Background: an optimization exercise with open tools, aiming at small area and a short achievable clock period. Do not read the settings as production practice.
In this exercise RTL edits were held to simulation tests only and were not proved equivalent to the original.
Some runs may be left out. An edit can pass the tests and still lose a function that they never use.
Power is estimated from default activity; no workload was simulated.

**Run 1: metal layers overlaid**

Two of the layers only.
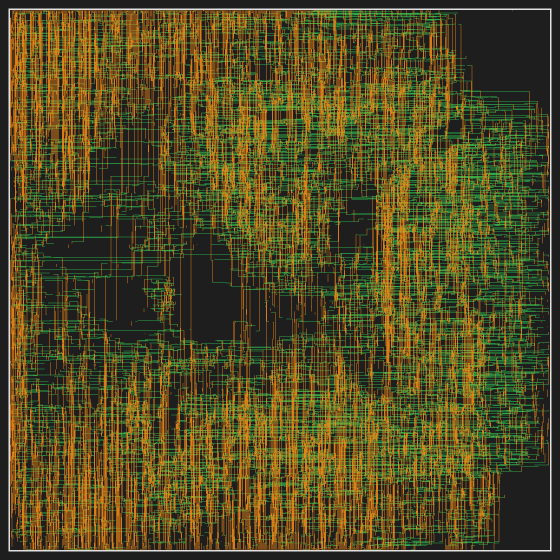
**Run 1: layout detail**

Window x 334 to 354, y 334 to 354 um. Cells in grey, sequential cells in the stronger grey; small squares are vias.
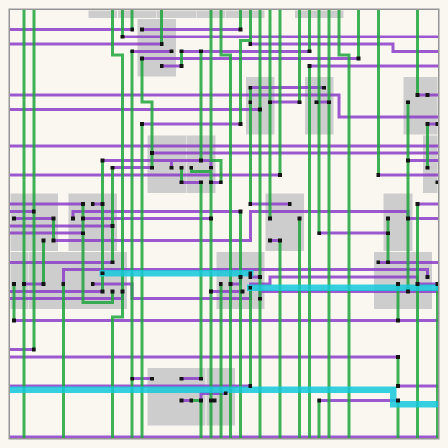
**Run 1: wires at chosen ports, followed through buffers**

Bar = 100 um.
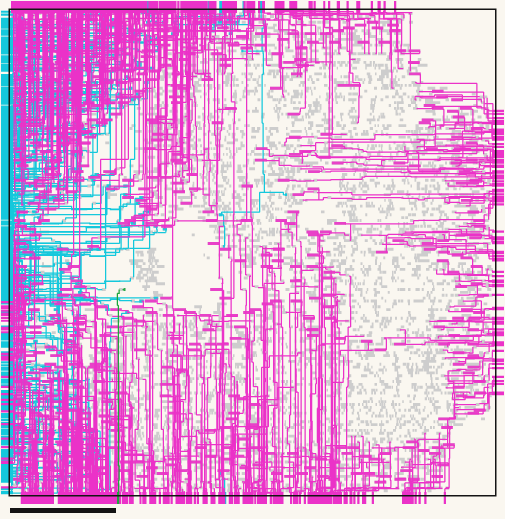
**Run 1: full-chip view from the flow's report step**

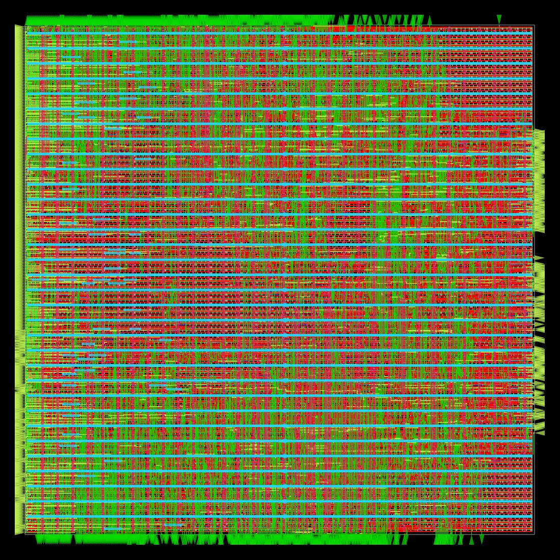
## flow/run.sh

```bash
#!/bin/bash
# synth_recipe.tcl (not shown) runs the flow's synth.tcl, then flattens the netlist and writes it again
# the make line also repeats each setting of config.mk as NAME=value (left out here)
make -C /OpenROAD-flow-scripts/flow DESIGN_CONFIG=/design/flow/config.mk WORK_HOME=/design/flow/orfs CLKGATE_MAP_FILE= SYNTH_SCRIPT=/design/flow/synth_recipe.tcl finish
```

## flow/config.mk

```make
export PLATFORM = sky130hd
export DESIGN_NAME = schoolbook
export DESIGN_NICKNAME = schoolbook
export VERILOG_FILES = /design/flow/design.v
export SDC_FILE = /design/flow/constraint.sdc
export NUM_CORES = 4
export LEC_CHECK = 0
export CAP_MARGIN = 20
export CORE_MARGIN = 2
export CORE_UTILIZATION = 25
export PLACE_DENSITY = 0.4
export SLEW_MARGIN = 20
```

## flow/constraint.sdc

```tcl
create_clock -name core_clock -period 14.0 [get_ports {clk}]
set_input_delay 2.8000 -clock core_clock [delete_from_list [all_inputs] [get_ports {clk}]]
set_output_delay 2.8000 -clock core_clock [all_outputs]
set_load 0.01 [all_outputs]
```

## flow/design.v

```verilog
module schoolbook(clk, rst, a, b, c);
input clk;
input rst;
input [282:0] a;
input [282:0] b;
output [565:0] c;
reg  [282:0] areg;
reg  [282:0] hi;
reg  [282:0] lo;
reg  [8:0]   count;
reg          first;
reg          done;
wire [282:0] addend = lo[0] ? areg : 283'd0;
wire [283:0] s      = {1'b0, hi} + {1'b0, addend};
wire [283:0] s0     = {1'b0, b[0] ? a : 283'd0};
wire [283:0] sn     = first ? s0 : s;
assign c = {hi, lo};
always @(posedge clk) begin
	areg <= a;
	if (rst == 1'b0) begin
		count <= 9'd0;
		first <= 1'b1;
		done  <= 1'b0;
	end
	else begin
		first <= 1'b0;
		if (!done) count <= count + 9'd1;
		if (count == 9'd282) done <= 1'b1;
	end
	if (!done) begin
		hi <= sn[283:1];
		lo <= first ? {sn[0], b[282:1]} : {sn[0], lo[282:1]};
	end
end
endmodule
```

==> impl_metrics.env, run 1 <==
export IMPL_status="finished clean"
export IMPL_nNonClkInverters=108
export IMPL_initial_utilization_pct=25.1
export IMPL_h_tree_depth=3
export IMPL_nFillCells=21500
export IMPL_endpoint_kind="flop"
export IMPL_fin_skew_ps=65.2
export IMPL_cp_buffers_inverters=4
export IMPL_post_cts_resized=0
export IMPL_whs_ps=512
export IMPL_peakVddDrop_uv=103
export IMPL_synth_area_per_cell_um2=9.33
export IMPL_ys_ff_latch=860
export IMPL_via_per_inst=5.10
export IMPL_rr_worst_depth=20
export IMPL_synthSimpleGateAreaFrac_pct=16.2
export IMPL_antenna_found_initial=110
export IMPL_routedWlPerCell_um=30.1
export IMPL_placed_area_um2=65800
export IMPL_clock_root_buffer="clkbuf_16"
export IMPL_area_growth_pct=34.9
export IMPL_min_from="count[8]"
export IMPL_pin_count=1134
export IMPL_leakage_nw=25.9
export IMPL_setup_tns_final_ps=0
export IMPL_crit_top_cell="buf_4"
export IMPL_synth_async_reset_ratio_pct=0
export IMPL_mappedNetlistArea_um2=51800
export IMPL_grt_overflow=0
export IMPL_antenna_cells=39
export IMPL_synth_mux_area_share_pct=6.17
export IMPL_fin_area_um2=69800
export IMPL_dr_total_vias=48000
export IMPL_timing_rr_end="hi[280]"
export IMPL_setup_violations=0
export IMPL_signal_buffers=1172
export IMPL_worst_slack_ps=6150
## Picture notes: 'metal layers overlaid'
metal 2 -> orange  # wire length 139 mm
metal 1 -> green  # wire length 109 mm

## Picture notes: 'layout detail'
metal 1 -> purple
metal 3 -> cyan
metal 2 -> green
most frequent = a21oi_1 (3)
cells with their middle in the window = 16
sequential cells in the window = 0

## Picture notes: 'wires at chosen ports, followed through buffers'
c -> magenta  # bits 566, direction output, end cells 566, buffers 567, wire 67.7 mm
rst -> green  # bits 1, direction input, end cells 1, buffers 1, wire 200 um
b -> cyan  # bits 283, direction input, end cells 286, buffers 284, wire 20.5 mm

## Picture notes: 'full-chip view from the flow's report step'
Die Y: 459 um
Die Span X: 459 um

==> run 1: routing by layer <==
metal / wire length (um) / global-route usage [%] / share of wire (%)
met2: 139000 / 44.8 / 49
met1: 109000 / 29.0 / 38
met5: 651 / 0 / 0.23
met4: 17100 / 14.3 / 6.0
met3: 17800 / 6.68 / 6.3
==> run 1: cells in the final DEF, fill, tap and decap left out, drive strengths merged, types with 29 or more instances in the layout <==
cell type / Yosys / final
o21bai: 102 / 102
and2: 285 / 285
buf: 3 / 39
clkdlybuf4s50: 0 / 1133
nor3: 81 / 81
nor2: 341 / 341
a31oi: 29 / 29
xor2: 108 / 108
o21ai: 630 / 630
o21a: 48 / 48
diode: 0 / 39
nand4: 158 / 158
dfxtp: 294 / 294
nor4: 40 / 40
ha: 285 / 285
a21boi: 29 / 29
a21oi: 564 / 564
nand3: 43 / 43
inv: 108 / 110
nand2: 717 / 717
clkbuf: 260 / 166
a21o: 126 / 126
mux2: 282 / 282
xnor2: 173 / 173
edfxtp: 566 / 566
==> run 1: worst max-delay path by stage <==
| stage | startpoint | depth (start not counted) | to | slack, ps |
|---|---|---|---|---|
| 2_1_floorplan | done | 2 | count[1] | 1770 |
| 3_3_place_gp | lo[0] | 20 | hi[280] | 6060 |
| 3_5_place_dp | lo[0] | 20 | hi[280] | 5950 |
| 4_1_cts | lo[0] | 20 | hi[280] | 5870 |
| 5_1_grt | lo[0] | 20 | hi[280] | 5320 |
| 6_report | lo[0] | 20 | hi[280] | 6150 |
==> run 1: where the power goes <==
| group | total, mW | switching [mW] | internal (mW) | leakage, nW |
|---|---|---|---|---|
| logic | 4.91 | 2.98 | 1.93 | 15.3 |
| clock network | 3.09 | 1.27 | 1.82 | 1.88 |
| registers | 3.66 | 0.422 | 3.24 | 8.68 |
| total | 11.7 | 4.67 | 6.99 | 25.9 |
==> run 1: Yosys cell counts (48+ instances only) <==
master    count  area, um2
a21o_1      126        946
dfxtp_1     294       5890
nor2_1      341       1280
clkbuf_1    260        976
inv_1       108        405
o21a_1       48        360
xnor2_1     173       1520
and2_1      285       1780
ha_1        285       3570
nand2_1     717       2690
o21bai_1    102        766
a21oi_1     563       2820
o21ai_0     617       3090
nor3_1       80        400
mux2_2      282       3180
edfxtp_1    566      17000
xor2_1      108        946
nand4_1     158        988
==> run 1: sequential cells by signal (all words and copies together), names as in the netlist <==
name,count
hi,283
count,9
lo,283
first,1
areg,283
done,1
==> run 2, diff against run 1 <==
--- a/flow/design.v
+++ b/flow/design.v
@@ -4,19 +4,18 @@
 input [282:0] a;
 input [282:0] b;
 output [565:0] c;
-reg  [282:0] areg;
+reg  [282:0] am;
 reg  [282:0] hi;
 reg  [282:0] lo;
 reg  [8:0]   count;
 reg          first;
 reg          done;
-wire [282:0] addend = lo[0] ? areg : 283'd0;
-wire [283:0] s      = {1'b0, hi} + {1'b0, addend};
-wire [283:0] s0     = {1'b0, b[0] ? a : 283'd0};
-wire [283:0] sn     = first ? s0 : s;
+wire         bn = first ? b[1] : lo[1];
+wire [283:0] s  = {1'b0, hi} + {1'b0, am};
+wire [283:0] sn = first ? {1'b0, b[0] ? a : 283'd0} : s;
 assign c = {hi, lo};
 always @(posedge clk) begin
-	areg <= a;
+	am <= bn ? a : 283'd0;
 	if (rst == 1'b0) begin
 		count <= 9'd0;
 		first <= 1'b1;
==> flow/flow/run.sh (new file) <==
#!/bin/bash
set -euo pipefail
bash standard.sh SETUP_SLACK_MARGIN=9 finish > standard.log 2>&1
==> flow/standard.sh (new file) <==
#!/bin/bash
# synth_recipe.tcl (not shown) runs the flow's synth.tcl, then flattens the netlist and writes it again
# the make line also repeats each setting of config.mk as NAME=value (left out here)
make -C /OpenROAD-flow-scripts/flow DESIGN_CONFIG=/design/flow/config.mk WORK_HOME=/design/flow/orfs CLKGATE_MAP_FILE= SYNTH_SCRIPT=/design/flow/synth_recipe.tcl "${@:-finish}"
--- a/flow/config.mk
+++ b/flow/config.mk
@@ -7,6 +7,6 @@
 export LEC_CHECK = 0
 export CAP_MARGIN = 20
 export CORE_MARGIN = 2
-export CORE_UTILIZATION = 25
-export PLACE_DENSITY = 0.4
+export CORE_UTILIZATION = 50
+export PLACE_DENSITY = 0.6
 export SLEW_MARGIN = 20
removed: flow/run.sh
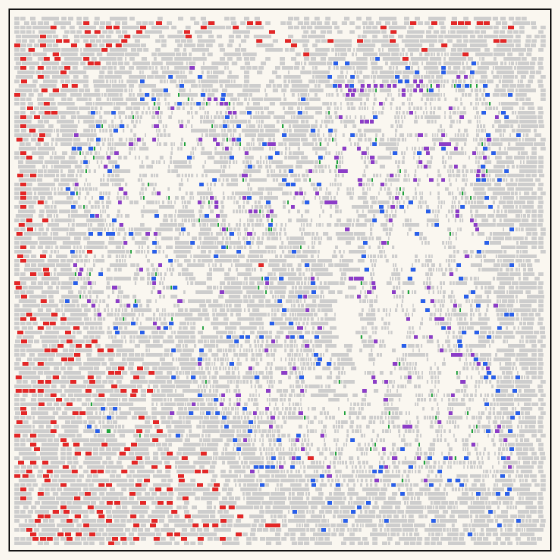
**Above:** run 2 (selected gate families).
AND-OR and OR-AND gates -> purple  # cells 228
XOR/XNOR gates -> blue  # cells 277, where all over the die
inverters -> green  # cells 99
multiplexers -> red  # cells 284

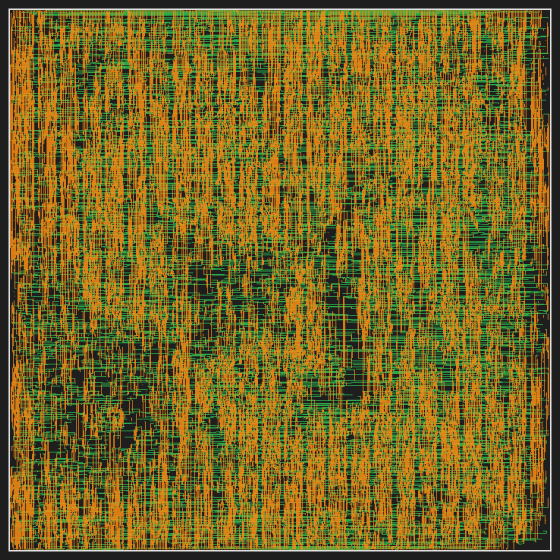
**Above:** run 2 (metal layers overlaid).
Two of the layers only.
metal 1 -> green  # wire length 98.8 mm
metal 2 -> orange  # wire length 111 mm

==> impl_metrics.env, run 2 <==
export IMPL_status="finished clean"
export IMPL_yosys_top_cells_count="nand2_1 (726), o21ai_0 (599), a21oi_1 (567), edfxtp_1 (566), nor2_1 (344)"
export IMPL_mappedNetlistArea_um2=52300
export IMPL_setup_violations=0
export IMPL_synth_async_reset_ratio_pct=0
export IMPL_reg_largest_list="am: 283 flops, hi: 283 flops, lo: 283 flops"
export IMPL_h_tree_depth=3
export IMPL_yosysTopAreaCell="edfxtp_1"
export IMPL_whs_ps=507
export IMPL_ys_ff_latch=860
export IMPL_timing_rr_end="hi[253]"
export IMPL_clock_root_buffer="clkbuf_16"
export IMPL_grt_overflow=0
export IMPL_synth_area_per_cell_um2=9.31
export IMPL_peakVddDrop_uv=120
export IMPL_min_from="count[8]"
export IMPL_yosysMostFrequentCell="nand2_1"
export IMPL_final_common_cell="clkdlybuf4s50_1"
export IMPL_initial_utilization_pct=50.5
export IMPL_via_per_inst=6.52
export IMPL_area_growth_pct=32.9
export IMPL_leakage_nw=26.2
export IMPL_antenna_found_initial=54
export IMPL_dr_total_vias=53100
export IMPL_placed_area_um2=64500
export IMPL_die_h_um=328
export IMPL_final_cell_mix="clkdlybuf4s50_1 (1133), nand2_1 (725), o21ai_0 (589)"
export IMPL_die_w_um=328
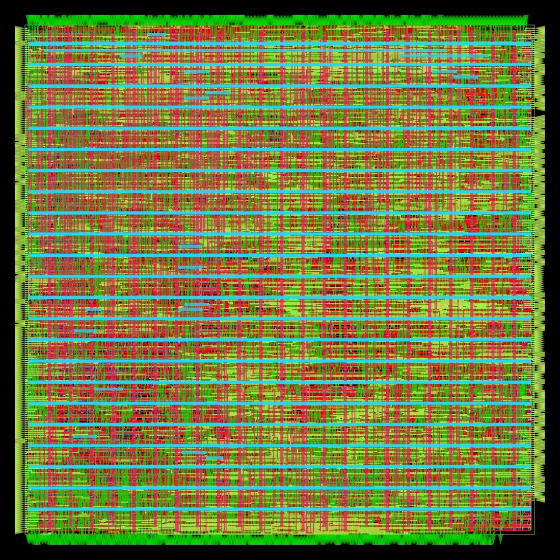
**Above:** run 2 (full-chip view from the flow's report step).
fin util: 67.1%
design area: 69500 um2

==> run 2: layout make-up <==
type	instances	area (um2)	share of cell area [%]
clock inverter	47	626	0.900
clock buffer	128	2690	3.87
antenna	38	95.1	0.137
multi-input combinational	4382	29100	41.8
inverter	99	375	0.540
timing repair buffer	1218	12100	17.3
tap	1380	1730	2.48
sequential	860	22900	32.9
==> run 2: layer usage <==
metal,track usage (%),part of all wire (%)
met1,59.5,36
met2,68.7,40
met3,23.9,16
met4,35.0,8.9
met5,1.69,0.19
==> run 2: worst max-delay path by stage <==
stage                          end   from
final                      hi[253]  hi[0]
after global routing       hi[251]  hi[0]
after CTS                  hi[251]  hi[0]
after detailed placement   hi[273]   b[0]
after global placement     hi[273]   b[0]
after floorplan           count[6]   done
==> run 2: cells by family (layout without fill, tap and decap cells) <==
group	after synthesis	in the layout	share of synthesized area, %
AOI/OAI and AO/OA	1696	1696	19.1
xor gates and xnor gates	277	277	4.64
adders and majority gates	286	286	6.85
buffers and inverters	382	1492	2.84
DFF	860	860	43.7
muxes	284	284	6.11
other	0	38	0
and+or+nand+nor	1838	1839	16.7
==> run 2: critical path: cells and delay by family (launching register included) <==
kind / cells / cell delay (ps)
AND/OR/NAND/NOR: 2 / 260
buffers and inverters: 1 / 50
AO/OA/AOI/OAI: 12 / 3380
flip-flops: 1 / 390
XOR/XNOR: 1 / 190
adder cells (fa/ha/maj): 2 / 530
==> run 2: metrics by stage <==
stage / utilization, % / setup WS, ps / cells
floorplan: - / 4500 / 5623
detailed placement: 62.3 / 7690 / 7878
CTS: 66.0 / 8940 / 8071
global placement: 62.3 / 7730 / 7878
finish: 67.1 / 8910 / 8152
global route: 67.1 / 8890 / 8146
==> run 2: power breakdown <==
group,switching [mW],internal (mW)
combinational,3.23,2.04
sequential,0.459,3.26
clock,1.15,1.53
==> run 2: what timing repair did <==
action	in CTS	in global routing
cloned	1	0
setup buffers	17	43
pin swaps	17	39
resized for setup	94	111
endpoints found under the setup margin	213	160
**Run 2: layout detail**

Window x 236 to 256, y 236 to 256 um. Cells in grey, sequential cells in the stronger grey; small squares are vias.
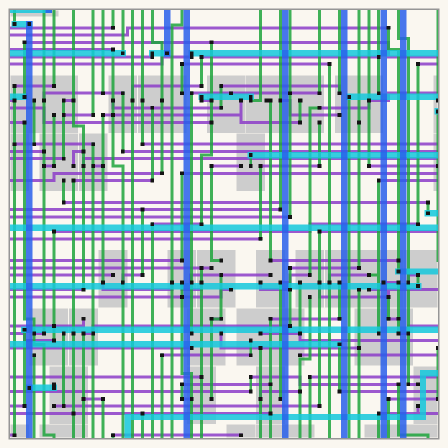

## Run 3: large edit since run 2, in outline
flow/design.v: 34 -> 1425 lines; modules unchanged: 0
  schoolbook: edited, 34 -> 1425 lines
==> flow/flow/run.sh (replaced) <==
#!/bin/bash
set -euo pipefail
bash standard.sh SETUP_SLACK_MARGIN=9 BUFFER_PORTS_ARGS="-buffer_cell sky130_fd_sc_hd__buf_1" finish > standard.log 2>&1
--- a/flow/config.mk
+++ b/flow/config.mk
@@ -7,6 +7,6 @@
 export LEC_CHECK = 0
 export CAP_MARGIN = 20
-export CORE_MARGIN = 2
-export CORE_UTILIZATION = 50
+export CORE_AREA = 5 5 395 395
+export DIE_AREA = 0 0 400 400
 export PLACE_DENSITY = 0.6
-export SLEW_MARGIN = 20
+export SLEW_MARGIN = 40
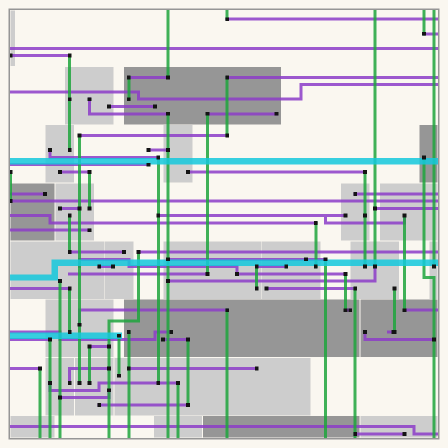
**Above:** run 3 (layout detail).
Window x 290 to 310, y 290 to 310 um. Cells in grey, sequential cells in the stronger grey; small squares are vias.

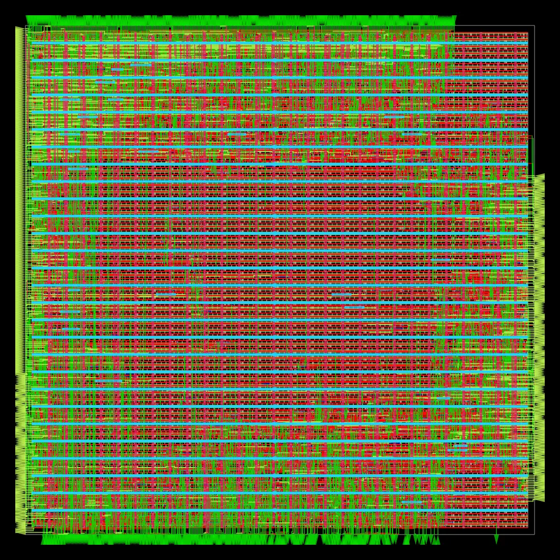
**Above:** run 3 (full-chip view from the flow's report step).
Die Span X: 400 um
Die Area: 160000 um2
fin util: 35.8%

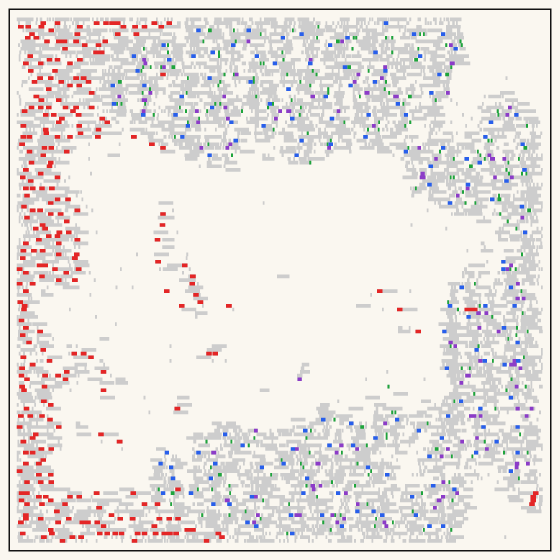
**Above:** run 3 (selected gate families).
multi-input logic portion of the cell area: 36.2%
commonest non-fill, non-tap cell in the layout: buf_1
non-filler instance count after layout: 6953

==> impl_metrics.env, run 3 <==
export IMPL_status="finished clean"
export IMPL_clkTransAtPathRegs_ps=60
export IMPL_gp_congestion=0.926
export IMPL_cts_buffer_depth=3
export IMPL_rr_worst_depth=17
export IMPL_power_per_cell_area_nw_per_um2=166
export IMPL_fin_skew_ps=56.6
export IMPL_ys_ff_latch=860
export IMPL_worstPathRequired_ps=14420
export IMPL_antenna_found_initial=62
export IMPL_final_cell_mix="buf_1 (1132), edfxtp_1 (566), nand2_1 (377)"
export IMPL_grt_busiest_layer="met2"
export IMPL_synth_area_leaders="edfxtp_1 (39%), dfxtp_1 (13%), ha_1 (8.1%)"
export IMPL_grt_overflow=0
export IMPL_met2_usage_pct=37.4
export IMPL_track_usage_pct=21.6
export IMPL_dr_total_vias=33700
export IMPL_reg_largest_list="am: 283 flops, hi: 283 flops, lo: 283 flops"
export IMPL_nFillCells=15300
export IMPL_leakage_nw=21.3
export IMPL_grt_use_met1_pct=23.2
export IMPL_yosysTopAreaCell="edfxtp_1"
export IMPL_mappedNetlistArea_um2=43700
export IMPL_use_met3_pct=8.64
export IMPL_pin_count=1134
export IMPL_via_per_inst=4.85
export IMPL_whs_ps=487
export IMPL_synth_async_reset_ratio_pct=0
export IMPL_peakVddDrop_uv=124
export IMPL_initial_utilization_pct=28.8
export IMPL_cts_inserted_buffers=104
export IMPL_setup_violations=0
export IMPL_hpwlAfterDp_mm=146
export IMPL_yosys_top_cells_count="edfxtp_1 (566), nand2_1 (377), o21ai_0 (351), dfxtp_1 (294), and2_1 (292)"
export IMPL_area_growth_pct=24.1
export IMPL_endpoint_kind="flop"
export IMPL_crit_type="flop to flop"
export IMPL_synth_area_per_cell_um2=11.9
export IMPL_h_tree_depth=3
export IMPL_dp_cells=6714
export IMPL_routedWlPerCell_um=26.1
export IMPL_yosysTopAreaCellShare_pct=38.9
export IMPL_yosysMostFrequentCell="edfxtp_1"
run 3: cell types whose count changed in the layout (fill, tap and decap cells not counted), sizes merged, moves of 259 or more:
cell	delta
nor2	-278
clkdlybuf4s50	-1133
o21ai	-259
buf	+1078
nand2	-349
a21oi	-440
run 3: kinds of logic after synthesis:
group           Yosys count  synth area share, %
xor+xnor                145                 2.91
mux                     282                 7.27
buf+inv                 362                 3.11
simple gates            879                 10.1
fa+ha+maj               425                 14.6
compound gates          704                 9.62
flops                   860                 52.4
run 3: worst paths after layout:
path	startpoint	end
setup reg to reg	hi[0]	hi[166]
hold reg to reg	count[8]	count[8]
setup / recovery	hi[0]	hi[166]
hold / removal	count[8]	count[8]
run 3: final cells by class:
cell class / count / area, um2 / share of cell area (%)
sequential: 860 / 22900 / 42.2
multi-input combinational: 2435 / 19600 / 36.2
timing repair buffer: 1164 / 4650 / 8.57
clock buffer: 142 / 2930 / 5.40
tap: 2030 / 2540 / 4.69
inverter: 235 / 886 / 1.63
clock inverter: 50 / 626 / 1.15
antenna: 37 / 92.6 / 0.171
run 3: critical path, stage by stage, from the launching register on:
cell,delay (ps)
edfxtp_1,410
ha_1,230
fa_1,440
a211oi_2,240
o211a_1,210
or4b_1,130
nand3_2,230
o2111ai_4,340
a2111oi_4,110
buf_4,190
buf_4,150
o21a_2,290
a21oi_1,400
o21bai_1,170
a31o_2,280
fa_1,370
xnor2_1,180
o21ai_0,100
run 3: timing repair:
action                                  CTS  global route
resized for setup                         6            18
endpoints found under the setup margin   49            71
buffers inserted                          5             4
pin swaps                                 2             2
hold buffers                              0             0
run 3: metal layers:
layer / share of wire [%] / up-vias
li1: - / 15300
met1: 35 / 16700
met2: 49 / 1316
met3: 9.9 / 370
met4: 5.2 / 50
met5: 0.17 / -
run 3: power by group:
group | leakage [nW] | switching, mW | internal (mW)
logic | 11.0 | 1.59 | 0.991
clock network | 1.72 | 1.16 | 1.66
registers | 8.65 | 0.378 | 3.24
total | 21.3 | 3.14 | 5.89
run 3: metrics by stage:
stage | util [%] | setup WS, ps | area (um2)
floorplan | - | 4720 | 43700
global placement | 33.1 | 8490 | 50200
detailed placement | 33.2 | 8440 | 50300
CTS | 35.6 | 9040 | 53900
global route | 35.7 | 9020 | 54100
finish | 35.8 | 9230 | 54200
==> run 4, diff against run 3 <==
--- a/flow/config.mk
+++ b/flow/config.mk
@@ -6,7 +6,7 @@
 export NUM_CORES = 4
 export LEC_CHECK = 0
 export CAP_MARGIN = 20
-export CORE_AREA = 5 5 395 395
-export DIE_AREA = 0 0 400 400
+export CORE_MARGIN = 2
+export CORE_UTILIZATION = 50
 export PLACE_DENSITY = 0.6
 export SLEW_MARGIN = 40
==> impl_metrics.env, run 4 <==
export IMPL_yosysWarnings=1
export IMPL_die_h_um=300
export IMPL_yosysMostFrequentCell="edfxtp_1"
export IMPL_synth_edff_count=566
export IMPL_mappedNetlistArea_um2=43700
export IMPL_synth_cell_types=70
export IMPL_status="aborted with a tool error"
export IMPL_synth_area_per_cell_um2=11.9
export IMPL_synth_flop_cell="edfxtp_1"
export IMPL_yosysTopAreaCell="edfxtp_1"
export IMPL_synth_async_reset_ratio_pct=0
export IMPL_syn_num_nets=4650
export IMPL_die_w_um=300
export IMPL_synth_area_leaders="edfxtp_1 (39%), dfxtp_1 (13%), ha_1 (8.1%)"
export IMPL_yosys_top_cells_count="edfxtp_1 (566), nand2_1 (377), o21ai_0 (351), dfxtp_1 (294), and2_1 (292)"
export IMPL_ys_ff_latch=860
export IMPL_initial_utilization_pct=50.4
export IMPL_rows=108
export IMPL_yosysTopAreaCellShare_pct=38.9
export IMPL_error="[ERROR PPL-0024] Number of IO pins (1134) exceeds maximum number of available positions (1080). Increase the die perimeter from 1198.08um to 1542.24um."
export IMPL_yosysSeqAreaShare_pct=52.4
export IMPL_failing_step="I/O pin placement"
export IMPL_synthCells=3657
==> run 4: cells by family after synthesis <==
| group | Yosys count | share of synthesized area (%) |
|---|---|---|
| buffers and inverters | 362 | 3.11 |
| multiplexers | 282 | 7.27 |
| XOR/XNOR | 145 | 2.91 |
| flip-flops | 860 | 52.4 |
| AO/OA/AOI/OAI | 704 | 9.62 |
| adder cells (fa/ha/maj) | 425 | 14.6 |
| AND/OR/NAND/NOR | 879 | 10.1 |
## Run 5: large edit since run 4, in outline
flow/design.v: 1425 -> 2543 lines; modules unchanged: 0
  schoolbook: edited, 1425 -> 2543 lines
--- a/flow/config.mk
+++ b/flow/config.mk
@@ -7,6 +7,6 @@
 export LEC_CHECK = 0
 export CAP_MARGIN = 20
-export CORE_MARGIN = 2
-export CORE_UTILIZATION = 50
+export CORE_AREA = 5 5 395 395
+export DIE_AREA = 0 0 400 400
 export PLACE_DENSITY = 0.6
 export SLEW_MARGIN = 40
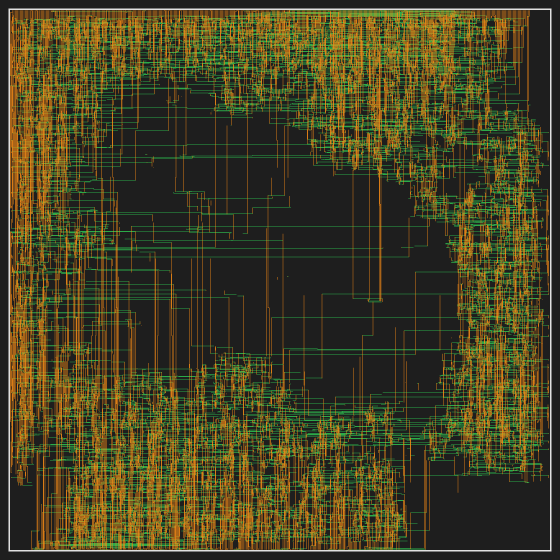
**Above:** run 5 (metal layers overlaid).
Two of the layers only.
metal 1 -> green  # wire length 72.6 mm
metal 2 -> orange  # wire length 88.7 mm

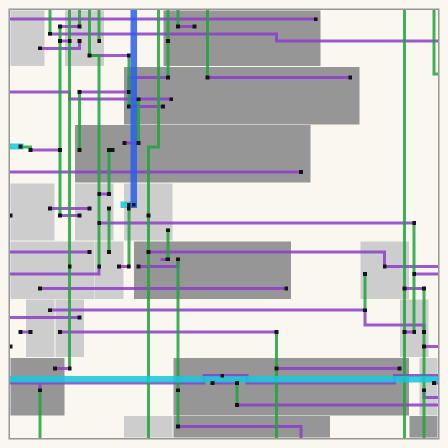
**Above:** run 5 (layout detail).
Window x 290 to 310, y 290 to 310 um. Cells in grey, sequential cells in the stronger grey; small squares are vias.

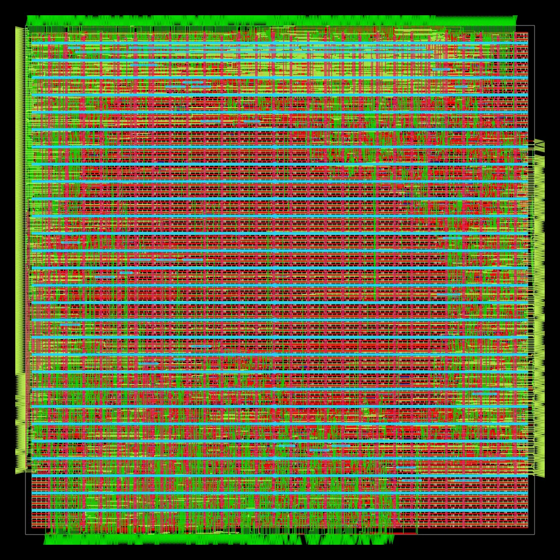
**Above:** run 5 (full-chip view from the flow's report step).
fin util: 35.0%
Ports: 1134
Rows: 143

==> impl_metrics.env, run 5 <==
export IMPL_endpoint_kind="output pin"
export IMPL_clock_root_buffer="clkbuf_16"
export IMPL_setup_violations=0
export IMPL_power_per_cell_area_nw_per_um2=172
export IMPL_top_layer="met5"
export IMPL_wl_met1_mm=72.6
export IMPL_p_clk_share_pct=30.5
export IMPL_dr_total_vias=34700
export IMPL_swShare_pct=35.4
export IMPL_slowest_stage="buf_1"
export IMPL_clkTransAtPathRegs_ps=60
export IMPL_routedWlPerCell_um=28.7
export IMPL_track_usage_pct=23.6
export IMPL_ys_ff_latch=860
export IMPL_synth_flop_cell="edfxtp_1"
export IMPL_antenna_found_initial=86
export IMPL_final_common_cell="buf_1"
export IMPL_crit_type="flop to output pin"
export IMPL_peakVddDrop_uv=117
export IMPL_wl_met3_mm=24.9
export IMPL_dieArea_um2=160000
export IMPL_h_tree_depth=3
export IMPL_grt_overflow=0
export IMPL_mappedNetlistArea_um2=42600
export IMPL_whs_ps=512
export IMPL_synthCells=3652
export IMPL_yosysSeqAreaShare_pct=53.7
export IMPL_nFillCells=15500
export IMPL_yosysTopAreaCellShare_pct=39.9
export IMPL_cts_inserted_buffers=101
export IMPL_die_w_um=400
export IMPL_hpwlAfterDp_mm=161
export IMPL_fin_skew_ps=85.6
export IMPL_setup_tns_final_ps=0
export IMPL_synth_area_per_cell_um2=11.7
export IMPL_yosysWarnings=1
export IMPL_cp_top_family="buffers and inverters"
export IMPL_status="finished clean"
export IMPL_p_seq_share_pct=39.5
export IMPL_syn_num_nets=4513
export IMPL_via_per_inst=4.98
export IMPL_comb_power_share_pct=30.0
export IMPL_gp_congestion=0.982
export IMPL_yosysMostFrequentCell="edfxtp_1"
export IMPL_regArea_um2=22900
export IMPL_multiInputGateArea_um2=19000
export IMPL_synth_async_reset_ratio_pct=0
-- run 5: cell types whose count changed after synthesis, sizes merged, moves of 9 or more --
cell,before,now
a21oi,129,202
o21bai,28,40
o21ai,359,338
a21o,78,93
nand2,377,349
xor2,53,123
inv,235,76
nand3,26,44
xnor2,92,149
clkbuf,118,127
fa,142,9
a22o,0,24
nor2,66,89
-- run 5: final timing paths --
kind | startpoint | endpoint | cells past startpoint
max | lo[2] | c[2] | 1
min | count[8] | count[8] | 2
min reg2reg | count[8] | count[8] | 2
max reg2reg | hi[110] | hi[174] | 15
-- run 5: routing by layer --
metal | track usage, % | vias up
li1 | - | 15700
met1 | 25.9 | 16900
met2 | 36.1 | 1606
met3 | 12.2 | 444
met4 | 13.6 | 64
met5 | 3.85 | -
-- run 5: cell type report --
type,instances,area share (%)
sequential,860,43.2
clock buffer,136,5.46
antenna,54,0.255
clock inverter,56,1.09
multi-input combinational,2588,35.9
inverter,76,0.550
tap,2030,4.79
timing repair buffer,1156,8.73
-- run 5: power groups by stage --
stage / clock [mW] / combinational (mW) / sequential [mW]
final: 2.78 / 2.73 / 3.60
after global routing: 2.93 / 2.97 / 3.63
after CTS: 2.82 / 2.72 / 3.59
after detailed placement: 0 / 2.70 / 3.63
after global placement: 0 / 2.66 / 3.62
after floorplan: 0 / 1.53 / 3.66
-- run 5: stage by stage --
step                power, mW  std cells  setup slack (ps)  instance area (um2)  util [%]
global placement         6.28       6704              8480                49200      32.4
finish                   9.10       6956              9290                53000      35.0
floorplan                5.20       3652              4720                42600         -
detailed placement       6.33       6707              8600                49300      32.5
CTS                      9.12       6900              9140                52800      34.8
global route             9.53       6935              9020                52900      34.9
-- run 5: kinds of logic (layout without fill, tap and decap cells) --
kind of cell	count (synthesis)	count (layout)	synth area share, %
and+or+nand+nor	918	918	10.9
adders and majority gates	293	293	8.76
muxes	282	282	7.45
buffers and inverters	204	1424	1.80
other	0	54	0
AOI/OAI and AO/OA	823	823	11.8
xor gates and xnor gates	272	272	5.59
DFF	860	860	53.7
-- run 5: timing repair --
action                     4_1_cts  5_1_grt
setup endpoints to repair       54       18
buffers inserted                 1        0
pin swaps                        1        0
hold buffers                     0        0
resized for setup                3        6
==> run 6, diff against run 5 <==
--- a/flow/config.mk
+++ b/flow/config.mk
@@ -6,7 +6,7 @@
 export NUM_CORES = 4
 export LEC_CHECK = 0
 export CAP_MARGIN = 20
-export CORE_AREA = 5 5 395 395
-export DIE_AREA = 0 0 400 400
+export CORE_MARGIN = 2
+export CORE_UTILIZATION = 50
 export PLACE_DENSITY = 0.6
 export SLEW_MARGIN = 40
==> impl_metrics.env, run 6 <==
export IMPL_status="aborted with a tool error"
export IMPL_failing_step="I/O pin placement"
export IMPL_error="[ERROR PPL-0024] Number of IO pins (1134) exceeds maximum number of available positions (1068). Increase the die perimeter from 1183.96um to 1542.24um."
export IMPL_synth_area_per_cell_um2=11.7
export IMPL_mappedNetlistArea_um2=42600
export IMPL_yosysWarnings=1
export IMPL_synth_area_leaders="edfxtp_1 (40%), dfxtp_1 (14%), ha_1 (8.3%)"
export IMPL_yosysSeqAreaShare_pct=53.7
export IMPL_yosysTopAreaCellShare_pct=39.9
export IMPL_yosys_top_cells_count="edfxtp_1 (566), nand2_1 (349), o21ai_0 (334), and2_1 (295), dfxtp_1 (294)"
export IMPL_ys_ff_latch=860
export IMPL_synth_edff_count=566
export IMPL_synth_async_reset_ratio_pct=0
export IMPL_initial_utilization_pct=50.2
export IMPL_syn_num_nets=4513
export IMPL_synth_cell_types=74
export IMPL_die_w_um=296
export IMPL_synthCells=3652
export IMPL_yosysMostFrequentCell="edfxtp_1"
export IMPL_yosysTopAreaCell="edfxtp_1"
export IMPL_die_h_um=296
export IMPL_rows=107
export IMPL_synth_flop_cell="edfxtp_1"
==> run 6: cell counts after synthesis <==
No cell type changed its count.
==> run 6: logic make-up after synthesis <==
family | count (synthesis) | synth area share, %
compound gates | 823 | 11.8
xor+xnor | 272 | 5.59
fa+ha+maj | 293 | 8.76
buf+inv | 204 | 1.80
flops | 860 | 53.7
mux | 282 | 7.45
simple gates | 918 | 10.9
==> run 7, diff against run 6 <==
==> flow/flow/run.sh (replaced) <==
#!/bin/bash
set -euo pipefail
bash standard.sh SETUP_SLACK_MARGIN=10 BUFFER_PORTS_ARGS="-buffer_cell sky130_fd_sc_hd__buf_1" finish > standard.log 2>&1
--- a/flow/config.mk
+++ b/flow/config.mk
@@ -6,7 +6,7 @@
 export NUM_CORES = 4
 export LEC_CHECK = 0
 export CAP_MARGIN = 20
-export CORE_MARGIN = 2
-export CORE_UTILIZATION = 50
+export CORE_AREA = 5 5 395 395
+export DIE_AREA = 0 0 400 400
 export PLACE_DENSITY = 0.6
 export SLEW_MARGIN = 40
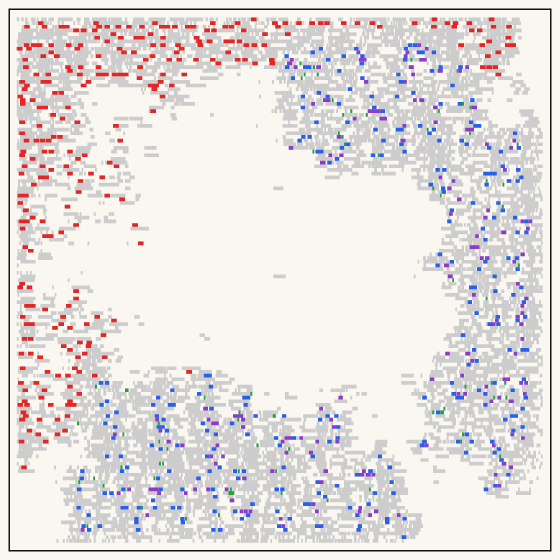
**Above:** run 7 (selected gate families).
inverters -> green  # cells 76, where all over the die
AND-OR and OR-AND gates -> purple  # cells 156
XOR/XNOR gates -> blue  # cells 272, where all over the die
multiplexers -> red  # cells 282

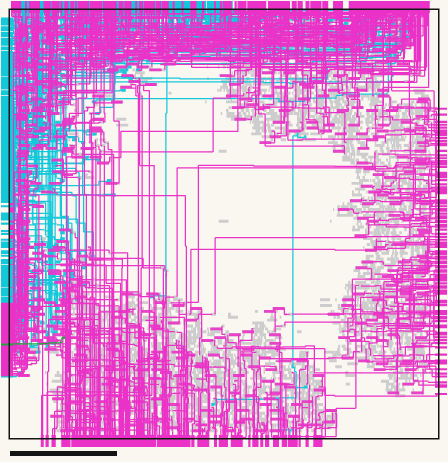
**Above:** run 7 (wires at chosen ports, followed through buffers).
Bar = 100 um.
rst -> green  # bits 1, direction input, end cells 1, buffers 1, wire 55.3 um
c -> magenta  # bits 566, direction output, end cells 566, buffers 581, wire 63.5 mm
b -> cyan  # bits 283, direction input, end cells 288, buffers 283, wire 25.4 mm

==> impl_metrics.env, run 7 <==
export IMPL_p_clk_share_pct=26.9
export IMPL_slowest_stage="edfxtp_1"
export IMPL_endpoint="c[256]"
export IMPL_timing_rr_end="hi[281]"
export IMPL_reg2reg_from="hi[210]"
export IMPL_multiInputGateArea_um2=21000
export IMPL_fin_skew_ps=53.0
export IMPL_nFillCells=14600
export IMPL_cp_depth=1
export IMPL_cp_buffers_inverters=1
export IMPL_synthCells=3652
export IMPL_cts_buffer_depth=3
export IMPL_regArea_um2=22900
export IMPL_setup_tns_final_ps=0
export IMPL_synth_edff_count=566
export IMPL_track_usage_pct=23.8
export IMPL_status="finished clean"
export IMPL_min_path_cells=2
export IMPL_dp_cells=6711
export IMPL_cp_top_family="flip-flops"
export IMPL_h_tree_depth=3
export IMPL_synth_cell_types=74
export IMPL_dp_slack_ps=8510
export IMPL_via_per_inst=4.95
export IMPL_die_h_um=400
export IMPL_reg_largest_list="am: 283 flops, hi: 283 flops, lo: 283 flops"
export IMPL_yosysTopAreaCellShare_pct=39.9
export IMPL_grt_overflow=0
export IMPL_dr_total_vias=36900
export IMPL_final_cell_mix="buf_1 (577), edfxtp_1 (566), buf_4 (435)"
export IMPL_swShare_pct=34.6
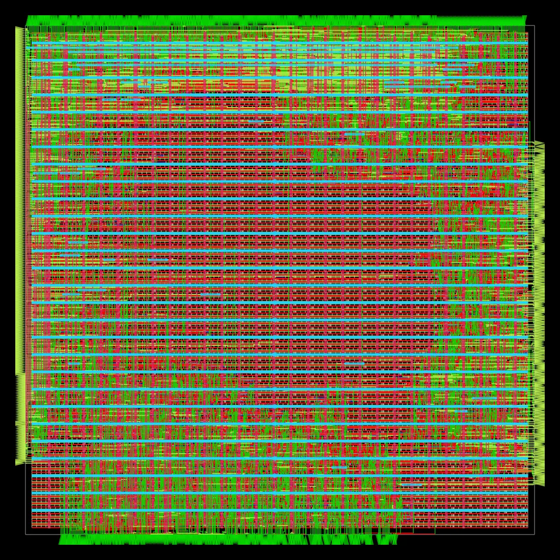
**Above:** run 7 (full-chip view from the flow's report step).
non-filler instance count after layout: 7453
fin util: 40.6%
design area: 61500 um2
final wirelength: 206 mm

## run 7: cell counts after synthesis
No cell type changed its count.
## run 7: worst min-delay path by stage
stage	from	end
3_5_place_dp	count[8]	count[8]
6_report	count[8]	count[8]
4_1_cts	count[8]	count[8]
3_3_place_gp	count[8]	count[8]
2_1_floorplan	count[8]	count[8]
5_1_grt	count[7]	count[7]
## run 7: final cells by class
class,instances,share of cell area (%)
antenna,57,0.232
inverter,76,0.474
sequential,860,37.2
clock buffer,138,4.60
multi-input combinational,2590,34.1
clock inverter,56,0.913
tap,2030,4.13
timing repair buffer,1646,18.4
## run 7: kinds of logic after synthesis
kind of cell             Yosys count  synth area share [%]
multiplexers                     282                  7.45
XOR/XNOR                         272                  5.59
flip-flops                       860                  53.7
AND/OR/NAND/NOR                  918                  10.9
AO/OA/AOI/OAI                    823                  11.8
buffers and inverters            204                  1.80
adder cells (fa/ha/maj)          293                  8.76
## run 7: worst reg2reg max path: stages, from the launching register on
cell and delay (ps):
edfxtp_1 400, buf_4 150, ha_1 360, nand2_1 120, o21ai_2 110, a221o_1 370, a221o_1 360, a221oi_4 370
nand3_2 170, nand3b_1 230, a31oi_4 300, o21ai_4 110, o311a_1 320, or3_1 310, a32o_1 250
## run 7: timing repair
action                     in CTS  in global routing
setup endpoints to repair     828                737
buffers inserted              318                169
gates cloned                    3                  0
gates resized for setup      1033                653
pin swaps                      29                215
## run 7: routing by layer
layer	track usage, %	vias up	share of wire [%]
met3	11.5	467	12
met5	4.06	-	0.65
li1	-	16700	-
met4	14.4	66	6.9
met2	36.9	1702	45
met1	26.0	17900	35
## run 7: stage by stage
| step | hold WS [ps] | area, um2 | power, mW | util (%) |
|---|---|---|---|---|
| 2_1_floorplan | 453 | 42600 | 5.20 | - |
| 3_3_place_gp | 466 | 49200 | 6.27 | 32.4 |
| 3_5_place_dp | 476 | 49300 | 6.31 | 32.5 |
| 4_1_cts | 486 | 57900 | 9.68 | 38.2 |
| 5_1_grt | 522 | 61500 | 10.6 | 40.6 |
| 6_report | 487 | 61500 | 10.2 | 40.6 |
## run 7: power groups by stage
stage                     logic, mW  registers (mW)  clock network (mW)
after floorplan                1.53            3.66                   0
after global placement         2.66            3.61                   0
after detailed placement       2.68            3.63                   0
after CTS                      3.34            3.57                2.77
after global routing           4.08            3.63                2.87
final                          3.83            3.60                2.73
**Run 7: layout detail**

Window x 290 to 310, y 290 to 310 um. Cells in grey, sequential cells in the stronger grey; small squares are vias.
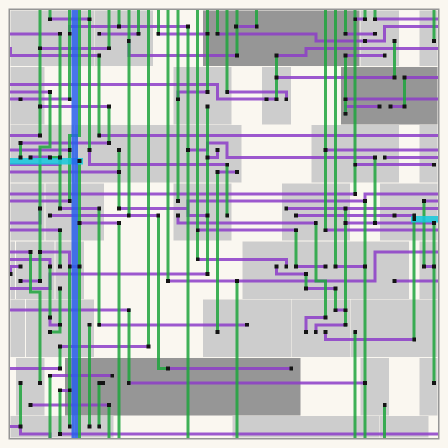

==> run 8, diff against run 7 <==
--- a/flow/config.mk
+++ b/flow/config.mk
@@ -7,6 +7,8 @@
 export LEC_CHECK = 0
 export CAP_MARGIN = 20
 export CORE_AREA = 5 5 395 395
+export CTS_CLUSTER_DIAMETER = 60
+export CTS_CLUSTER_SIZE = 30
 export DIE_AREA = 0 0 400 400
 export PLACE_DENSITY = 0.6
 export SLEW_MARGIN = 40
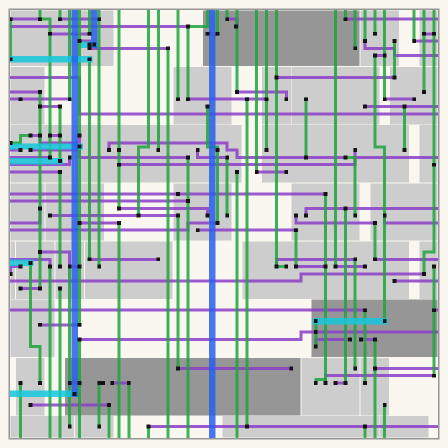
**Above:** run 8 (layout detail).
Window x 290 to 310, y 290 to 310 um. Cells in grey, sequential cells in the stronger grey; small squares are vias.

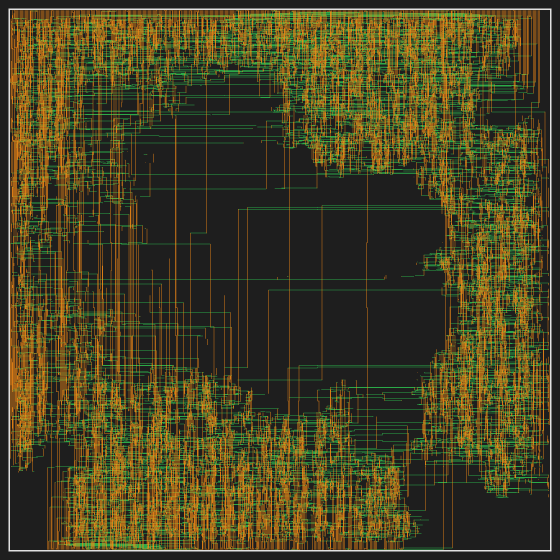
**Above:** run 8 (metal layers overlaid).
Two of the layers only.
metal 2 -> orange  # wire length 93.3 mm
metal 1 -> green  # wire length 73.1 mm

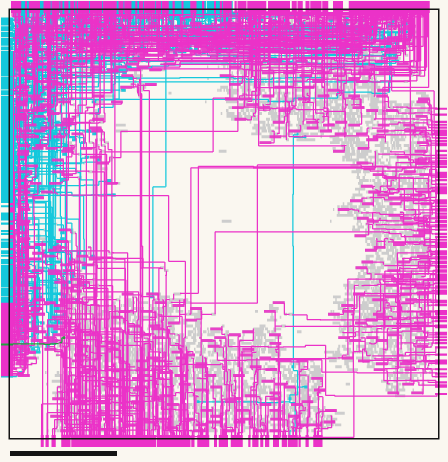
**Above:** run 8 (wires at chosen ports, followed through buffers).
Bar = 100 um.
Port Buffers: 1133

==> impl_metrics.env, run 8 <==
export IMPL_reg2reg_from="hi[11]"
export IMPL_track_usage_pct=23.7
export IMPL_p_clk_share_pct=27.1
export IMPL_mappedNetlistArea_um2=42600
export IMPL_reg_largest_list="am: 283 flops, hi: 283 flops, lo: 283 flops"
export IMPL_power_per_cell_area_nw_per_um2=165
export IMPL_ys_ff_latch=860
export IMPL_h_tree_depth=3
export IMPL_die_h_um=400
export IMPL_cts_inserted_buffers=96
export IMPL_yosysTopAreaCellShare_pct=39.9
export IMPL_area_growth_pct=44.1
export IMPL_swShare_pct=35.8
export IMPL_synth_flop_cell="edfxtp_1"
export IMPL_yosysMostFrequentCell="edfxtp_1"
export IMPL_peakVddDrop_uv=109
export IMPL_synth_area_leaders="edfxtp_1 (40%), dfxtp_1 (14%), ha_1 (8.3%)"
export IMPL_dieArea_um2=160000
export IMPL_yosysWarnings=1
export IMPL_status="finished clean"
export IMPL_wirelength_mm=205
export IMPL_gp_congestion=1.01
export IMPL_setup_tns_final_ps=0
export IMPL_p_seq_share_pct=35.4
export IMPL_pin_count=1134
export IMPL_synth_cell_types=74
export IMPL_die_w_um=400
export IMPL_dp_slack_ps=8510
export IMPL_hpwlAfterDp_mm=159
export IMPL_final_cell_mix="buf_1 (589), edfxtp_1 (566), buf_4 (429)"
export IMPL_power_mw=10.1
export IMPL_synthCells=3652
export IMPL_drt_pass1_iterations=6
export IMPL_min_from="count[8]"
export IMPL_synth_edff_count=566
export IMPL_path_cells="buf_2"
export IMPL_cp_buffers_inverters=1
export IMPL_synth_async_reset_ratio_pct=0
export IMPL_timing_rr_end="hi[225]"
export IMPL_worst_slack_ps=9550
export IMPL_endpoint_kind="output pin"
export IMPL_worstPathRequired_ps=11200
export IMPL_initial_utilization_pct=28.1
export IMPL_crit_type="flop to output pin"
export IMPL_final_common_cell="buf_1"
export IMPL_intPower_mw=6.52
export IMPL_grt_overflow=0
export IMPL_cts_hold_buf=0
export IMPL_endpoint="c[233]"
export IMPL_cp_depth=1
export IMPL_yosys_top_cells_count="edfxtp_1 (566), nand2_1 (349), o21ai_0 (334), and2_1 (295), dfxtp_1 (294)"
export IMPL_crit_start="lo[233]"
export IMPL_synth_area_per_cell_um2=11.7
export IMPL_dr_total_vias=37100
export IMPL_min_path_cells=2
export IMPL_syn_num_nets=4513
export IMPL_p_sw_mw=3.63
export IMPL_yosysSeqAreaShare_pct=53.7
export IMPL_rr_worst_depth=19
run 8: cell counts after synthesis:
Identical to the previous run, type by type.
run 8: cells by family (layout without fill, tap and decap cells):
kind of cell | count (synthesis) | after routing | synth area share, %
xor gates and xnor gates | 272 | 272 | 5.59
DFF | 860 | 860 | 53.7
adders and majority gates | 293 | 293 | 8.76
other | 0 | 65 | 0
AOI/OAI and AO/OA | 823 | 824 | 11.8
buffers and inverters | 204 | 1899 | 1.80
muxes | 282 | 282 | 7.45
and+or+nand+nor | 918 | 920 | 10.9
run 8: layout make-up:
class | count | area, um2 | share of cell area, %
antenna | 65 | 163 | 0.265
timing repair buffer | 1641 | 11200 | 18.2
inverter | 76 | 292 | 0.475
tap | 2030 | 2540 | 4.13
clock buffer | 104 | 2520 | 4.10
sequential | 860 | 22900 | 37.3
clock inverter | 78 | 933 | 1.52
multi-input combinational | 2591 | 20900 | 34.1
run 8: metrics by stage:
step | util, % | std cells | area (um2) | hold WS [ps]
2_1_floorplan | - | 3652 | 42600 | 453
3_3_place_gp | 32.4 | 6706 | 49200 | 466
3_5_place_dp | 32.5 | 6711 | 49300 | 476
4_1_cts | 38.3 | 7219 | 58000 | 489
5_1_grt | 40.5 | 7420 | 61400 | 534
6_report | 40.5 | 7445 | 61400 | 487
run 8: repair_timing:
action / 4_1_cts / 5_1_grt
buffers inserted: 322 / 160
gates cloned: 4 / 0
pin swaps: 46 / 196
setup endpoints to repair: 828 / 755
gates resized for setup: 1035 / 644
run 8: routing by layer:
layer / wire length [um] / vias to the layer above / track usage, %
li1: - / 16700 / -
met1: 73100 / 18200 / 26.0
met2: 93300 / 1756 / 37.0
met3: 24100 / 470 / 11.3
met4: 13600 / 64 / 14.1
met5: 977 / - / 4.09
run 8: worst reg2reg max path, stage by stage, from the launching register on:
cell,delay (ps)
edfxtp_1,410
buf_6,140
ha_4,280
nand4_1,240
nor2_4,280
o2111ai_4,230
a2111oi_4,440
nor2_4,90
o211ai_1,210
buf_4,210
o21ai_4,120
buf_6,160
and2_4,140
o31ai_4,280
buf_12,170
buf_6,100
a21o_1,160
a21oi_2,80
xor2_1,190
o21ai_1,70
run 8: power by group through the flow:
stage                     clock network [mW]  registers [mW]  logic [mW]
after floorplan                            0            3.66        1.53
after global placement                     0            3.61        2.66
after detailed placement                   0            3.63        2.68
after CTS                               2.80            3.56        3.35
after global routing                    2.89            3.62        4.06
final                                   2.75            3.59        3.80
**Run 8: selected gate families**

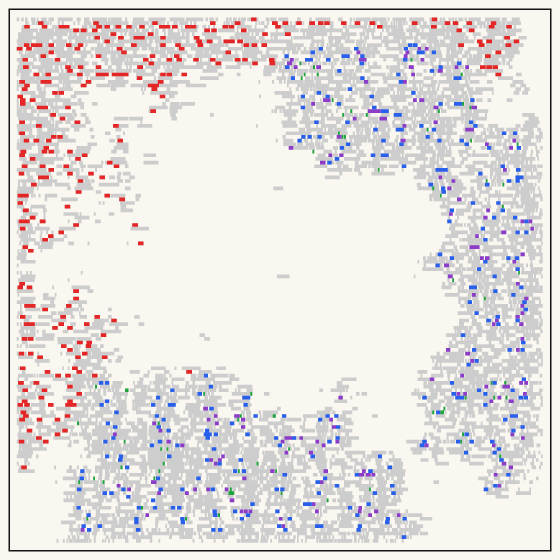

==> run 9, diff against run 8 <==
==> flow/flow/run.sh (replaced) <==
#!/bin/bash
set -euo pipefail
bash standard.sh SETUP_SLACK_MARGIN=9.5 BUFFER_PORTS_ARGS="-buffer_cell sky130_fd_sc_hd__buf_1" finish > standard.log 2>&1
--- a/flow/config.mk
+++ b/flow/config.mk
@@ -7,8 +7,6 @@
 export LEC_CHECK = 0
 export CAP_MARGIN = 20
 export CORE_AREA = 5 5 395 395
-export CTS_CLUSTER_DIAMETER = 60
-export CTS_CLUSTER_SIZE = 30
 export DIE_AREA = 0 0 400 400
 export PLACE_DENSITY = 0.6
 export SLEW_MARGIN = 40
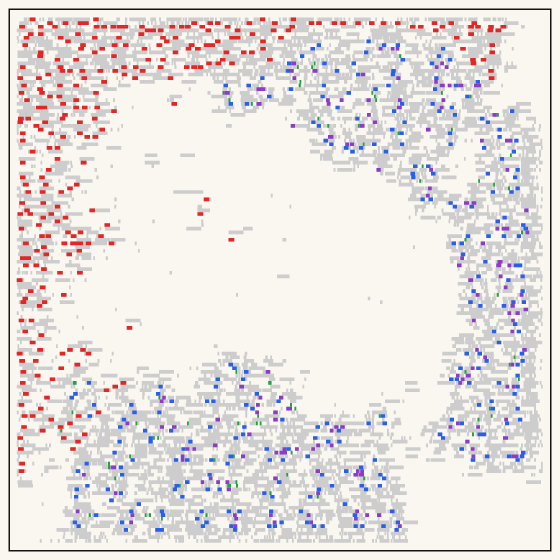
**Above:** run 9 (selected gate families).
inverters -> green  # cells 76, where all over the die
XOR/XNOR gates -> blue  # cells 272, where all over the die
multiplexers -> red  # cells 282
AND-OR and OR-AND gates -> purple  # cells 156

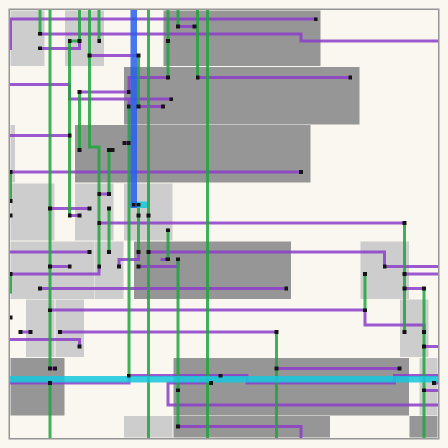
**Above:** run 9 (layout detail).
Window x 290 to 310, y 290 to 310 um. Cells in grey, sequential cells in the stronger grey; small squares are vias.
metal 1 -> purple
metal 3 -> cyan
metal 2 -> green
metal 4 -> blue
cells with their middle in the window = 16
sequential cells in the window = 5
most frequent = edfxtp_1 (3)
netlist names of flops here include = hi (3), am (2)

==> impl_metrics.env, run 9 <==
export IMPL_reg2reg_from="hi[139]"
export IMPL_area_growth_pct=25.2
export IMPL_cts_hold_buf=0
export IMPL_setup_violations=0
export IMPL_rows=143
export IMPL_dr_total_vias=35000
export IMPL_crit_path_max_incr_delay_ps=630
export IMPL_yosysWarnings=1
export IMPL_grt_overflow=0
export IMPL_slowest_stage="buf_1"
export IMPL_clock_root_buffer="clkbuf_16"
export IMPL_die_h_um=400
export IMPL_whs_ps=505
export IMPL_h_tree_depth=3
export IMPL_cp_buffers_inverters=1
export IMPL_p_clk_share_pct=30.4
export IMPL_crit_type="flop to output pin"
export IMPL_cts_inserted_buffers=101
export IMPL_cts_buffer_depth=3
export IMPL_drt_pass1_iterations=7
export IMPL_synthCells=3652
export IMPL_dp_cells=6707
export IMPL_leakage_nw=20.8
export IMPL_status="finished clean"
export IMPL_final_common_cell="buf_1"
export IMPL_crit_start="lo[207]"
export IMPL_synth_cell_types=74
export IMPL_die_w_um=400
export IMPL_initial_utilization_pct=28.1
export IMPL_hpwlAfterDp_mm=161
export IMPL_routedWlPerCell_um=28.7
export IMPL_layout_cells_non_filler=6965
export IMPL_peakVddDrop_uv=116
export IMPL_final_cell_mix="buf_1 (1099), edfxtp_1 (566), nand2_1 (348)"
export IMPL_syn_num_nets=4513
export IMPL_power_per_cell_area_nw_per_um2=171
export IMPL_synth_edff_count=566
export IMPL_endpoint_kind="output pin"
export IMPL_intPower_mw=5.90
export IMPL_reg_largest_list="am: 283 flops, hi: 283 flops, lo: 283 flops"
export IMPL_yosysSeqAreaShare_pct=53.7
export IMPL_clkTransAtPathRegs_ps=70
export IMPL_power_mw=9.14
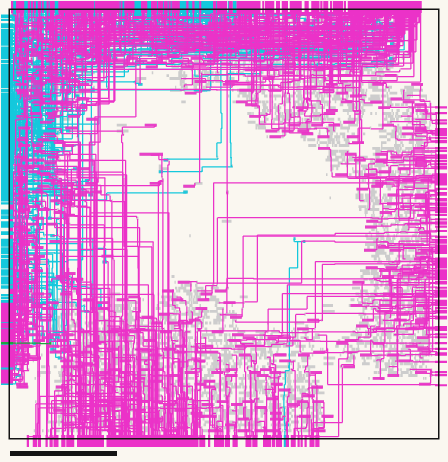
**Above:** run 9 (wires at chosen ports, followed through buffers).
Bar = 100 um.
c -> magenta  # bits 566, direction output, end cells 566, buffers 568, wire 68.3 mm
rst -> green  # bits 1, direction input, end cells 1, buffers 1, wire 37.5 um
b -> cyan  # bits 283, direction input, end cells 286, buffers 283, wire 26.4 mm

[run 9: stage by stage]
step / utilization [%] / cell area (um2) / setup slack (ps)
after floorplan: - / 42600 / 4720
after global placement: 32.4 / 49200 / 8480
after detailed placement: 32.5 / 49300 / 8600
after CTS: 34.9 / 52900 / 9430
after global routing: 35.2 / 53300 / 9400
final: 35.2 / 53400 / 9490
[run 9: cell type report]
type                    instances  area (um2)
multi-input cells            2589       19300
well taps                    2030        2540
flip-flops and latches        860       22900
fillers                     15400       98200
clock inverters                56         577
inverters                      76         292
diodes                         48         120
repair buffers               1170        4780
clock buffers                 136        2890
[run 9: logic make-up (layout without fill, tap and decap cells)]
logic type      count (synthesis)  in the layout  share of synthesized area (%)
simple gates                  918            918                           10.9
compound gates                823            824                           11.8
mux                           282            282                           7.45
buf+inv                       204           1438                           1.80
fa+ha+maj                     293            293                           8.76
flops                         860            860                           53.7
other cells                     0             48                              0
xor+xnor                      272            272                           5.59
[run 9: power by group through the flow]
stage | Clock [mW] | Combinational (mW) | Sequential, mW
global route | 2.93 | 3.01 | 3.62
finish | 2.78 | 2.77 | 3.59
CTS | 2.82 | 2.73 | 3.58
floorplan | 0 | 1.53 | 3.66
global placement | 0 | 2.66 | 3.62
detailed placement | 0 | 2.70 | 3.63
[run 9: path summary, 6_finish.rpt]
path	endpoint	slack [ps]	depth (start not counted)
worst max-delay path	c[207]	9490	1
worst min-delay path	count[8]	500	2
worst max register to register	hi[281]	9520	14
worst min register to register	count[8]	500	2
[run 9: worst reg2reg max path: stages, from the launching register on]
cell and delay [ps]:
edfxtp_1 400, ha_1 370, a21oi_1 140, o21ai_0 220, a211oi_1 660, a21oi_1 200, a211oi_2 310, nor2_1 120
o21ai_2 320, nand3b_1 220, a31oi_4 250, o21ai_2 130, o311a_1 320, or3_1 310, a32o_1 260
[run 9: repair_timing]
action                     4_1_cts  5_1_grt
setup buffers                    7        8
setup endpoints to repair      160       82
pin swaps                        5       10
gates cloned                     0        1
gates resized for setup         49       35
[run 9: layer usage]
layer	wire [um]	vias up	GRT usage, %
met2	89200	1691	36.6
met3	25000	473	11.8
met5	1170	-	3.11
li1	-	15700	-
met4	12500	66	12.9
met1	72100	17100	26.2
**Run 9: full-chip view from the flow's report step**

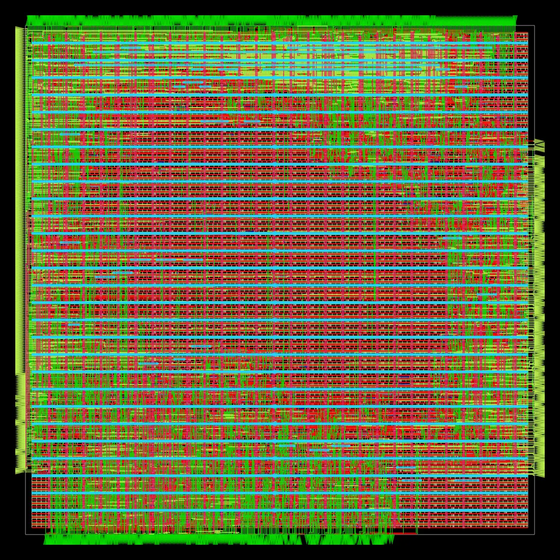

==> run 10, diff against run 9 <==
--- a/flow/config.mk
+++ b/flow/config.mk
@@ -7,6 +7,7 @@
 export LEC_CHECK = 0
 export CAP_MARGIN = 20
 export CORE_AREA = 5 5 395 395
+export CTS_BUF_LIST = sky130_fd_sc_hd__clkbuf_8
 export DIE_AREA = 0 0 400 400
 export PLACE_DENSITY = 0.6
 export SLEW_MARGIN = 40
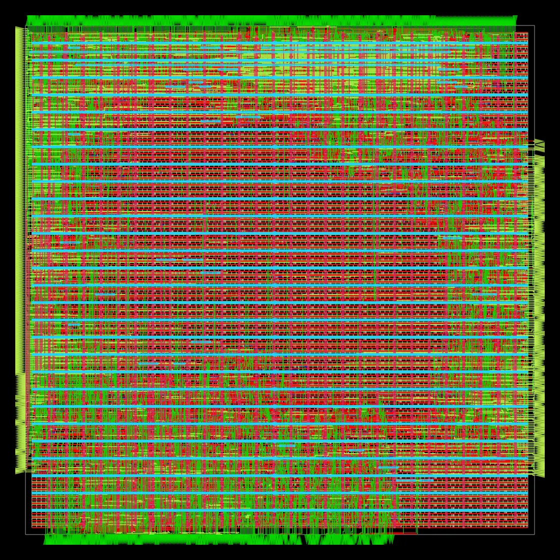
**Above:** run 10 (full-chip view from the flow's report step).
final wirelength: 202 mm
design area: 54100 um2

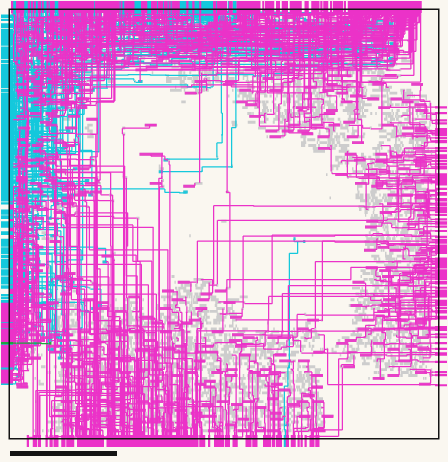
**Above:** run 10 (wires at chosen ports, followed through buffers).
Bar = 100 um.

==> impl_metrics.env, run 10 <==
export IMPL_swShare_pct=36.5
export IMPL_synth_async_reset_ratio_pct=0
export IMPL_yosysSeqAreaShare_pct=53.7
export IMPL_synth_cell_types=74
export IMPL_yosysMostFrequentCell="edfxtp_1"
export IMPL_syn_num_nets=4513
export IMPL_yosysTopAreaCellShare_pct=39.9
export IMPL_routedWlPerCell_um=28.3
export IMPL_drt_pass1_iterations=8
export IMPL_grt_use_met1_pct=26.0
export IMPL_grt_busiest_layer="met2"
export IMPL_crit_type="flop to output pin"
export IMPL_utilization_pct=35.7
export IMPL_hpwlAfterDp_mm=161
export IMPL_cts_buffer_depth=3
export IMPL_cts_hold_buf=0
export IMPL_fin_skew_ps=62.0
export IMPL_nFillCells=15400
export IMPL_setup_violations=0
export IMPL_track_usage_pct=23.8
export IMPL_gp_congestion=0.982
export IMPL_final_common_cell="buf_1"
export IMPL_use_met3_pct=13.0
export IMPL_peakVddDrop_uv=88.6
export IMPL_clkTransAtPathRegs_ps=60
export IMPL_io_buffers=1133
export IMPL_status="finished clean"
export IMPL_worstPathRequired_ps=11200
export IMPL_final_cell_mix="buf_1 (1006), edfxtp_1 (566), nand2_1 (348)"
export IMPL_mappedNetlistArea_um2=42600
export IMPL_crit_path_max_incr_delay_ps=630
export IMPL_yosysWarnings=1
export IMPL_initial_utilization_pct=28.1
export IMPL_slowest_stage="edfxtp_1"
export IMPL_dr_total_vias=35500
export IMPL_synth_flop_cell="edfxtp_1"
export IMPL_dieArea_um2=160000
export IMPL_reg_largest_list="am: 283 flops, hi: 283 flops, lo: 283 flops"
export IMPL_antenna_found_initial=87
export IMPL_cp_buffers_inverters=1
export IMPL_endpoint_kind="output pin"
export IMPL_top_layer="met5"
export IMPL_clock_root_buffer="clkbuf_8"
export IMPL_met2_usage_pct=36.5
export IMPL_h_tree_depth=4
export IMPL_p_seq_share_pct=39.6
export IMPL_die_h_um=400
export IMPL_synthCells=3652
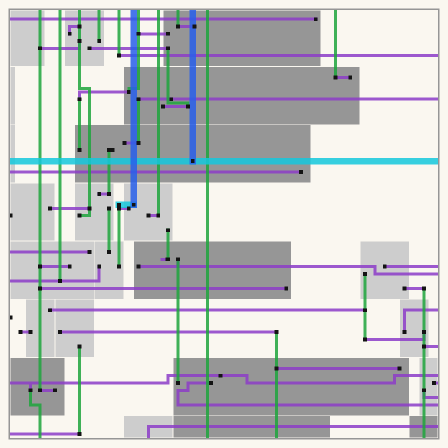
**Above:** run 10 (layout detail).
Window x 290 to 310, y 290 to 310 um. Cells in grey, sequential cells in the stronger grey; small squares are vias.
metal 2 -> green
metal 1 -> purple
metal 4 -> blue
metal 3 -> cyan
sequential cells in the window = 5
cells with their middle in the window = 16
netlist names of flops here include = hi (3), am (2)
most frequent = edfxtp_1 (3)

## run 10: cell counts after synthesis
No cell type changed its count.
## run 10: final timing paths
path / from / end / slack (ps) / cells after the start
max: lo[280] / c[280] / 9470 / 1
min: count[8] / count[8] / 510 / 2
max reg2reg: hi[81] / hi[281] / 9560 / 17
min reg2reg: count[8] / count[8] / 510 / 2
## run 10: cell families (layout without fill, tap and decap cells)
group / Yosys count / count (layout) / synth area share [%]
flip-flops: 860 / 860 / 53.7
AND/OR/NAND/NOR: 918 / 918 / 10.9
buffers and inverters: 204 / 1592 / 1.80
AO/OA/AOI/OAI: 823 / 823 / 11.8
other: 0 / 61 / 0
XOR/XNOR: 272 / 272 / 5.59
multiplexers: 282 / 282 / 7.45
adder cells (fa/ha/maj): 293 / 293 / 8.76
## run 10: cell type report
| class | count | area, um2 | area share (%) |
|---|---|---|---|
| repair buffers | 1216 | 5410 | 10.0 |
| inverters | 76 | 292 | 0.539 |
| multi-input cells | 2588 | 19500 | 36.1 |
| clock buffers | 189 | 2600 | 4.81 |
| clock inverters | 111 | 683 | 1.26 |
| diodes | 61 | 153 | 0.282 |
| well taps | 2030 | 2540 | 4.70 |
| flip-flops and latches | 860 | 22900 | 42.3 |
## run 10: timing repair
| item | 4_1_cts | 5_1_grt |
|---|---|---|
| pin swaps | 10 | 23 |
| hold endpoints to repair | 0 | 0 |
| setup buffers | 43 | 17 |
| resized for setup | 190 | 73 |
| setup endpoints to repair | 255 | 83 |
## run 10: through the flow
stage               area (um2)  hold slack [ps]  setup WS [ps]  total power [mW]  cells
detailed placement       49300              504           8600              6.33   6707
floorplan                42600              453           4720              5.20   3652
global route             54000              555           9390              9.47   7101
finish                   54100              509           9470              9.02   7131
global placement         49200              468           8480              6.28   6704
CTS                      53300              512           9410              8.98   7050
## run 10: power by group through the flow
stage	Combinational [mW]	Clock, mW	Sequential, mW
floorplan	1.53	0	3.66
global placement	2.66	0	3.62
detailed placement	2.70	0	3.63
CTS	2.82	2.60	3.56
global route	3.14	2.72	3.61
finish	2.90	2.54	3.58
**Run 10: metal layers overlaid**

Two of the layers only.
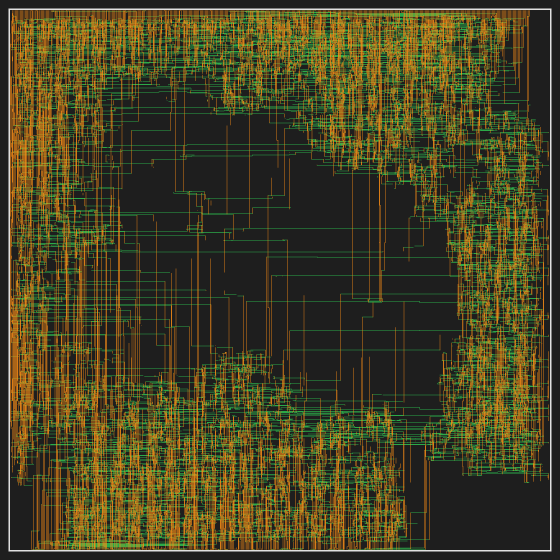

==> run 11, diff against run 10 <==
==> flow/flow/run.sh (replaced) <==
#!/bin/bash
set -euo pipefail
bash standard.sh SETUP_SLACK_MARGIN=9.75 BUFFER_PORTS_ARGS="-buffer_cell sky130_fd_sc_hd__buf_1" finish > standard.log 2>&1
--- a/flow/config.mk
+++ b/flow/config.mk
@@ -7,7 +7,6 @@
 export LEC_CHECK = 0
 export CAP_MARGIN = 20
 export CORE_AREA = 5 5 395 395
-export CTS_BUF_LIST = sky130_fd_sc_hd__clkbuf_8
 export DIE_AREA = 0 0 400 400
 export PLACE_DENSITY = 0.6
 export SLEW_MARGIN = 40
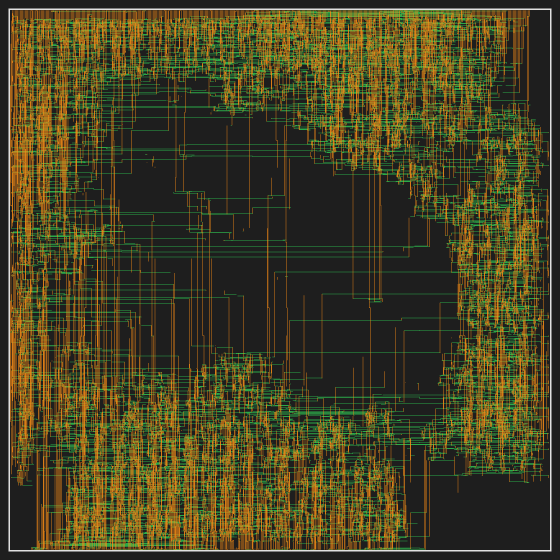
**Above:** run 11 (metal layers overlaid).
Two of the layers only.
metal 1 -> green  # wire length 72.8 mm
metal 2 -> orange  # wire length 90.2 mm

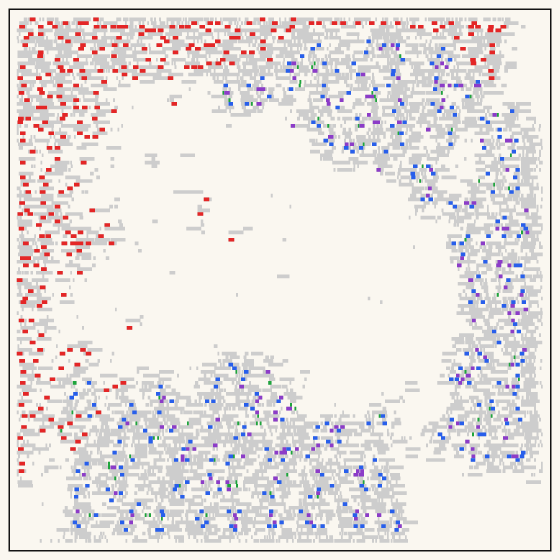
**Above:** run 11 (selected gate families).
XOR/XNOR gates -> blue  # cells 272, where all over the die
AND-OR and OR-AND gates -> purple  # cells 156
multiplexers -> red  # cells 282
inverters -> green  # cells 76, where all over the die

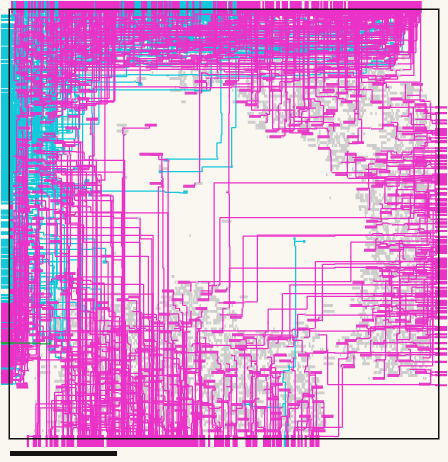
**Above:** run 11 (wires at chosen ports, followed through buffers).
Bar = 100 um.
rst -> green  # bits 1, direction input, end cells 1, buffers 1, wire 38.2 um
b -> cyan  # bits 283, direction input, end cells 288, buffers 283, wire 26.4 mm
c -> magenta  # bits 566, direction output, end cells 566, buffers 576, wire 66.5 mm

==> impl_metrics.env, run 11 <==
export IMPL_hpwlAfterDp_mm=161
export IMPL_yosysTopAreaCell="edfxtp_1"
export IMPL_status="finished clean"
export IMPL_cts_hold_buf=0
export IMPL_yosysWarnings=1
export IMPL_h_tree_depth=3
export IMPL_slowest_stage="edfxtp_1"
export IMPL_wirelength_mm=202
export IMPL_grt_busiest_layer="met2"
export IMPL_synth_edff_count=566
export IMPL_yosysSeqAreaShare_pct=53.7
export IMPL_dp_slack_ps=8600
export IMPL_synth_area_leaders="edfxtp_1 (40%), dfxtp_1 (14%), ha_1 (8.3%)"
export IMPL_drt_pass1_iterations=6
export IMPL_die_w_um=400
export IMPL_synth_flop_cell="edfxtp_1"
export IMPL_power_per_cell_area_nw_per_um2=170
export IMPL_via_per_inst=5.00
export IMPL_area_growth_pct=29.1
export IMPL_track_usage_pct=23.7
export IMPL_peakVddDrop_uv=116
export IMPL_cts_inserted_buffers=101
export IMPL_synthCells=3652
export IMPL_cts_buffer_depth=3
export IMPL_yosysTopAreaCellShare_pct=39.9
export IMPL_antenna_found_initial=86
export IMPL_rows=143
export IMPL_die_h_um=400
export IMPL_initial_utilization_pct=28.1
==> run 11: cell type report <==
type	count	area [um2]	area share, %
Antenna cell	45	113	0.205
Inverter	76	292	0.530
Tap cell	2030	2540	4.62
Multi-Input combinational cell	2590	19800	36.0
Clock buffer	136	2890	5.26
Clock inverter	56	577	1.05
Timing Repair Buffer	1255	5930	10.8
Sequential cell	860	22900	41.6
==> run 11: logic make-up after synthesis <==
family	count (synthesis)	synth area share (%)
simple gates	918	10.9
xor+xnor	272	5.59
fa+ha+maj	293	8.76
compound gates	823	11.8
flops	860	53.7
mux	282	7.45
buf+inv	204	1.80
==> run 11: final timing paths <==
check	start	endpoint	slack (ps)	cells past startpoint
max	lo[244]	c[244]	9620	1
min	count[8]	count[8]	510	2
max reg2reg	hi[167]	hi[281]	9810	14
min reg2reg	count[8]	count[8]	510	2
==> run 11: repair_timing <==
| item | CTS | global route |
|---|---|---|
| buffers inserted | 65 | 34 |
| resized for setup | 296 | 124 |
| gates cloned | 1 | 2 |
| pin swaps | 17 | 61 |
| setup endpoints to repair | 364 | 167 |
==> run 11: report_power, final <==
group          leakage (nW)  internal [mW]  switching (mW)
sequential             8.65           3.24           0.341
combinational          11.5           1.21            1.78
clock                  1.71           1.61            1.17
total                  21.8           6.05            3.30
==> run 11: metal layers <==
metal / share of wire [%] / vias to the layer above
met3: 13 / 451
met4: 6.3 / 70
li1: - / 15900
met2: 45 / 1640
met5: 0.60 / -
met1: 36 / 17200
==> run 11: per-stage QoR <==
step	util (%)	area [um2]	hold slack (ps)
after floorplan	-	42600	453
after global placement	32.4	49200	468
after detailed placement	32.5	49300	504
after CTS	35.6	54000	512
after global routing	36.3	55000	555
final	36.3	55000	511
**Run 11: full-chip view from the flow's report step**

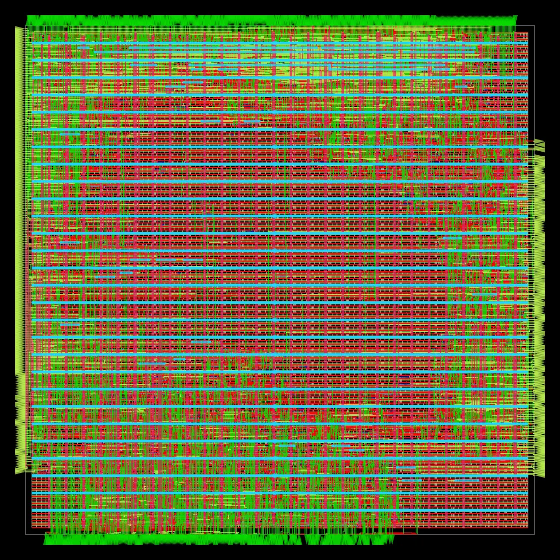

==> run 12, diff against run 11 <==
--- a/flow/config.mk
+++ b/flow/config.mk
@@ -8,5 +8,5 @@
 export CAP_MARGIN = 20
 export CORE_AREA = 5 5 395 395
 export DIE_AREA = 0 0 400 400
-export PLACE_DENSITY = 0.6
+export PLACE_DENSITY = 0.35
 export SLEW_MARGIN = 40
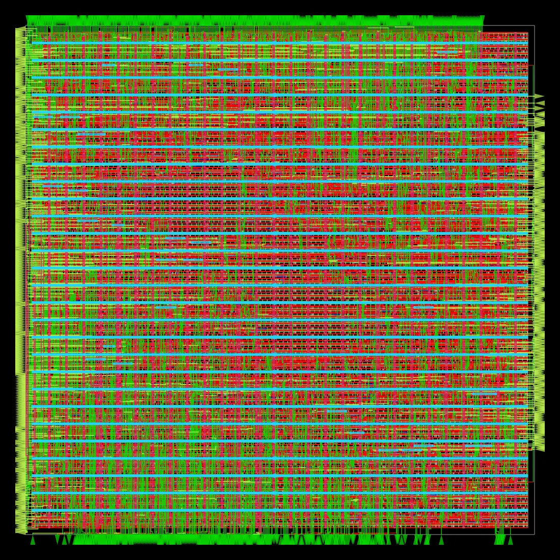
**Above:** run 12 (full-chip view from the flow's report step).
Die Y: 400 um
non-filler instance count after layout: 7038

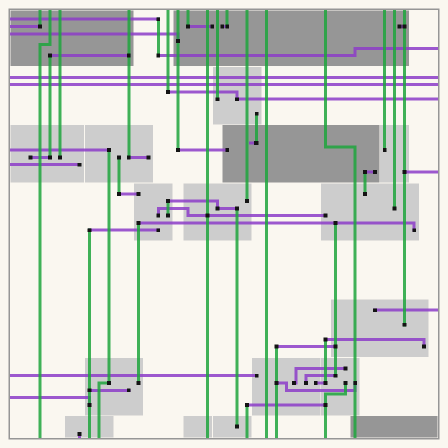
**Above:** run 12 (layout detail).
Window x 290 to 310, y 290 to 310 um. Cells in grey, sequential cells in the stronger grey; small squares are vias.

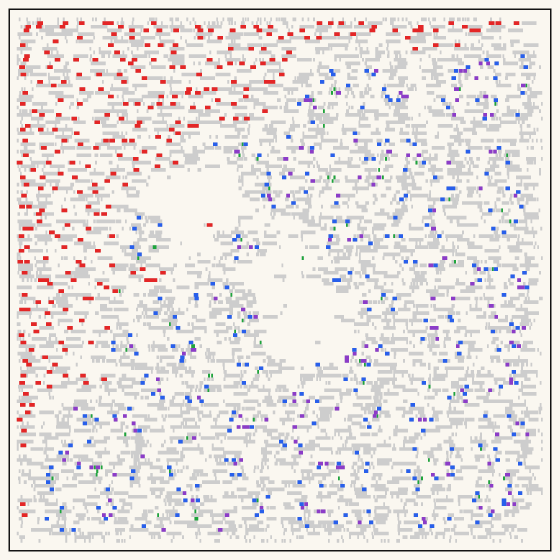
**Above:** run 12 (selected gate families).
multiplexers -> red  # cells 282
inverters -> green  # cells 76, where all over the die
AND-OR and OR-AND gates -> purple  # cells 156, where all over the die
XOR/XNOR gates -> blue  # cells 272, where all over the die

==> impl_metrics.env, run 12 <==
export IMPL_synth_edff_count=566
export IMPL_utilization_pct=36.2
export IMPL_power_per_cell_area_nw_per_um2=169
export IMPL_track_usage_pct=24.0
export IMPL_slowest_stage="edfxtp_1"
export IMPL_synthCells=3652
export IMPL_yosysTopAreaCellShare_pct=39.9
export IMPL_dp_cells=6716
export IMPL_cts_inserted_buffers=109
export IMPL_clock_root_buffer="clkbuf_16"
export IMPL_io_buffers=1133
export IMPL_synth_cell_types=74
export IMPL_mappedNetlistArea_um2=42600
export IMPL_leakage_nw=21.7
export IMPL_fin_area_um2=54800
export IMPL_area_growth_pct=28.6
export IMPL_peakVddDrop_uv=91.6
export IMPL_placed_area_um2=49400
export IMPL_reg_largest_list="am: 283 flops, hi: 283 flops, lo: 283 flops"
export IMPL_routedWlPerCell_um=28.8
export IMPL_worst_slack_ps=9730
export IMPL_yosysMostFrequentCell="edfxtp_1"
export IMPL_hpwlAfterDp_mm=160
export IMPL_syn_num_nets=4513
export IMPL_via_per_inst=4.79
export IMPL_pin_count=1134
export IMPL_h_tree_depth=3
export IMPL_synth_flop_cell="edfxtp_1"
export IMPL_gp_congestion=0.911
export IMPL_yosysSeqAreaShare_pct=53.7
export IMPL_cts_hold_buf=0
export IMPL_setup_violations=0
export IMPL_path_cells="buf_6"
export IMPL_yosysTopAreaCell="edfxtp_1"
export IMPL_status="finished clean"
export IMPL_grt_overflow=0
export IMPL_dp_slack_ps=8580
## run 12: cell counts after synthesis
Identical to the previous run, type by type.
## run 12: kinds of logic (layout without fill, tap and decap cells)
group	after synthesis	count (layout)	share of synthesized area [%]
simple gates	918	920	10.9
flops	860	860	53.7
xor+xnor	272	272	5.59
buf+inv	204	1516	1.80
other cells	0	42	0
compound gates	823	823	11.8
mux	282	282	7.45
fa+ha+maj	293	293	8.76
## run 12: through the flow
| stage | hold WS [ps] | power (mW) |
|---|---|---|
| 2_1_floorplan | 453 | 5.20 |
| 3_3_place_gp | 474 | 6.40 |
| 3_5_place_dp | 479 | 6.38 |
| 4_1_cts | 487 | 9.30 |
| 5_1_grt | 547 | 9.79 |
| 6_report | 490 | 9.27 |
## run 12: cell type report
class / instances / area [um2]
sequential: 860 / 22900
multi-input combinational: 2590 / 19900
tap: 2030 / 2540
clock inverter: 29 / 244
antenna: 42 / 105
timing repair buffer: 1241 / 5770
clock buffer: 170 / 3080
inverter: 76 / 289
fill: 15600 / 96700
## run 12: path summary, 6_finish.rpt
path                            startpoint  slack [ps]       end  cells past startpoint
worst max-delay path               hi[244]        9730    c[527]                      1
worst min-delay path              count[8]         490  count[8]                      2
worst max register to register      hi[58]        9860   hi[281]                     15
worst min register to register    count[8]         490  count[8]                      2
## run 12: what timing repair did
action,4_1_cts,5_1_grt
setup buffers,43,35
resized for setup,325,97
endpoints found under the setup margin,427,175
pin swaps,27,46
gates cloned,0,2
## run 12: power by group
part	internal [mW]	switching (mW)	leakage (nW)	total [mW]
combinational	1.21	1.77	11.4	2.99
sequential	3.24	0.322	8.65	3.56
clock	1.54	1.18	1.61	2.72
total	5.99	3.28	21.7	9.27
## run 12: per-layer routing
layer / global-route usage (%) / share of wire [%] / up-vias
met5: 0 / 0.18 / -
met4: 9.27 / 4.4 / 54
met3: 9.23 / 8.6 / 323
met2: 40.4 / 48 / 1074
met1: 27.7 / 39 / 16400
li1: - / - / 15900
## run 12: worst min-delay path: stages, from the launching register on
cell and delay [ps]:
dfxtp_1 310, o21ai_0 70, a21oi_1 60
**Run 12: wires at chosen ports, followed through buffers**

Bar = 100 um.
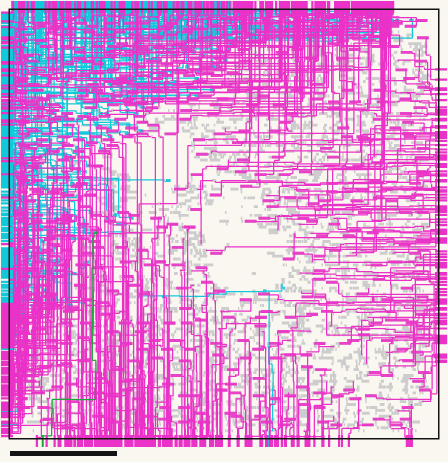

==> run 13, diff against run 12 <==
--- a/flow/config.mk
+++ b/flow/config.mk
@@ -8,5 +8,5 @@
 export CAP_MARGIN = 20
 export CORE_AREA = 5 5 395 395
 export DIE_AREA = 0 0 400 400
-export PLACE_DENSITY = 0.35
+export PLACE_DENSITY = 0.45
 export SLEW_MARGIN = 40
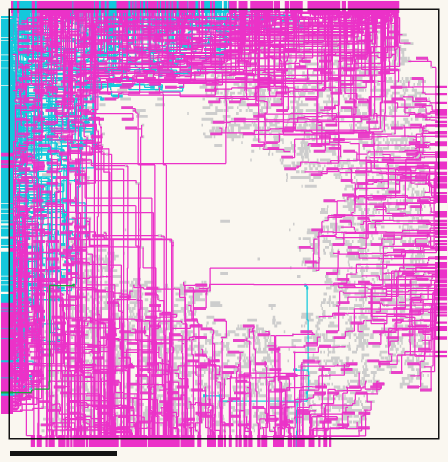
**Above:** run 13 (wires at chosen ports, followed through buffers).
Bar = 100 um.
c -> magenta  # bits 566, direction output, end cells 566, buffers 576, wire 67.7 mm
rst -> green  # bits 1, direction input, end cells 1, buffers 1, wire 158 um
b -> cyan  # bits 283, direction input, end cells 288, buffers 283, wire 18200 um

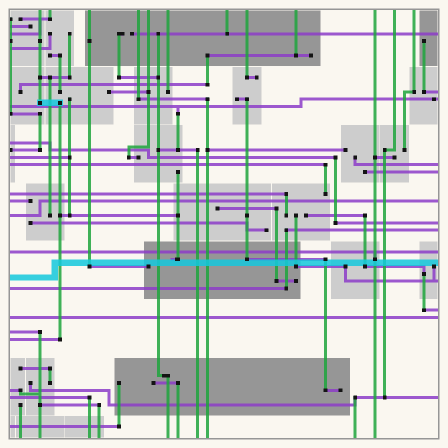
**Above:** run 13 (layout detail).
Window x 290 to 310, y 290 to 310 um. Cells in grey, sequential cells in the stronger grey; small squares are vias.
metal 3 -> cyan
metal 2 -> green
metal 1 -> purple
netlist names of flops here include = hi (2), am (1)
sequential cells in the window = 3
cells with their middle in the window = 17

==> impl_metrics.env, run 13 <==
export IMPL_status="finished clean"
export IMPL_ff2ff_setup_slack_ps=9770
export IMPL_clock_root_buffer="clkbuf_16"
export IMPL_cp_depth=1
export IMPL_cp_top_family="flip-flops"
export IMPL_multiInputGateArea_um2=19900
export IMPL_rows=143
export IMPL_final_cell_mix="buf_1 (907), edfxtp_1 (566), nand2_1 (347)"
export IMPL_fmax_ghz=0.234
export IMPL_layout_cells_non_filler=7042
export IMPL_final_common_cell="buf_1"
export IMPL_gp_congestion=0.922
export IMPL_synth_area_per_cell_um2=11.7
export IMPL_dp_slack_ps=8520
export IMPL_cts_buffer_depth=3
export IMPL_pin_count=1134
export IMPL_slowest_stage="edfxtp_1"
export IMPL_power_per_cell_area_nw_per_um2=171
export IMPL_dieArea_um2=160000
export IMPL_syn_num_nets=4513
export IMPL_worst_slack_ps=9720
export IMPL_synth_cell_types=74
export IMPL_drt_pass1_iterations=7
export IMPL_io_buffers=1133
export IMPL_routedWlPerCell_um=28.2
export IMPL_fin_skew_ps=51.8
export IMPL_path_cells="buf_6"
export IMPL_initial_utilization_pct=28.1
export IMPL_area_growth_pct=30.4
export IMPL_holdCritPathClass="flop to flop"
export IMPL_rr_worst_depth=14
export IMPL_synth_async_reset_ratio_pct=0
export IMPL_endpoint_kind="output pin"
export IMPL_whs_ps=493
export IMPL_ys_ff_latch=860
export IMPL_yosysWarnings=1
export IMPL_nFillCells=15500
export IMPL_cts_inserted_buffers=107
export IMPL_worstPathRequired_ps=11200
export IMPL_synth_edff_count=566
export IMPL_synth_flop_cell="edfxtp_1"
export IMPL_fin_area_um2=55600
export IMPL_mappedNetlistArea_um2=42600
export IMPL_die_w_um=400
export IMPL_antenna_found_initial=72
export IMPL_placed_area_um2=49300
export IMPL_crit_start="hi[245]"
export IMPL_crit_type="flop to output pin"
export IMPL_clkTransAtPathRegs_ps=60
export IMPL_reg2reg_from="hi[213]"
export IMPL_synthCells=3652
export IMPL_synth_area_leaders="edfxtp_1 (40%), dfxtp_1 (14%), ha_1 (8.3%)"
export IMPL_peakVddDrop_uv=105
export IMPL_yosysMostFrequentCell="edfxtp_1"
export IMPL_crit_path_max_incr_delay_ps=550
export IMPL_endpoint="c[528]"
export IMPL_setup_violations=0
export IMPL_die_h_um=400
export IMPL_cp_buffers_inverters=1
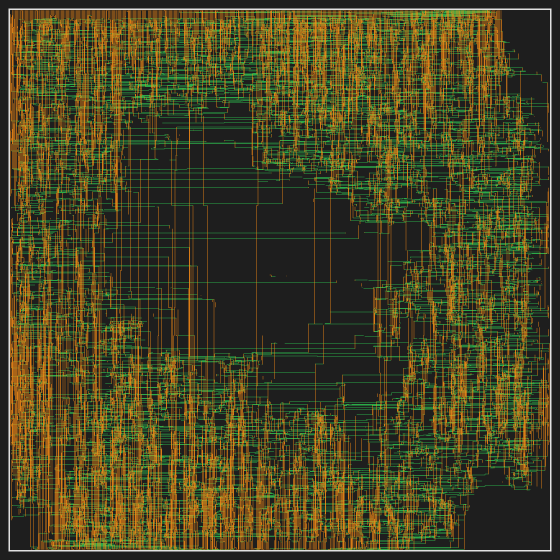
**Above:** run 13 (metal layers overlaid).
Two of the layers only.
gr usage total: 23.4%
via count: 34.3k

## run 13: cell counts after synthesis
Identical to the previous run, type by type.
## run 13: what timing repair did
item	CTS	global route
endpoints found under the setup margin	489	184
gates resized for setup	381	121
pin swaps	29	41
hold buffers	0	0
cloned	2	0
setup buffers	74	26
## run 13: worst min path at each step
stage	endpoint	cells after the start	startpoint
after floorplan	count[8]	2	count[8]
after global placement	count[8]	2	count[8]
after detailed placement	count[8]	2	count[8]
after CTS	count[8]	2	count[8]
after global routing	count[7]	2	count[7]
final	count[8]	2	count[8]
## run 13: per-stage QoR
stage | utilization [%] | total power, mW
after detailed placement | 32.5 | 6.35
final | 36.7 | 9.50
after global routing | 36.6 | 9.97
after CTS | 36.1 | 9.49
after global placement | 32.4 | 6.35
after floorplan | - | 5.20
## run 13: cell families (layout without fill, tap and decap cells)
group           after synthesis  in the layout  synth area share, %
compound gates              823            823                 11.8
mux                         282            282                 7.45
xor+xnor                    272            272                 5.59
flops                       860            860                 53.7
buf+inv                     204           1535                 1.80
simple gates                918            920                 10.9
fa+ha+maj                   293            293                 8.76
other cells                   0             27                    0
## run 13: layer usage
metal / part of all wire (%) / vias to the layer above / track usage (%)
li1: - / 15900 / -
met1: 40 / 16900 / 28.1
met2: 47 / 1132 / 38.6
met3: 7.5 / 330 / 6.96
met4: 5.0 / 48 / 10.8
met5: 0.16 / - / 0
## run 13: cell type report
type	instances	share of cell area, %
Sequential cell	860	41.2
Multi-Input combinational cell	2590	35.9
Clock buffer	142	5.40
Timing Repair Buffer	1260	11.1
Tap cell	2030	4.57
Antenna cell	27	0.122
Inverter	76	0.525
Clock inverter	57	1.21
## run 13: power by group
part,switching (mW),internal [mW]
Combinational,1.77,1.25
Clock,1.19,1.71
Sequential,0.349,3.24
**Run 13: selected gate families**

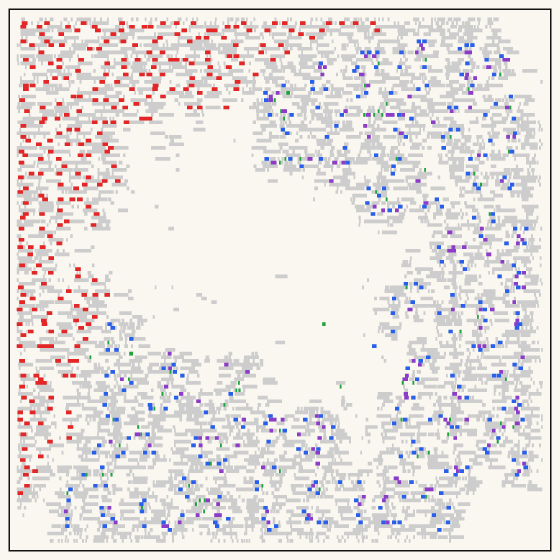

==> run 14, diff against run 13 <==
--- a/flow/config.mk
+++ b/flow/config.mk
@@ -8,5 +8,5 @@
 export CAP_MARGIN = 20
 export CORE_AREA = 5 5 395 395
 export DIE_AREA = 0 0 400 400
-export PLACE_DENSITY = 0.45
+export PLACE_DENSITY = 0.28
 export SLEW_MARGIN = 40
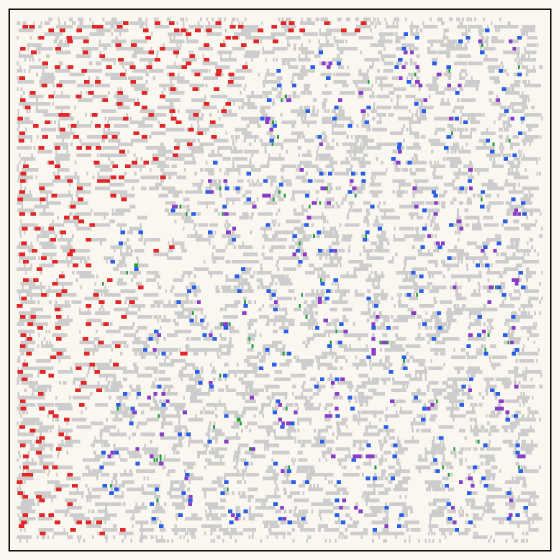
**Above:** run 14 (selected gate families).
non-filler instance count after layout: 7042
multi-input logic portion of the cell area: 35.9%

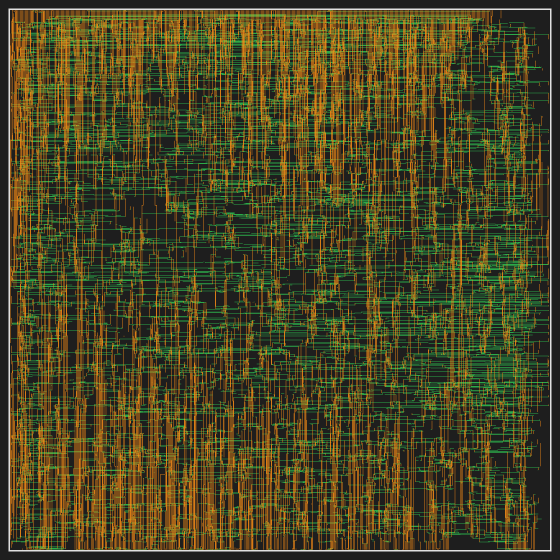
**Above:** run 14 (metal layers overlaid).
Two of the layers only.
metal 1 -> green  # wire length 78.1 mm
metal 2 -> orange  # wire length 99.6 mm

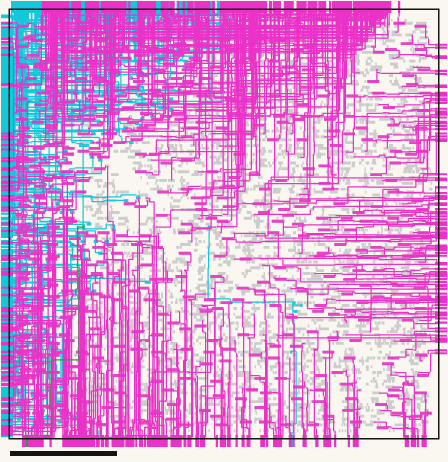
**Above:** run 14 (wires at chosen ports, followed through buffers).
Bar = 100 um.
c -> magenta  # bits 566, direction output, end cells 566, buffers 573, wire 64.2 mm
b -> cyan  # bits 283, direction input, end cells 288, buffers 283, wire 20.9 mm
rst -> green  # bits 1, direction input, end cells 1, buffers 1, wire 254 um

==> impl_metrics.env, run 14 <==
export IMPL_status="finished clean"
export IMPL_reg_largest_list="am: 283 flops, hi: 283 flops, lo: 283 flops"
export IMPL_setup_violations=0
export IMPL_cts_hold_buf=0
export IMPL_power_mw=9.40
export IMPL_min_from="count[8]"
export IMPL_synth_area_leaders="edfxtp_1 (40%), dfxtp_1 (14%), ha_1 (8.3%)"
export IMPL_dp_slack_ps=8420
export IMPL_track_usage_pct=23.9
export IMPL_final_common_cell="buf_1"
export IMPL_area_growth_pct=28.8
export IMPL_yosysTopAreaCell="edfxtp_1"
export IMPL_peakVddDrop_uv=104
export IMPL_antenna_found_initial=114
export IMPL_io_buffers=1133
export IMPL_via_per_inst=4.76
export IMPL_die_w_um=400
export IMPL_synthCells=3652
export IMPL_yosysSeqAreaShare_pct=53.7
export IMPL_leakage_nw=21.9
export IMPL_clkTransAtPathRegs_ps=60
export IMPL_ys_ff_latch=860
export IMPL_pin_count=1134
export IMPL_synth_cell_types=74
export IMPL_dieArea_um2=160000
export IMPL_die_h_um=400
export IMPL_gp_congestion=0.846
export IMPL_worst_slack_ps=9730
export IMPL_endpoint_kind="output pin"
export IMPL_crit_start="hi[214]"
export IMPL_crit_type="flop to output pin"
export IMPL_holdCritPathClass="flop to flop"
export IMPL_grt_overflow=0
export IMPL_yosysWarnings=1
export IMPL_worstPathRequired_ps=11200
export IMPL_wirelength_mm=202
export IMPL_fin_skew_ps=38.6
export IMPL_yosys_top_cells_count="edfxtp_1 (566), nand2_1 (349), o21ai_0 (334), and2_1 (295), dfxtp_1 (294)"
export IMPL_syn_num_nets=4513
export IMPL_mappedNetlistArea_um2=42600
export IMPL_synth_async_reset_ratio_pct=0
export IMPL_yosysTopAreaCellShare_pct=39.9
export IMPL_rows=143
export IMPL_cts_buffer_depth=3
export IMPL_initial_utilization_pct=28.1
export IMPL_synth_flop_cell="edfxtp_1"
export IMPL_final_cell_mix="buf_1 (910), edfxtp_1 (566), nand2_1 (348)"
export IMPL_fmax_ghz=0.234
export IMPL_min_path_cells=2
export IMPL_hpwlAfterDp_mm=158
==> run 14: cell counts after synthesis <==
No cell type changed its count.
==> run 14: metal layers <==
metal / global-route usage [%] / up-vias / part of all wire (%)
li1: - / 15900 / -
met5: 0 / - / 0.18
met3: 8.25 / 363 / 8.0
met4: 7.24 / 56 / 3.6
met2: 41.8 / 999 / 49
met1: 27.5 / 16200 / 39
==> run 14: layout make-up <==
type                            count  area, um2
Tap cell                         2030       2540
Fill cell                       15700      96600
Multi-Input combinational cell   2591      19700
Antenna cell                       29       72.6
Inverter                           76        289
Clock buffer                      165       3180
Timing Repair Buffer             1243       5780
Clock inverter                     48        443
Sequential cell                   860      22900
==> run 14: final timing paths <==
check	end	slack [ps]
worst min register to register	count[8]	500
worst max-delay path	c[497]	9730
worst min-delay path	count[8]	500
worst max register to register	hi[281]	9780
==> run 14: cell families (layout without fill, tap and decap cells) <==
kind of cell    after synthesis  in the layout  synth area share [%]
compound gates              823            824                  11.8
xor+xnor                    272            272                  5.59
fa+ha+maj                   293            293                  8.76
buf+inv                     204           1532                  1.80
flops                       860            860                  53.7
mux                         282            283                  7.45
other cells                   0             29                     0
simple gates                918            919                  10.9
==> run 14: repair_timing <==
item,4_1_cts,5_1_grt
resized for setup,353,85
setup buffers,51,31
endpoints found under the hold margin,0,0
gates cloned,0,3
pin swaps,30,34
setup endpoints to repair,464,155
==> run 14: stage by stage <==
stage          hold WS [ps]  util (%)  std cells
2_1_floorplan           453         -       3652
3_3_place_gp            470      32.4       6711
3_5_place_dp            483      32.5       6715
4_1_cts                 494      35.9       6979
5_1_grt                 552      36.2       7020
6_report                496      36.2       7042
==> run 14: worst max-delay path, stage by stage (launching register included) <==
cell      delay (ps)
edfxtp_1         480
buf_6            160
buf_6            110
==> run 14: where the power goes <==
| group | internal [mW] | switching, mW |
|---|---|---|
| Combinational | 1.20 | 1.78 |
| Clock | 1.67 | 1.23 |
| Sequential | 3.24 | 0.292 |
**Run 14: layout detail**

Window x 290 to 310, y 290 to 310 um. Cells in grey, sequential cells in the stronger grey; small squares are vias.
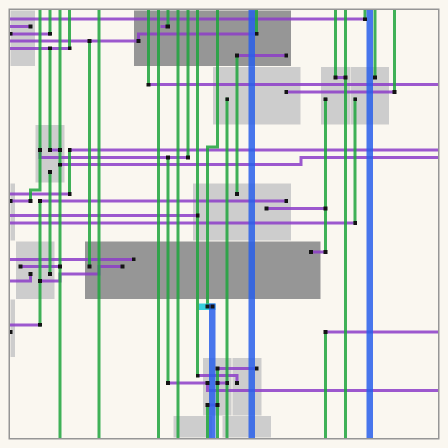

==> run 15, diff against run 14 <==
==> flow/flow/run.sh (replaced) <==
#!/bin/bash
set -euo pipefail
bash standard.sh SETUP_SLACK_MARGIN=9.75 BUFFER_PORTS_ARGS="-buffer_cell sky130_fd_sc_hd__buf_1" CTS_ARGS="-sink_clustering_enable -repair_clock_nets -dont_use_dummy_load" finish > standard.log 2>&1
--- a/flow/config.mk
+++ b/flow/config.mk
@@ -8,5 +8,5 @@
 export CAP_MARGIN = 20
 export CORE_AREA = 5 5 395 395
 export DIE_AREA = 0 0 400 400
-export PLACE_DENSITY = 0.28
+export PLACE_DENSITY = 0.35
 export SLEW_MARGIN = 40
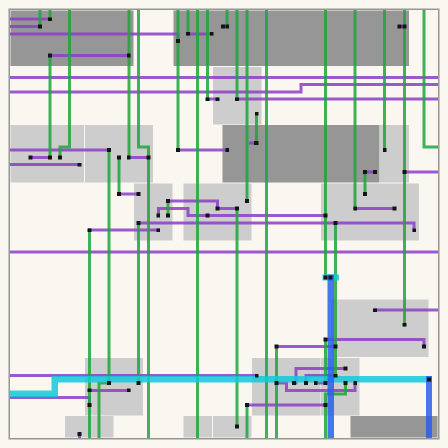
**Above:** run 15 (layout detail).
Window x 290 to 310, y 290 to 310 um. Cells in grey, sequential cells in the stronger grey; small squares are vias.

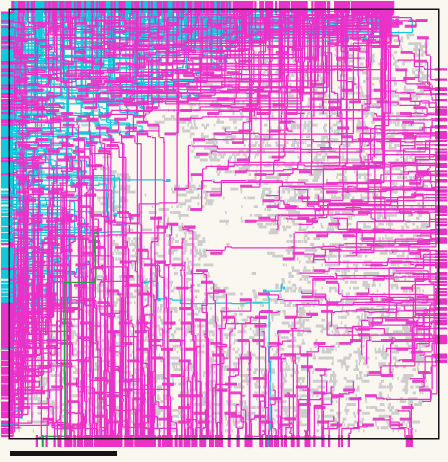
**Above:** run 15 (wires at chosen ports, followed through buffers).
Bar = 100 um.

==> impl_metrics.env, run 15 <==
export IMPL_synth_cell_types=74
export IMPL_rows=143
export IMPL_yosysSeqAreaShare_pct=53.7
export IMPL_reg_largest_list="am: 283 flops, hi: 283 flops, lo: 283 flops"
export IMPL_synth_flop_cell="edfxtp_1"
export IMPL_io_buffers=1133
export IMPL_synthCells=3652
export IMPL_nFillCells=15600
export IMPL_final_common_cell="buf_1"
export IMPL_peakVddDrop_uv=91.4
export IMPL_clkTransAtPathRegs_ps=60
export IMPL_yosysMostFrequentCell="edfxtp_1"
export IMPL_crit_type="flop to output pin"
export IMPL_mappedNetlistArea_um2=42600
export IMPL_status="finished clean"
export IMPL_yosysTopAreaCellShare_pct=39.9
export IMPL_leakage_nw=21.2
export IMPL_wl_met2_mm=96.5
export IMPL_dp_cells=6716
export IMPL_via_per_inst=4.82
export IMPL_setup_violations=0
export IMPL_holdCritPathClass="flop to flop"
export IMPL_power_mw=8.93
export IMPL_die_w_um=400
export IMPL_yosysWarnings=1
export IMPL_cts_hold_buf=0
export IMPL_layout_cells_non_filler=6925
export IMPL_endpoint_kind="output pin"
export IMPL_grt_overflow=0
export IMPL_yosys_top_cells_count="edfxtp_1 (566), nand2_1 (349), o21ai_0 (334), and2_1 (295), dfxtp_1 (294)"
export IMPL_dieArea_um2=160000
export IMPL_ys_ff_latch=860
export IMPL_synth_edff_count=566
export IMPL_dp_slack_ps=8580
export IMPL_gp_congestion=0.911
export IMPL_wl_met3_mm=16.9
export IMPL_cts_buffer_depth=3
export IMPL_h_tree_depth=3
export IMPL_top_layer="met5"
export IMPL_fmax_ghz=0.235
export IMPL_die_h_um=400
export IMPL_hpwlAfterDp_mm=160
export IMPL_synth_area_leaders="edfxtp_1 (40%), dfxtp_1 (14%), ha_1 (8.3%)"
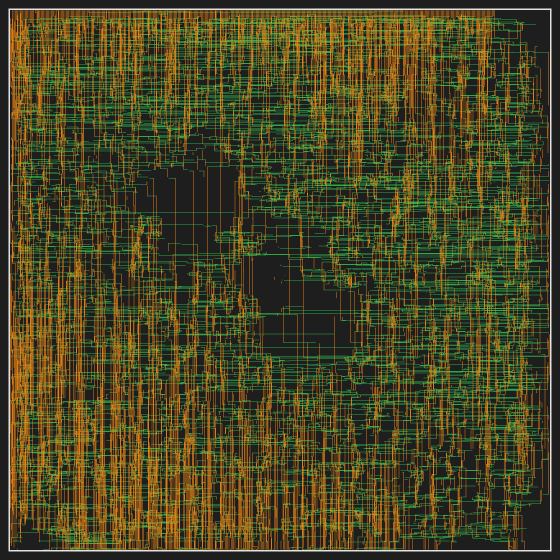
**Above:** run 15 (metal layers overlaid).
Two of the layers only.
Avg WL per Cell: 29.2 um
gr usage total: 24.1%
via count: 33.4k
final wirelength: 202 mm

-- run 15: cell types whose count changed in the layout (fill, tap and decap cells not counted), sizes merged, moves of 2 or more --
cell,before,now
clkbuf,188,119
clkinv,38,0
diode,29,37
buf,1220,1213
bufinv,5,0
inv,78,75
clkinvlp,3,1
-- run 15: critical path, cell delays in order (launching register included) --
cell and delay, ps:
edfxtp_1 440, buf_4 160, buf_2 170
-- run 15: what timing repair did --
| item | in CTS | in global routing |
|---|---|---|
| buffers inserted | 33 | 27 |
| gates resized for setup | 277 | 79 |
| cloned | 2 | 0 |
| pin swaps | 20 | 37 |
| endpoints found under the setup margin | 412 | 154 |
-- run 15: path summary, 6_finish.rpt --
check	from	endpoint	slack [ps]	cells after the start
max	hi[115]	c[398]	9750	2
max reg2reg	hi[117]	hi[281]	9870	14
min reg2reg	count[8]	count[8]	490	2
min	count[8]	count[8]	490	2
-- run 15: final cells by class --
cell class,instances,area (um2),area share (%)
sequential,860,22900,42.5
tap,2030,2540,4.72
multi-input combinational,2590,19800,36.7
antenna,37,92.6,0.172
clock buffer,109,2730,5.07
timing repair buffer,1223,5530,10.3
inverter,76,289,0.537
-- run 15: routing by layer --
metal	track usage, %	vias to the layer above
li1	-	15700
met1	28.2	16200
met2	40.4	1023
met3	8.66	320
met4	9.34	52
met5	0	-
-- run 15: kinds of logic after synthesis --
group	after synthesis	share of synthesized area [%]
buf+inv	204	1.80
compound gates	823	11.8
xor+xnor	272	5.59
flops	860	53.7
mux	282	7.45
fa+ha+maj	293	8.76
simple gates	918	10.9
-- run 15: through the flow --
| stage | hold WS [ps] | utilization (%) | instance area, um2 |
|---|---|---|---|
| floorplan | 453 | - | 42600 |
| global placement | 474 | 32.5 | 49200 |
| detailed placement | 479 | 32.6 | 49400 |
| CTS | 486 | 35.0 | 53100 |
| global route | 546 | 35.5 | 53700 |
| finish | 489 | 35.5 | 53800 |
-- run 15: report_power, final --
part	internal (mW)	switching, mW	leakage [nW]
sequential	3.24	0.319	8.65
combinational	1.17	1.76	11.2
clock	1.35	1.08	1.34
total	5.76	3.16	21.2
**Run 15: full-chip view from the flow's report step**

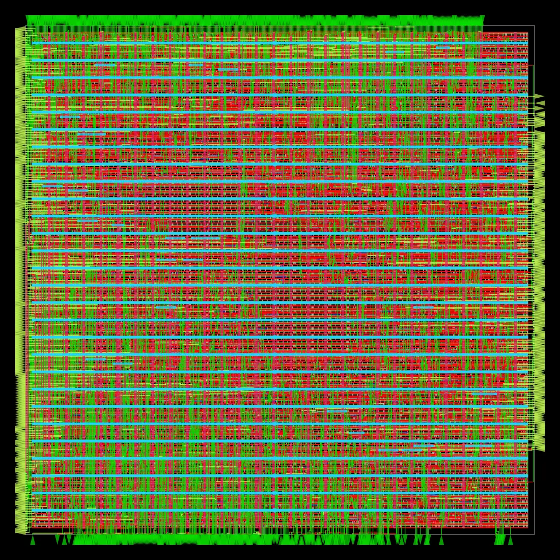

==> run 16, diff against run 15 <==
--- a/flow/config.mk
+++ b/flow/config.mk
@@ -9,4 +9,4 @@
 export CORE_AREA = 5 5 395 395
 export DIE_AREA = 0 0 400 400
 export PLACE_DENSITY = 0.35
-export SLEW_MARGIN = 40
+export SLEW_MARGIN = 20
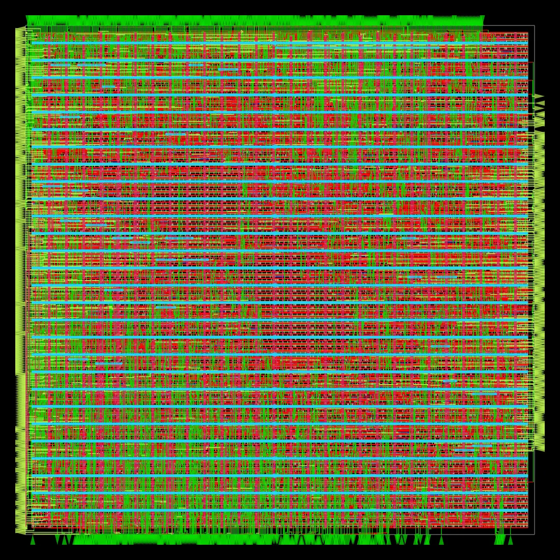
**Above:** run 16 (full-chip view from the flow's report step).
fin util: 35.4%
final wirelength: 202 mm
non-filler instance count after layout: 6927
design area: 53600 um2

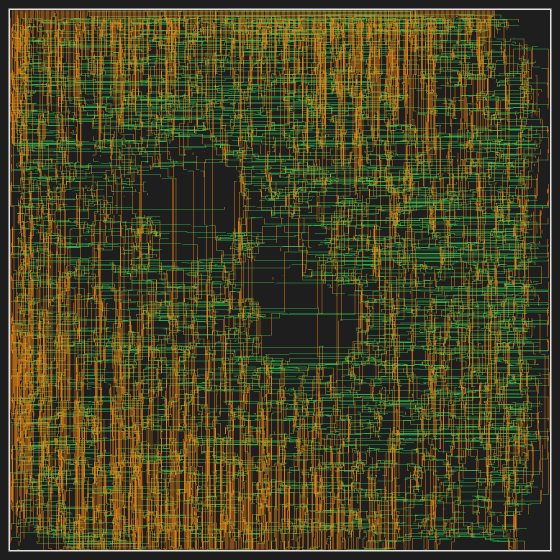
**Above:** run 16 (metal layers overlaid).
Two of the layers only.
metal 2 -> orange  # wire length 96.9 mm
metal 1 -> green  # wire length 78.6 mm

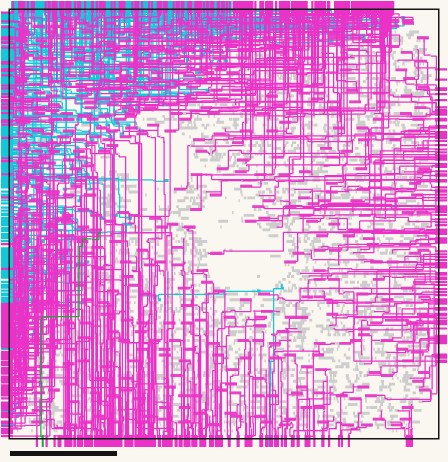
**Above:** run 16 (wires at chosen ports, followed through buffers).
Bar = 100 um.

==> impl_metrics.env, run 16 <==
export IMPL_status="finished clean"
export IMPL_cts_buffer_depth=3
export IMPL_swShare_pct=35.3
export IMPL_pin_count=1134
export IMPL_placed_area_um2=49200
export IMPL_cts_inserted_buffers=110
export IMPL_intPower_mw=5.77
export IMPL_power_per_cell_area_nw_per_um2=166
export IMPL_gp_congestion=0.911
export IMPL_clock_root_buffer="clkbuf_16"
export IMPL_io_buffers=1133
export IMPL_mappedNetlistArea_um2=42600
export IMPL_initial_utilization_pct=28.1
export IMPL_worstPathRequired_ps=11200
export IMPL_crit_path_max_incr_delay_ps=540
export IMPL_yosysMostFrequentCell="edfxtp_1"
export IMPL_timing_rr_end="hi[281]"
export IMPL_nFillCells=15600
export IMPL_area_growth_pct=25.8
export IMPL_p_seq_share_pct=39.8
export IMPL_drt_pass1_iterations=6
export IMPL_min_from="count[8]"
export IMPL_holdCritPathClass="flop to flop"
export IMPL_comb_power_share_pct=32.9
export IMPL_reg_largest_list="am: 283 flops, hi: 283 flops, lo: 283 flops"
export IMPL_peakVddDrop_uv=109
export IMPL_final_common_cell="buf_1"
export IMPL_routedWlPerCell_um=29.2
export IMPL_crit_start="hi[249]"
export IMPL_p_sw_mw=3.15
export IMPL_die_w_um=400
export IMPL_synthCells=3652
export IMPL_fmax_ghz=0.236
export IMPL_dieArea_um2=160000
export IMPL_hpwlAfterDp_mm=159
export IMPL_path_cells="buf_6"
export IMPL_antenna_found_initial=92
export IMPL_cp_depth=1
export IMPL_clkTransAtPathRegs_ps=50
export IMPL_ff2ff_setup_slack_ps=9770
export IMPL_h_tree_depth=3
export IMPL_synth_async_reset_ratio_pct=0
export IMPL_synth_area_leaders="edfxtp_1 (40%), dfxtp_1 (14%), ha_1 (8.3%)"
export IMPL_cts_hold_buf=0
export IMPL_synth_flop_cell="edfxtp_1"
export IMPL_slowest_stage="edfxtp_1"
export IMPL_via_per_inst=4.82
export IMPL_dr_total_vias=33400
export IMPL_endpoint="c[532]"
export IMPL_cp_buffers_inverters=1
export IMPL_leakage_nw=21.2
export IMPL_die_h_um=400
export IMPL_setup_tns_final_ps=0
export IMPL_ys_ff_latch=860
export IMPL_cp_top_family="flip-flops"
export IMPL_synth_edff_count=566
==> run 16: changes by cell type in the layout (fill, tap and decap cells not counted), moves of 3 or more <==
cell,previous run,this run
clkbuf_2,10,3
buf_1,954,960
buf_6,26,23
buf_12,8,4
buf_16,5,2
buf_4,83,90
ha_1,258,267
ha_4,23,13
==> run 16: worst min path at each step <==
stage	endpoint	slack (ps)	depth (start not counted)
6_report	count[8]	490	2
5_1_grt	count[1]	550	2
4_1_cts	count[8]	490	2
3_5_place_dp	count[8]	480	2
3_3_place_gp	count[8]	470	2
2_1_floorplan	count[8]	450	2
==> run 16: final cells by class <==
| class | count | area (um2) | area share, % |
|---|---|---|---|
| timing repair buffer | 1223 | 5430 | 10.1 |
| tap | 2030 | 2540 | 4.73 |
| multi-input combinational | 2590 | 19700 | 36.6 |
| inverter | 76 | 289 | 0.539 |
| antenna | 38 | 95.1 | 0.177 |
| clock buffer | 110 | 2750 | 5.13 |
| sequential | 860 | 22900 | 42.7 |
==> run 16: power by group through the flow <==
stage	clock [mW]	combinational, mW	sequential, mW
after floorplan	0	1.53	3.66
after global placement	0	2.79	3.61
after detailed placement	0	2.77	3.61
after CTS	2.53	2.91	3.55
after global routing	2.61	3.22	3.59
final	2.44	2.93	3.55
==> run 16: cells by family (layout without fill, tap and decap cells) <==
group                      Yosys count  after routing  synth area share [%]
muxes                              282            282                  7.45
AOI/OAI and AO/OA                  823            823                  11.8
DFF                                860            860                  53.7
and+or+nand+nor                    918            920                  10.9
buffers and inverters              204           1409                  1.80
other                                0             38                     0
xor gates and xnor gates           272            272                  5.59
adders and majority gates          293            293                  8.76
==> run 16: layer usage <==
metal / vias to the layer above / GRT usage (%) / share of wire (%)
li1: 15700 / - / -
met1: 16300 / 27.4 / 39
met2: 997 / 40.5 / 48
met3: 345 / 9.45 / 8.6
met4: 58 / 9.03 / 4.3
met5: - / 1.11 / 0.25
==> run 16: stage by stage <==
stage               setup WS (ps)  hold WS, ps  power, mW  instances
floorplan                    4720          453       5.20       3652
global placement             8680          474       6.40       6709
detailed placement           8620          481       6.38       6709
CTS                          9680          487       8.98       6857
global route                 9640          545       9.43       6895
finish                       9750          487       8.92       6927
==> run 16: what timing repair did <==
action / CTS / global route
cloned: 1 / 2
gates resized for setup: 280 / 73
setup endpoints to repair: 424 / 167
hold endpoints to repair: 0 / 0
pin swaps: 19 / 39
buffers inserted: 37 / 29
**Run 16: selected gate families**

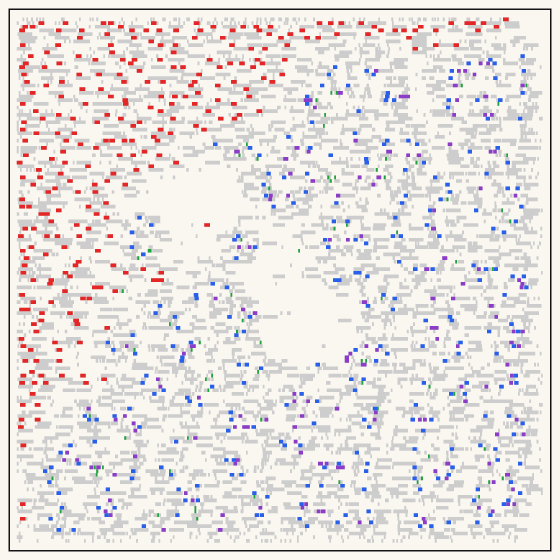

==> run 17, diff against run 16 <==
--- a/flow/config.mk
+++ b/flow/config.mk
@@ -9,4 +9,5 @@
 export CORE_AREA = 5 5 395 395
 export DIE_AREA = 0 0 400 400
 export PLACE_DENSITY = 0.35
-export SLEW_MARGIN = 20
+export SLEW_MARGIN = 40
+export TNS_END_PERCENT = 30
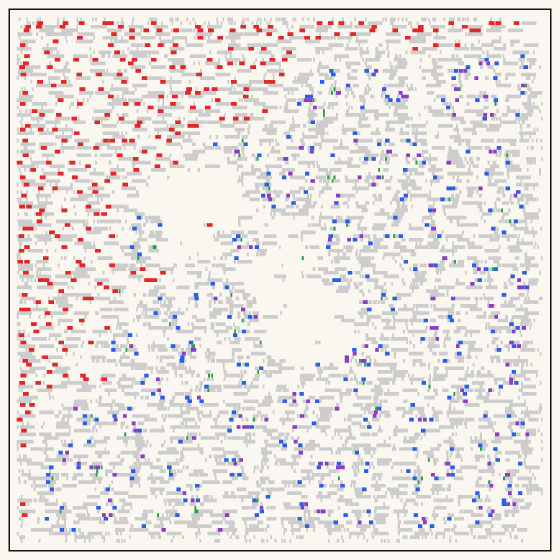
**Above:** run 17 (selected gate families).
inverters -> green  # cells 76, where all over the die
multiplexers -> red  # cells 282
XOR/XNOR gates -> blue  # cells 272, where all over the die
AND-OR and OR-AND gates -> purple  # cells 156, where all over the die

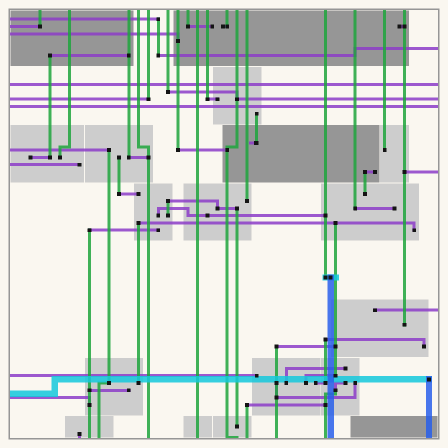
**Above:** run 17 (layout detail).
Window x 290 to 310, y 290 to 310 um. Cells in grey, sequential cells in the stronger grey; small squares are vias.
metal 4 -> blue
metal 3 -> cyan
metal 2 -> green
metal 1 -> purple
most frequent = ha_1 (3), a21oi_1 (2), dfxtp_1 (2)
sequential cells in the window = 3
cells with their middle in the window = 14
netlist names of flops here include = am (2), hi (1)

==> impl_metrics.env, run 17 <==
export IMPL_slowest_stage="buf_1"
export IMPL_crit_path_max_incr_delay_ps=450
export IMPL_crit_start="lo[226]"
export IMPL_fin_area_um2=53400
export IMPL_io_buffers=1133
export IMPL_path_cells="buf_1"
export IMPL_cp_top_family="buffers and inverters"
export IMPL_synth_xor_area_share_pct=5.59
export IMPL_reg_largest_list="am: 283 flops, hi: 283 flops, lo: 283 flops"
export IMPL_ys_ff_latch=860
export IMPL_rr_worst_depth=15
export IMPL_synth_compound_area_share_pct=11.8
export IMPL_status="finished clean"
export IMPL_endpoint="c[226]"
export IMPL_die_w_um=400
export IMPL_cts_hold_buf=0
export IMPL_wl_met1_mm=78.9
export IMPL_syn_num_nets=4513
export IMPL_yosysTopAreaCell="edfxtp_1"
export IMPL_drt_pass1_iterations=5
export IMPL_track_usage_pct=24.1
export IMPL_crit_type="flop to output pin"
export IMPL_yosysTopAreaCellShare_pct=39.9
export IMPL_synthSimpleGateAreaFrac_pct=10.9
export IMPL_mappedNetlistArea_um2=42600
export IMPL_p_sw_mw=3.15
export IMPL_reg2reg_from="hi[13]"
export IMPL_power_per_cell_area_nw_per_um2=166
export IMPL_via_per_inst=4.82
export IMPL_swShare_pct=35.6
export IMPL_final_common_cell="buf_1"
export IMPL_synth_edff_count=566
export IMPL_synth_top_family_by_area="compound AO/OA/AOI/OAI gates"
export IMPL_hpwlAfterDp_mm=160
export IMPL_comb_power_share_pct=32.4
export IMPL_cts_inserted_buffers=109
export IMPL_clkTransAtPathRegs_ps=50
export IMPL_wl_met2_mm=96.1
export IMPL_grt_overflow=0
export IMPL_p_clk_share_pct=27.4
export IMPL_yosysMostFrequentCell="edfxtp_1"
export IMPL_area_growth_pct=25.2
export IMPL_cp_buffers_inverters=1
export IMPL_synth_mux_area_share_pct=7.45
export IMPL_die_h_um=400
export IMPL_synthCells=3652
export IMPL_leakage_nw=20.7
export IMPL_initial_utilization_pct=28.1
export IMPL_yosysWarnings=1
export IMPL_routedWlPerCell_um=29.2
export IMPL_antenna_found_initial=100
export IMPL_synth_cell_types=74
export IMPL_dp_cells=6716
export IMPL_yosysSeqAreaShare_pct=53.7
export IMPL_ff2ff_setup_slack_ps=9790
export IMPL_timing_rr_end="hi[281]"
export IMPL_utilization_pct=35.2
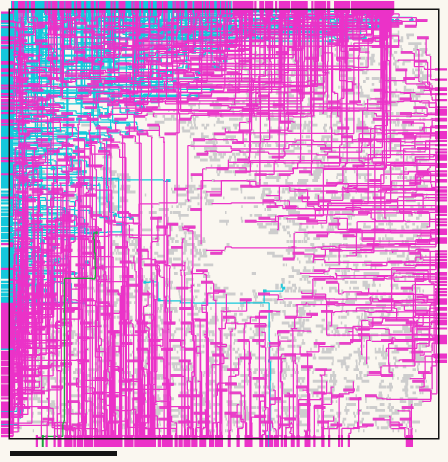
**Above:** run 17 (wires at chosen ports, followed through buffers).
Bar = 100 um.
b -> cyan  # bits 283, direction input, end cells 288, buffers 283, wire 23.4 mm
rst -> green  # bits 1, direction input, end cells 1, buffers 1, wire 247 um
c -> magenta  # bits 566, direction output, end cells 566, buffers 570, wire 67.3 mm

[run 17: cell counts after synthesis]
No cell type changed its count.
[run 17: routing by layer]
layer	GRT usage (%)	vias up
met5	0	-
met4	9.17	50
met3	8.68	320
met2	40.4	1073
met1	28.1	16200
li1	-	15700
[run 17: power groups by stage]
| stage | logic, mW | clock network [mW] | registers [mW] |
|---|---|---|---|
| final | 2.87 | 2.43 | 3.56 |
| after global routing | 3.15 | 2.61 | 3.60 |
| after CTS | 2.83 | 2.52 | 3.57 |
| after detailed placement | 2.77 | 0 | 3.61 |
| after global placement | 2.79 | 0 | 3.61 |
| after floorplan | 1.53 | 0 | 3.66 |
[run 17: area by class of cell]
type	instances	area (um2)
sequential	860	22900
clock buffer	109	2730
timing repair buffer	1212	5220
antenna	35	87.6
inverter	76	289
tap	2030	2540
fill	15700	98200
multi-input combinational	2590	19600
[run 17: repair_timing]
action                     in CTS  in global routing
setup buffers                  13                 36
resized for setup              69                136
cloned                          2                  0
setup endpoints to repair     412                289
pin swaps                      18                 29
[run 17: through the flow]
stage               setup slack, ps  power (mW)  hold WS, ps
finish                         9660        8.86          489
floorplan                      4720        5.20          453
global route                   9580        9.36          546
global placement               8680        6.40          474
CTS                            9500        8.91          486
detailed placement             8580        6.38          479
[run 17: worst min-delay path by stage]
stage	start	slack [ps]	endpoint	cells after the start
2_1_floorplan	count[8]	450	count[8]	2
3_3_place_gp	count[8]	470	count[8]	2
3_5_place_dp	count[8]	480	count[8]	2
4_1_cts	count[8]	490	count[8]	2
5_1_grt	count[7]	550	count[7]	2
6_report	count[8]	490	count[8]	2
[run 17: kinds of logic (layout without fill, tap and decap cells)]
| family | count (synthesis) | after routing |
|---|---|---|
| buffers and inverters | 204 | 1397 |
| AO/OA/AOI/OAI | 823 | 823 |
| AND/OR/NAND/NOR | 918 | 920 |
| multiplexers | 282 | 282 |
| adder cells (fa/ha/maj) | 293 | 293 |
| other | 0 | 35 |
| flip-flops | 860 | 860 |
| XOR/XNOR | 272 | 272 |
**Run 17: full-chip view from the flow's report step**

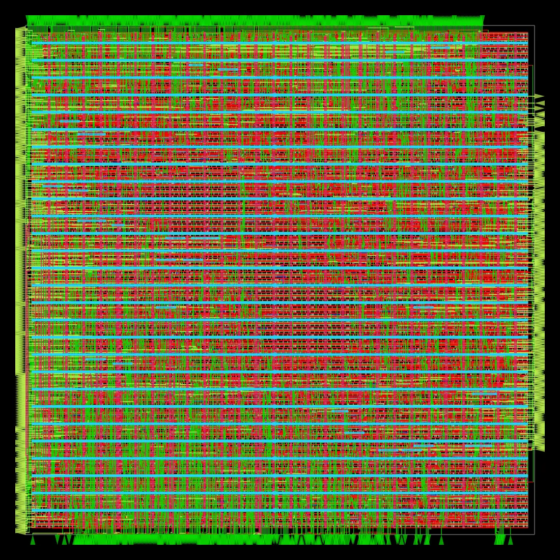

==> run 18, diff against run 17 <==
--- a/flow/config.mk
+++ b/flow/config.mk
@@ -8,6 +8,6 @@
 export CAP_MARGIN = 20
 export CORE_AREA = 5 5 395 395
 export DIE_AREA = 0 0 400 400
+export GPL_ROUTABILITY_DRIVEN = 0
 export PLACE_DENSITY = 0.35
 export SLEW_MARGIN = 40
-export TNS_END_PERCENT = 30
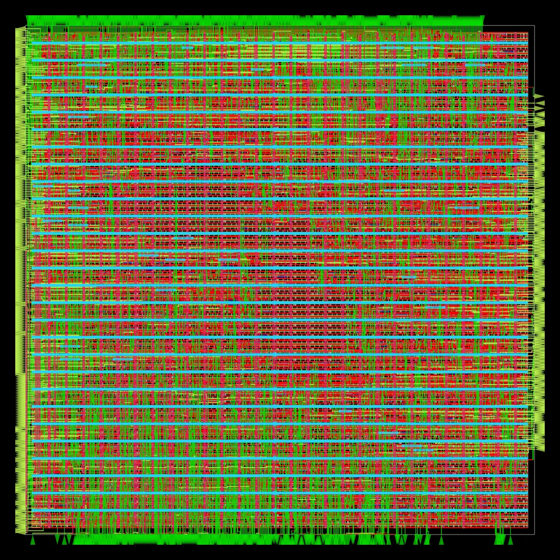
**Above:** run 18 (full-chip view from the flow's report step).
non-filler instance count after layout: 6917
final wirelength: 201 mm
fin util: 35.5%
design area: 53800 um2

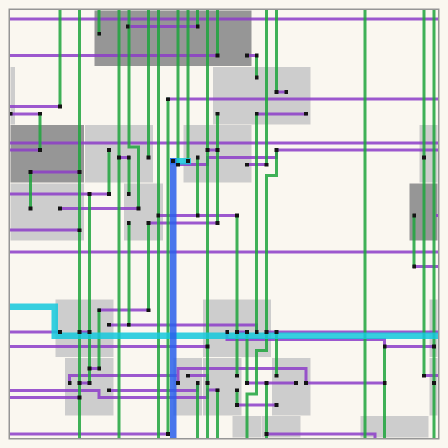
**Above:** run 18 (layout detail).
Window x 290 to 310, y 290 to 310 um. Cells in grey, sequential cells in the stronger grey; small squares are vias.

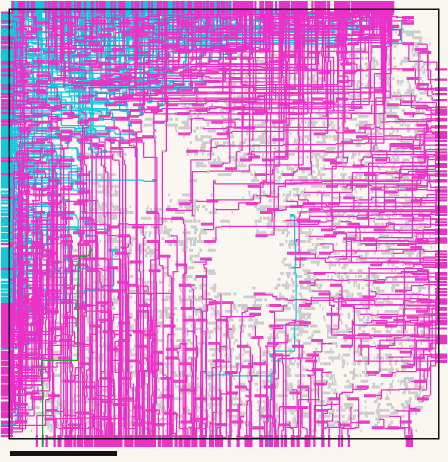
**Above:** run 18 (wires at chosen ports, followed through buffers).
Bar = 100 um.
b -> cyan  # bits 283, direction input, end cells 287, buffers 283, wire 23.5 mm
rst -> green  # bits 1, direction input, end cells 1, buffers 1, wire 220 um
c -> magenta  # bits 566, direction output, end cells 566, buffers 573, wire 66.2 mm

==> impl_metrics.env, run 18 <==
export IMPL_clkTransAtPathRegs_ps=60
export IMPL_yosysSeqAreaShare_pct=53.7
export IMPL_h_tree_depth=3
export IMPL_synth_flop_cell="edfxtp_1"
export IMPL_final_cell_mix="buf_1 (951), edfxtp_1 (566), nand2_1 (348)"
export IMPL_yosysMostFrequentCell="edfxtp_1"
export IMPL_synthAdderAreaFrac_pct=8.76
export IMPL_synth_async_reset_ratio_pct=0
export IMPL_peakVddDrop_uv=90.5
export IMPL_io_buffers=1133
export IMPL_synth_xor_area_share_pct=5.59
export IMPL_drt_pass1_iterations=5
export IMPL_synth_top_family_by_area="compound AO/OA/AOI/OAI gates"
export IMPL_yosysTopAreaCell="edfxtp_1"
export IMPL_die_h_um=400
export IMPL_pin_count=1134
export IMPL_crit_path_max_incr_delay_ps=550
export IMPL_endpoint_kind="output pin"
export IMPL_synth_area_leaders="edfxtp_1 (40%), dfxtp_1 (14%), ha_1 (8.3%)"
export IMPL_setup_violations=0
export IMPL_synth_cell_types=74
export IMPL_antenna_found_initial=102
export IMPL_cts_buffer_depth=3
export IMPL_cp_buffers_inverters=1
export IMPL_synth_area_per_cell_um2=11.7
export IMPL_crit_type="flop to output pin"
export IMPL_hpwlAfterDp_mm=159
export IMPL_clock_root_buffer="clkbuf_16"
export IMPL_power_per_cell_area_nw_per_um2=166
export IMPL_nFillCells=15600
export IMPL_reg_largest_list="am: 283 flops, hi: 283 flops, lo: 283 flops"
export IMPL_cp_top_family="flip-flops"
export IMPL_routedWlPerCell_um=29.1
export IMPL_p_seq_mw=3.56
export IMPL_pg_clk_mw=2.45
export IMPL_synth_compound_area_share_pct=11.8
export IMPL_dieArea_um2=160000
export IMPL_syn_num_nets=4513
export IMPL_p_clk_share_pct=27.4
export IMPL_worstPathRequired_ps=11200
export IMPL_rows=143
export IMPL_swShare_pct=35.4
export IMPL_synth_mux_area_share_pct=7.45
export IMPL_comb_power_share_pct=32.7
export IMPL_synthCells=3652
export IMPL_die_w_um=400
export IMPL_ys_ff_latch=860
export IMPL_final_common_cell="buf_1"
export IMPL_via_per_inst=4.81
export IMPL_status="finished clean"
export IMPL_initial_utilization_pct=28.1
export IMPL_synth_edff_count=566
export IMPL_pg_comb_mw=2.92
-- run 18: changes by cell type in the layout (fill, tap and decap cells not counted), moves of 3 or more --
| cell | before | now |
|---|---|---|
| buf_1 | 1088 | 951 |
| buf_2 | 19 | 137 |
| buf_4 | 57 | 76 |
| ha_1 | 270 | 259 |
| clkbuf_2 | 14 | 7 |
| ha_2 | 1 | 7 |
| diode_2 | 35 | 40 |
| ha_4 | 13 | 18 |
| buf_6 | 20 | 24 |
| buf_16 | 5 | 8 |
| o21ai_0 | 322 | 319 |
-- run 18: final timing paths --
check,startpoint,to,slack (ps),cells after the start
max,hi[245],c[528],9750,1
min,count[8],count[8],490,2
max reg2reg,hi[0],hi[281],9770,16
min reg2reg,count[8],count[8],490,2
-- run 18: cells by family (layout without fill, tap and decap cells) --
group / after synthesis / count (layout)
xor gates and xnor gates: 272 / 272
and+or+nand+nor: 918 / 919
adders and majority gates: 293 / 293
AOI/OAI and AO/OA: 823 / 823
muxes: 282 / 282
buffers and inverters: 204 / 1398
other: 0 / 40
DFF: 860 / 860
-- run 18: layer usage --
layer / up-vias / GRT usage (%) / routed length, um
met5: - / 0.677 / 394
met4: 60 / 10.3 / 9920
met3: 336 / 9.49 / 17600
met2: 1053 / 40.3 / 96100
met1: 16100 / 27.3 / 77300
li1: 15700 / - / -
-- run 18: cell type report --
type                       instances  area [um2]  area share, %
antenna                           40         100          0.186
clock buffer                     110        2750           5.12
inverter                          76         289          0.538
multi-input combinational       2589       19700           36.6
sequential                       860       22900           42.6
tap                             2030        2540           4.72
timing repair buffer            1212        5520           10.3
-- run 18: repair_timing --
item,CTS,global route
setup endpoints to repair,443,158
gates resized for setup,271,86
gates cloned,1,0
buffers inserted,29,22
pin swaps,9,39
-- run 18: worst min-delay path, cell delays in order (launching register included) --
cell and delay, ps:
dfxtp_1 310, o21ai_0 70, a21oi_1 60
-- run 18: metrics by stage --
step	setup slack, ps	power, mW	hold slack (ps)	instances
floorplan	4720	5.20	453	3652
global placement	8700	6.40	475	6706
detailed placement	8640	6.38	476	6714
CTS	9590	8.98	487	6854
global route	9610	9.44	537	6886
finish	9750	8.92	487	6917

## port drivers added, routing unchanged
How much do the figures lean on ideal ports? The routed layouts below were timed once more, with nothing changed but the port constraints. Step 1, drivers: a clkbuf_16 drives clk and a buf_2 each remaining input, both assumed. Step 2 times the ports against the registers' clock, not the clock port: input delays grow and output delays shrink by t, the midpoint of the rising clock arrivals with the driver on. Three values: no drivers, after step 1, after step 2; two values: the first two.
run | t, ns | setup WS [ns]
run 1 | 0.867 | 6.145 / 6.145 / 6.145
run 2 | 0.790 | 8.911 / 8.911 / 8.287
run 3 | 0.782 | 9.233 / 9.213 / 9.047
run 5 | 0.756 | 9.289 / 9.217 / 8.824
run 7 | 0.787 | 9.646 / 9.571 / 9.346
run 8 | 0.781 | 9.553 / 9.483 / 9.359
run 9 | 0.763 | 9.494 / 9.418 / 8.815
run 10 | 0.950 | 9.465 / 9.386 / 8.748
run 11 | 0.760 | 9.620 / 9.545 / 9.188
run 12 | 0.792 | 9.730 / 9.645 / 9.236
run 13 | 0.793 | 9.721 / 9.639 / 9.216
run 14 | 0.805 | 9.730 / 9.645 / 9.031
run 15 | 0.770 | 9.753 / 9.670 / 9.210
run 16 | 0.774 | 9.754 / 9.672 / 9.114
run 17 | 0.770 | 9.659 / 9.575 / 9.252
run 18 | 0.783 | 9.751 / 9.667 / 9.150
After both steps every run listed still meets setup and hold.
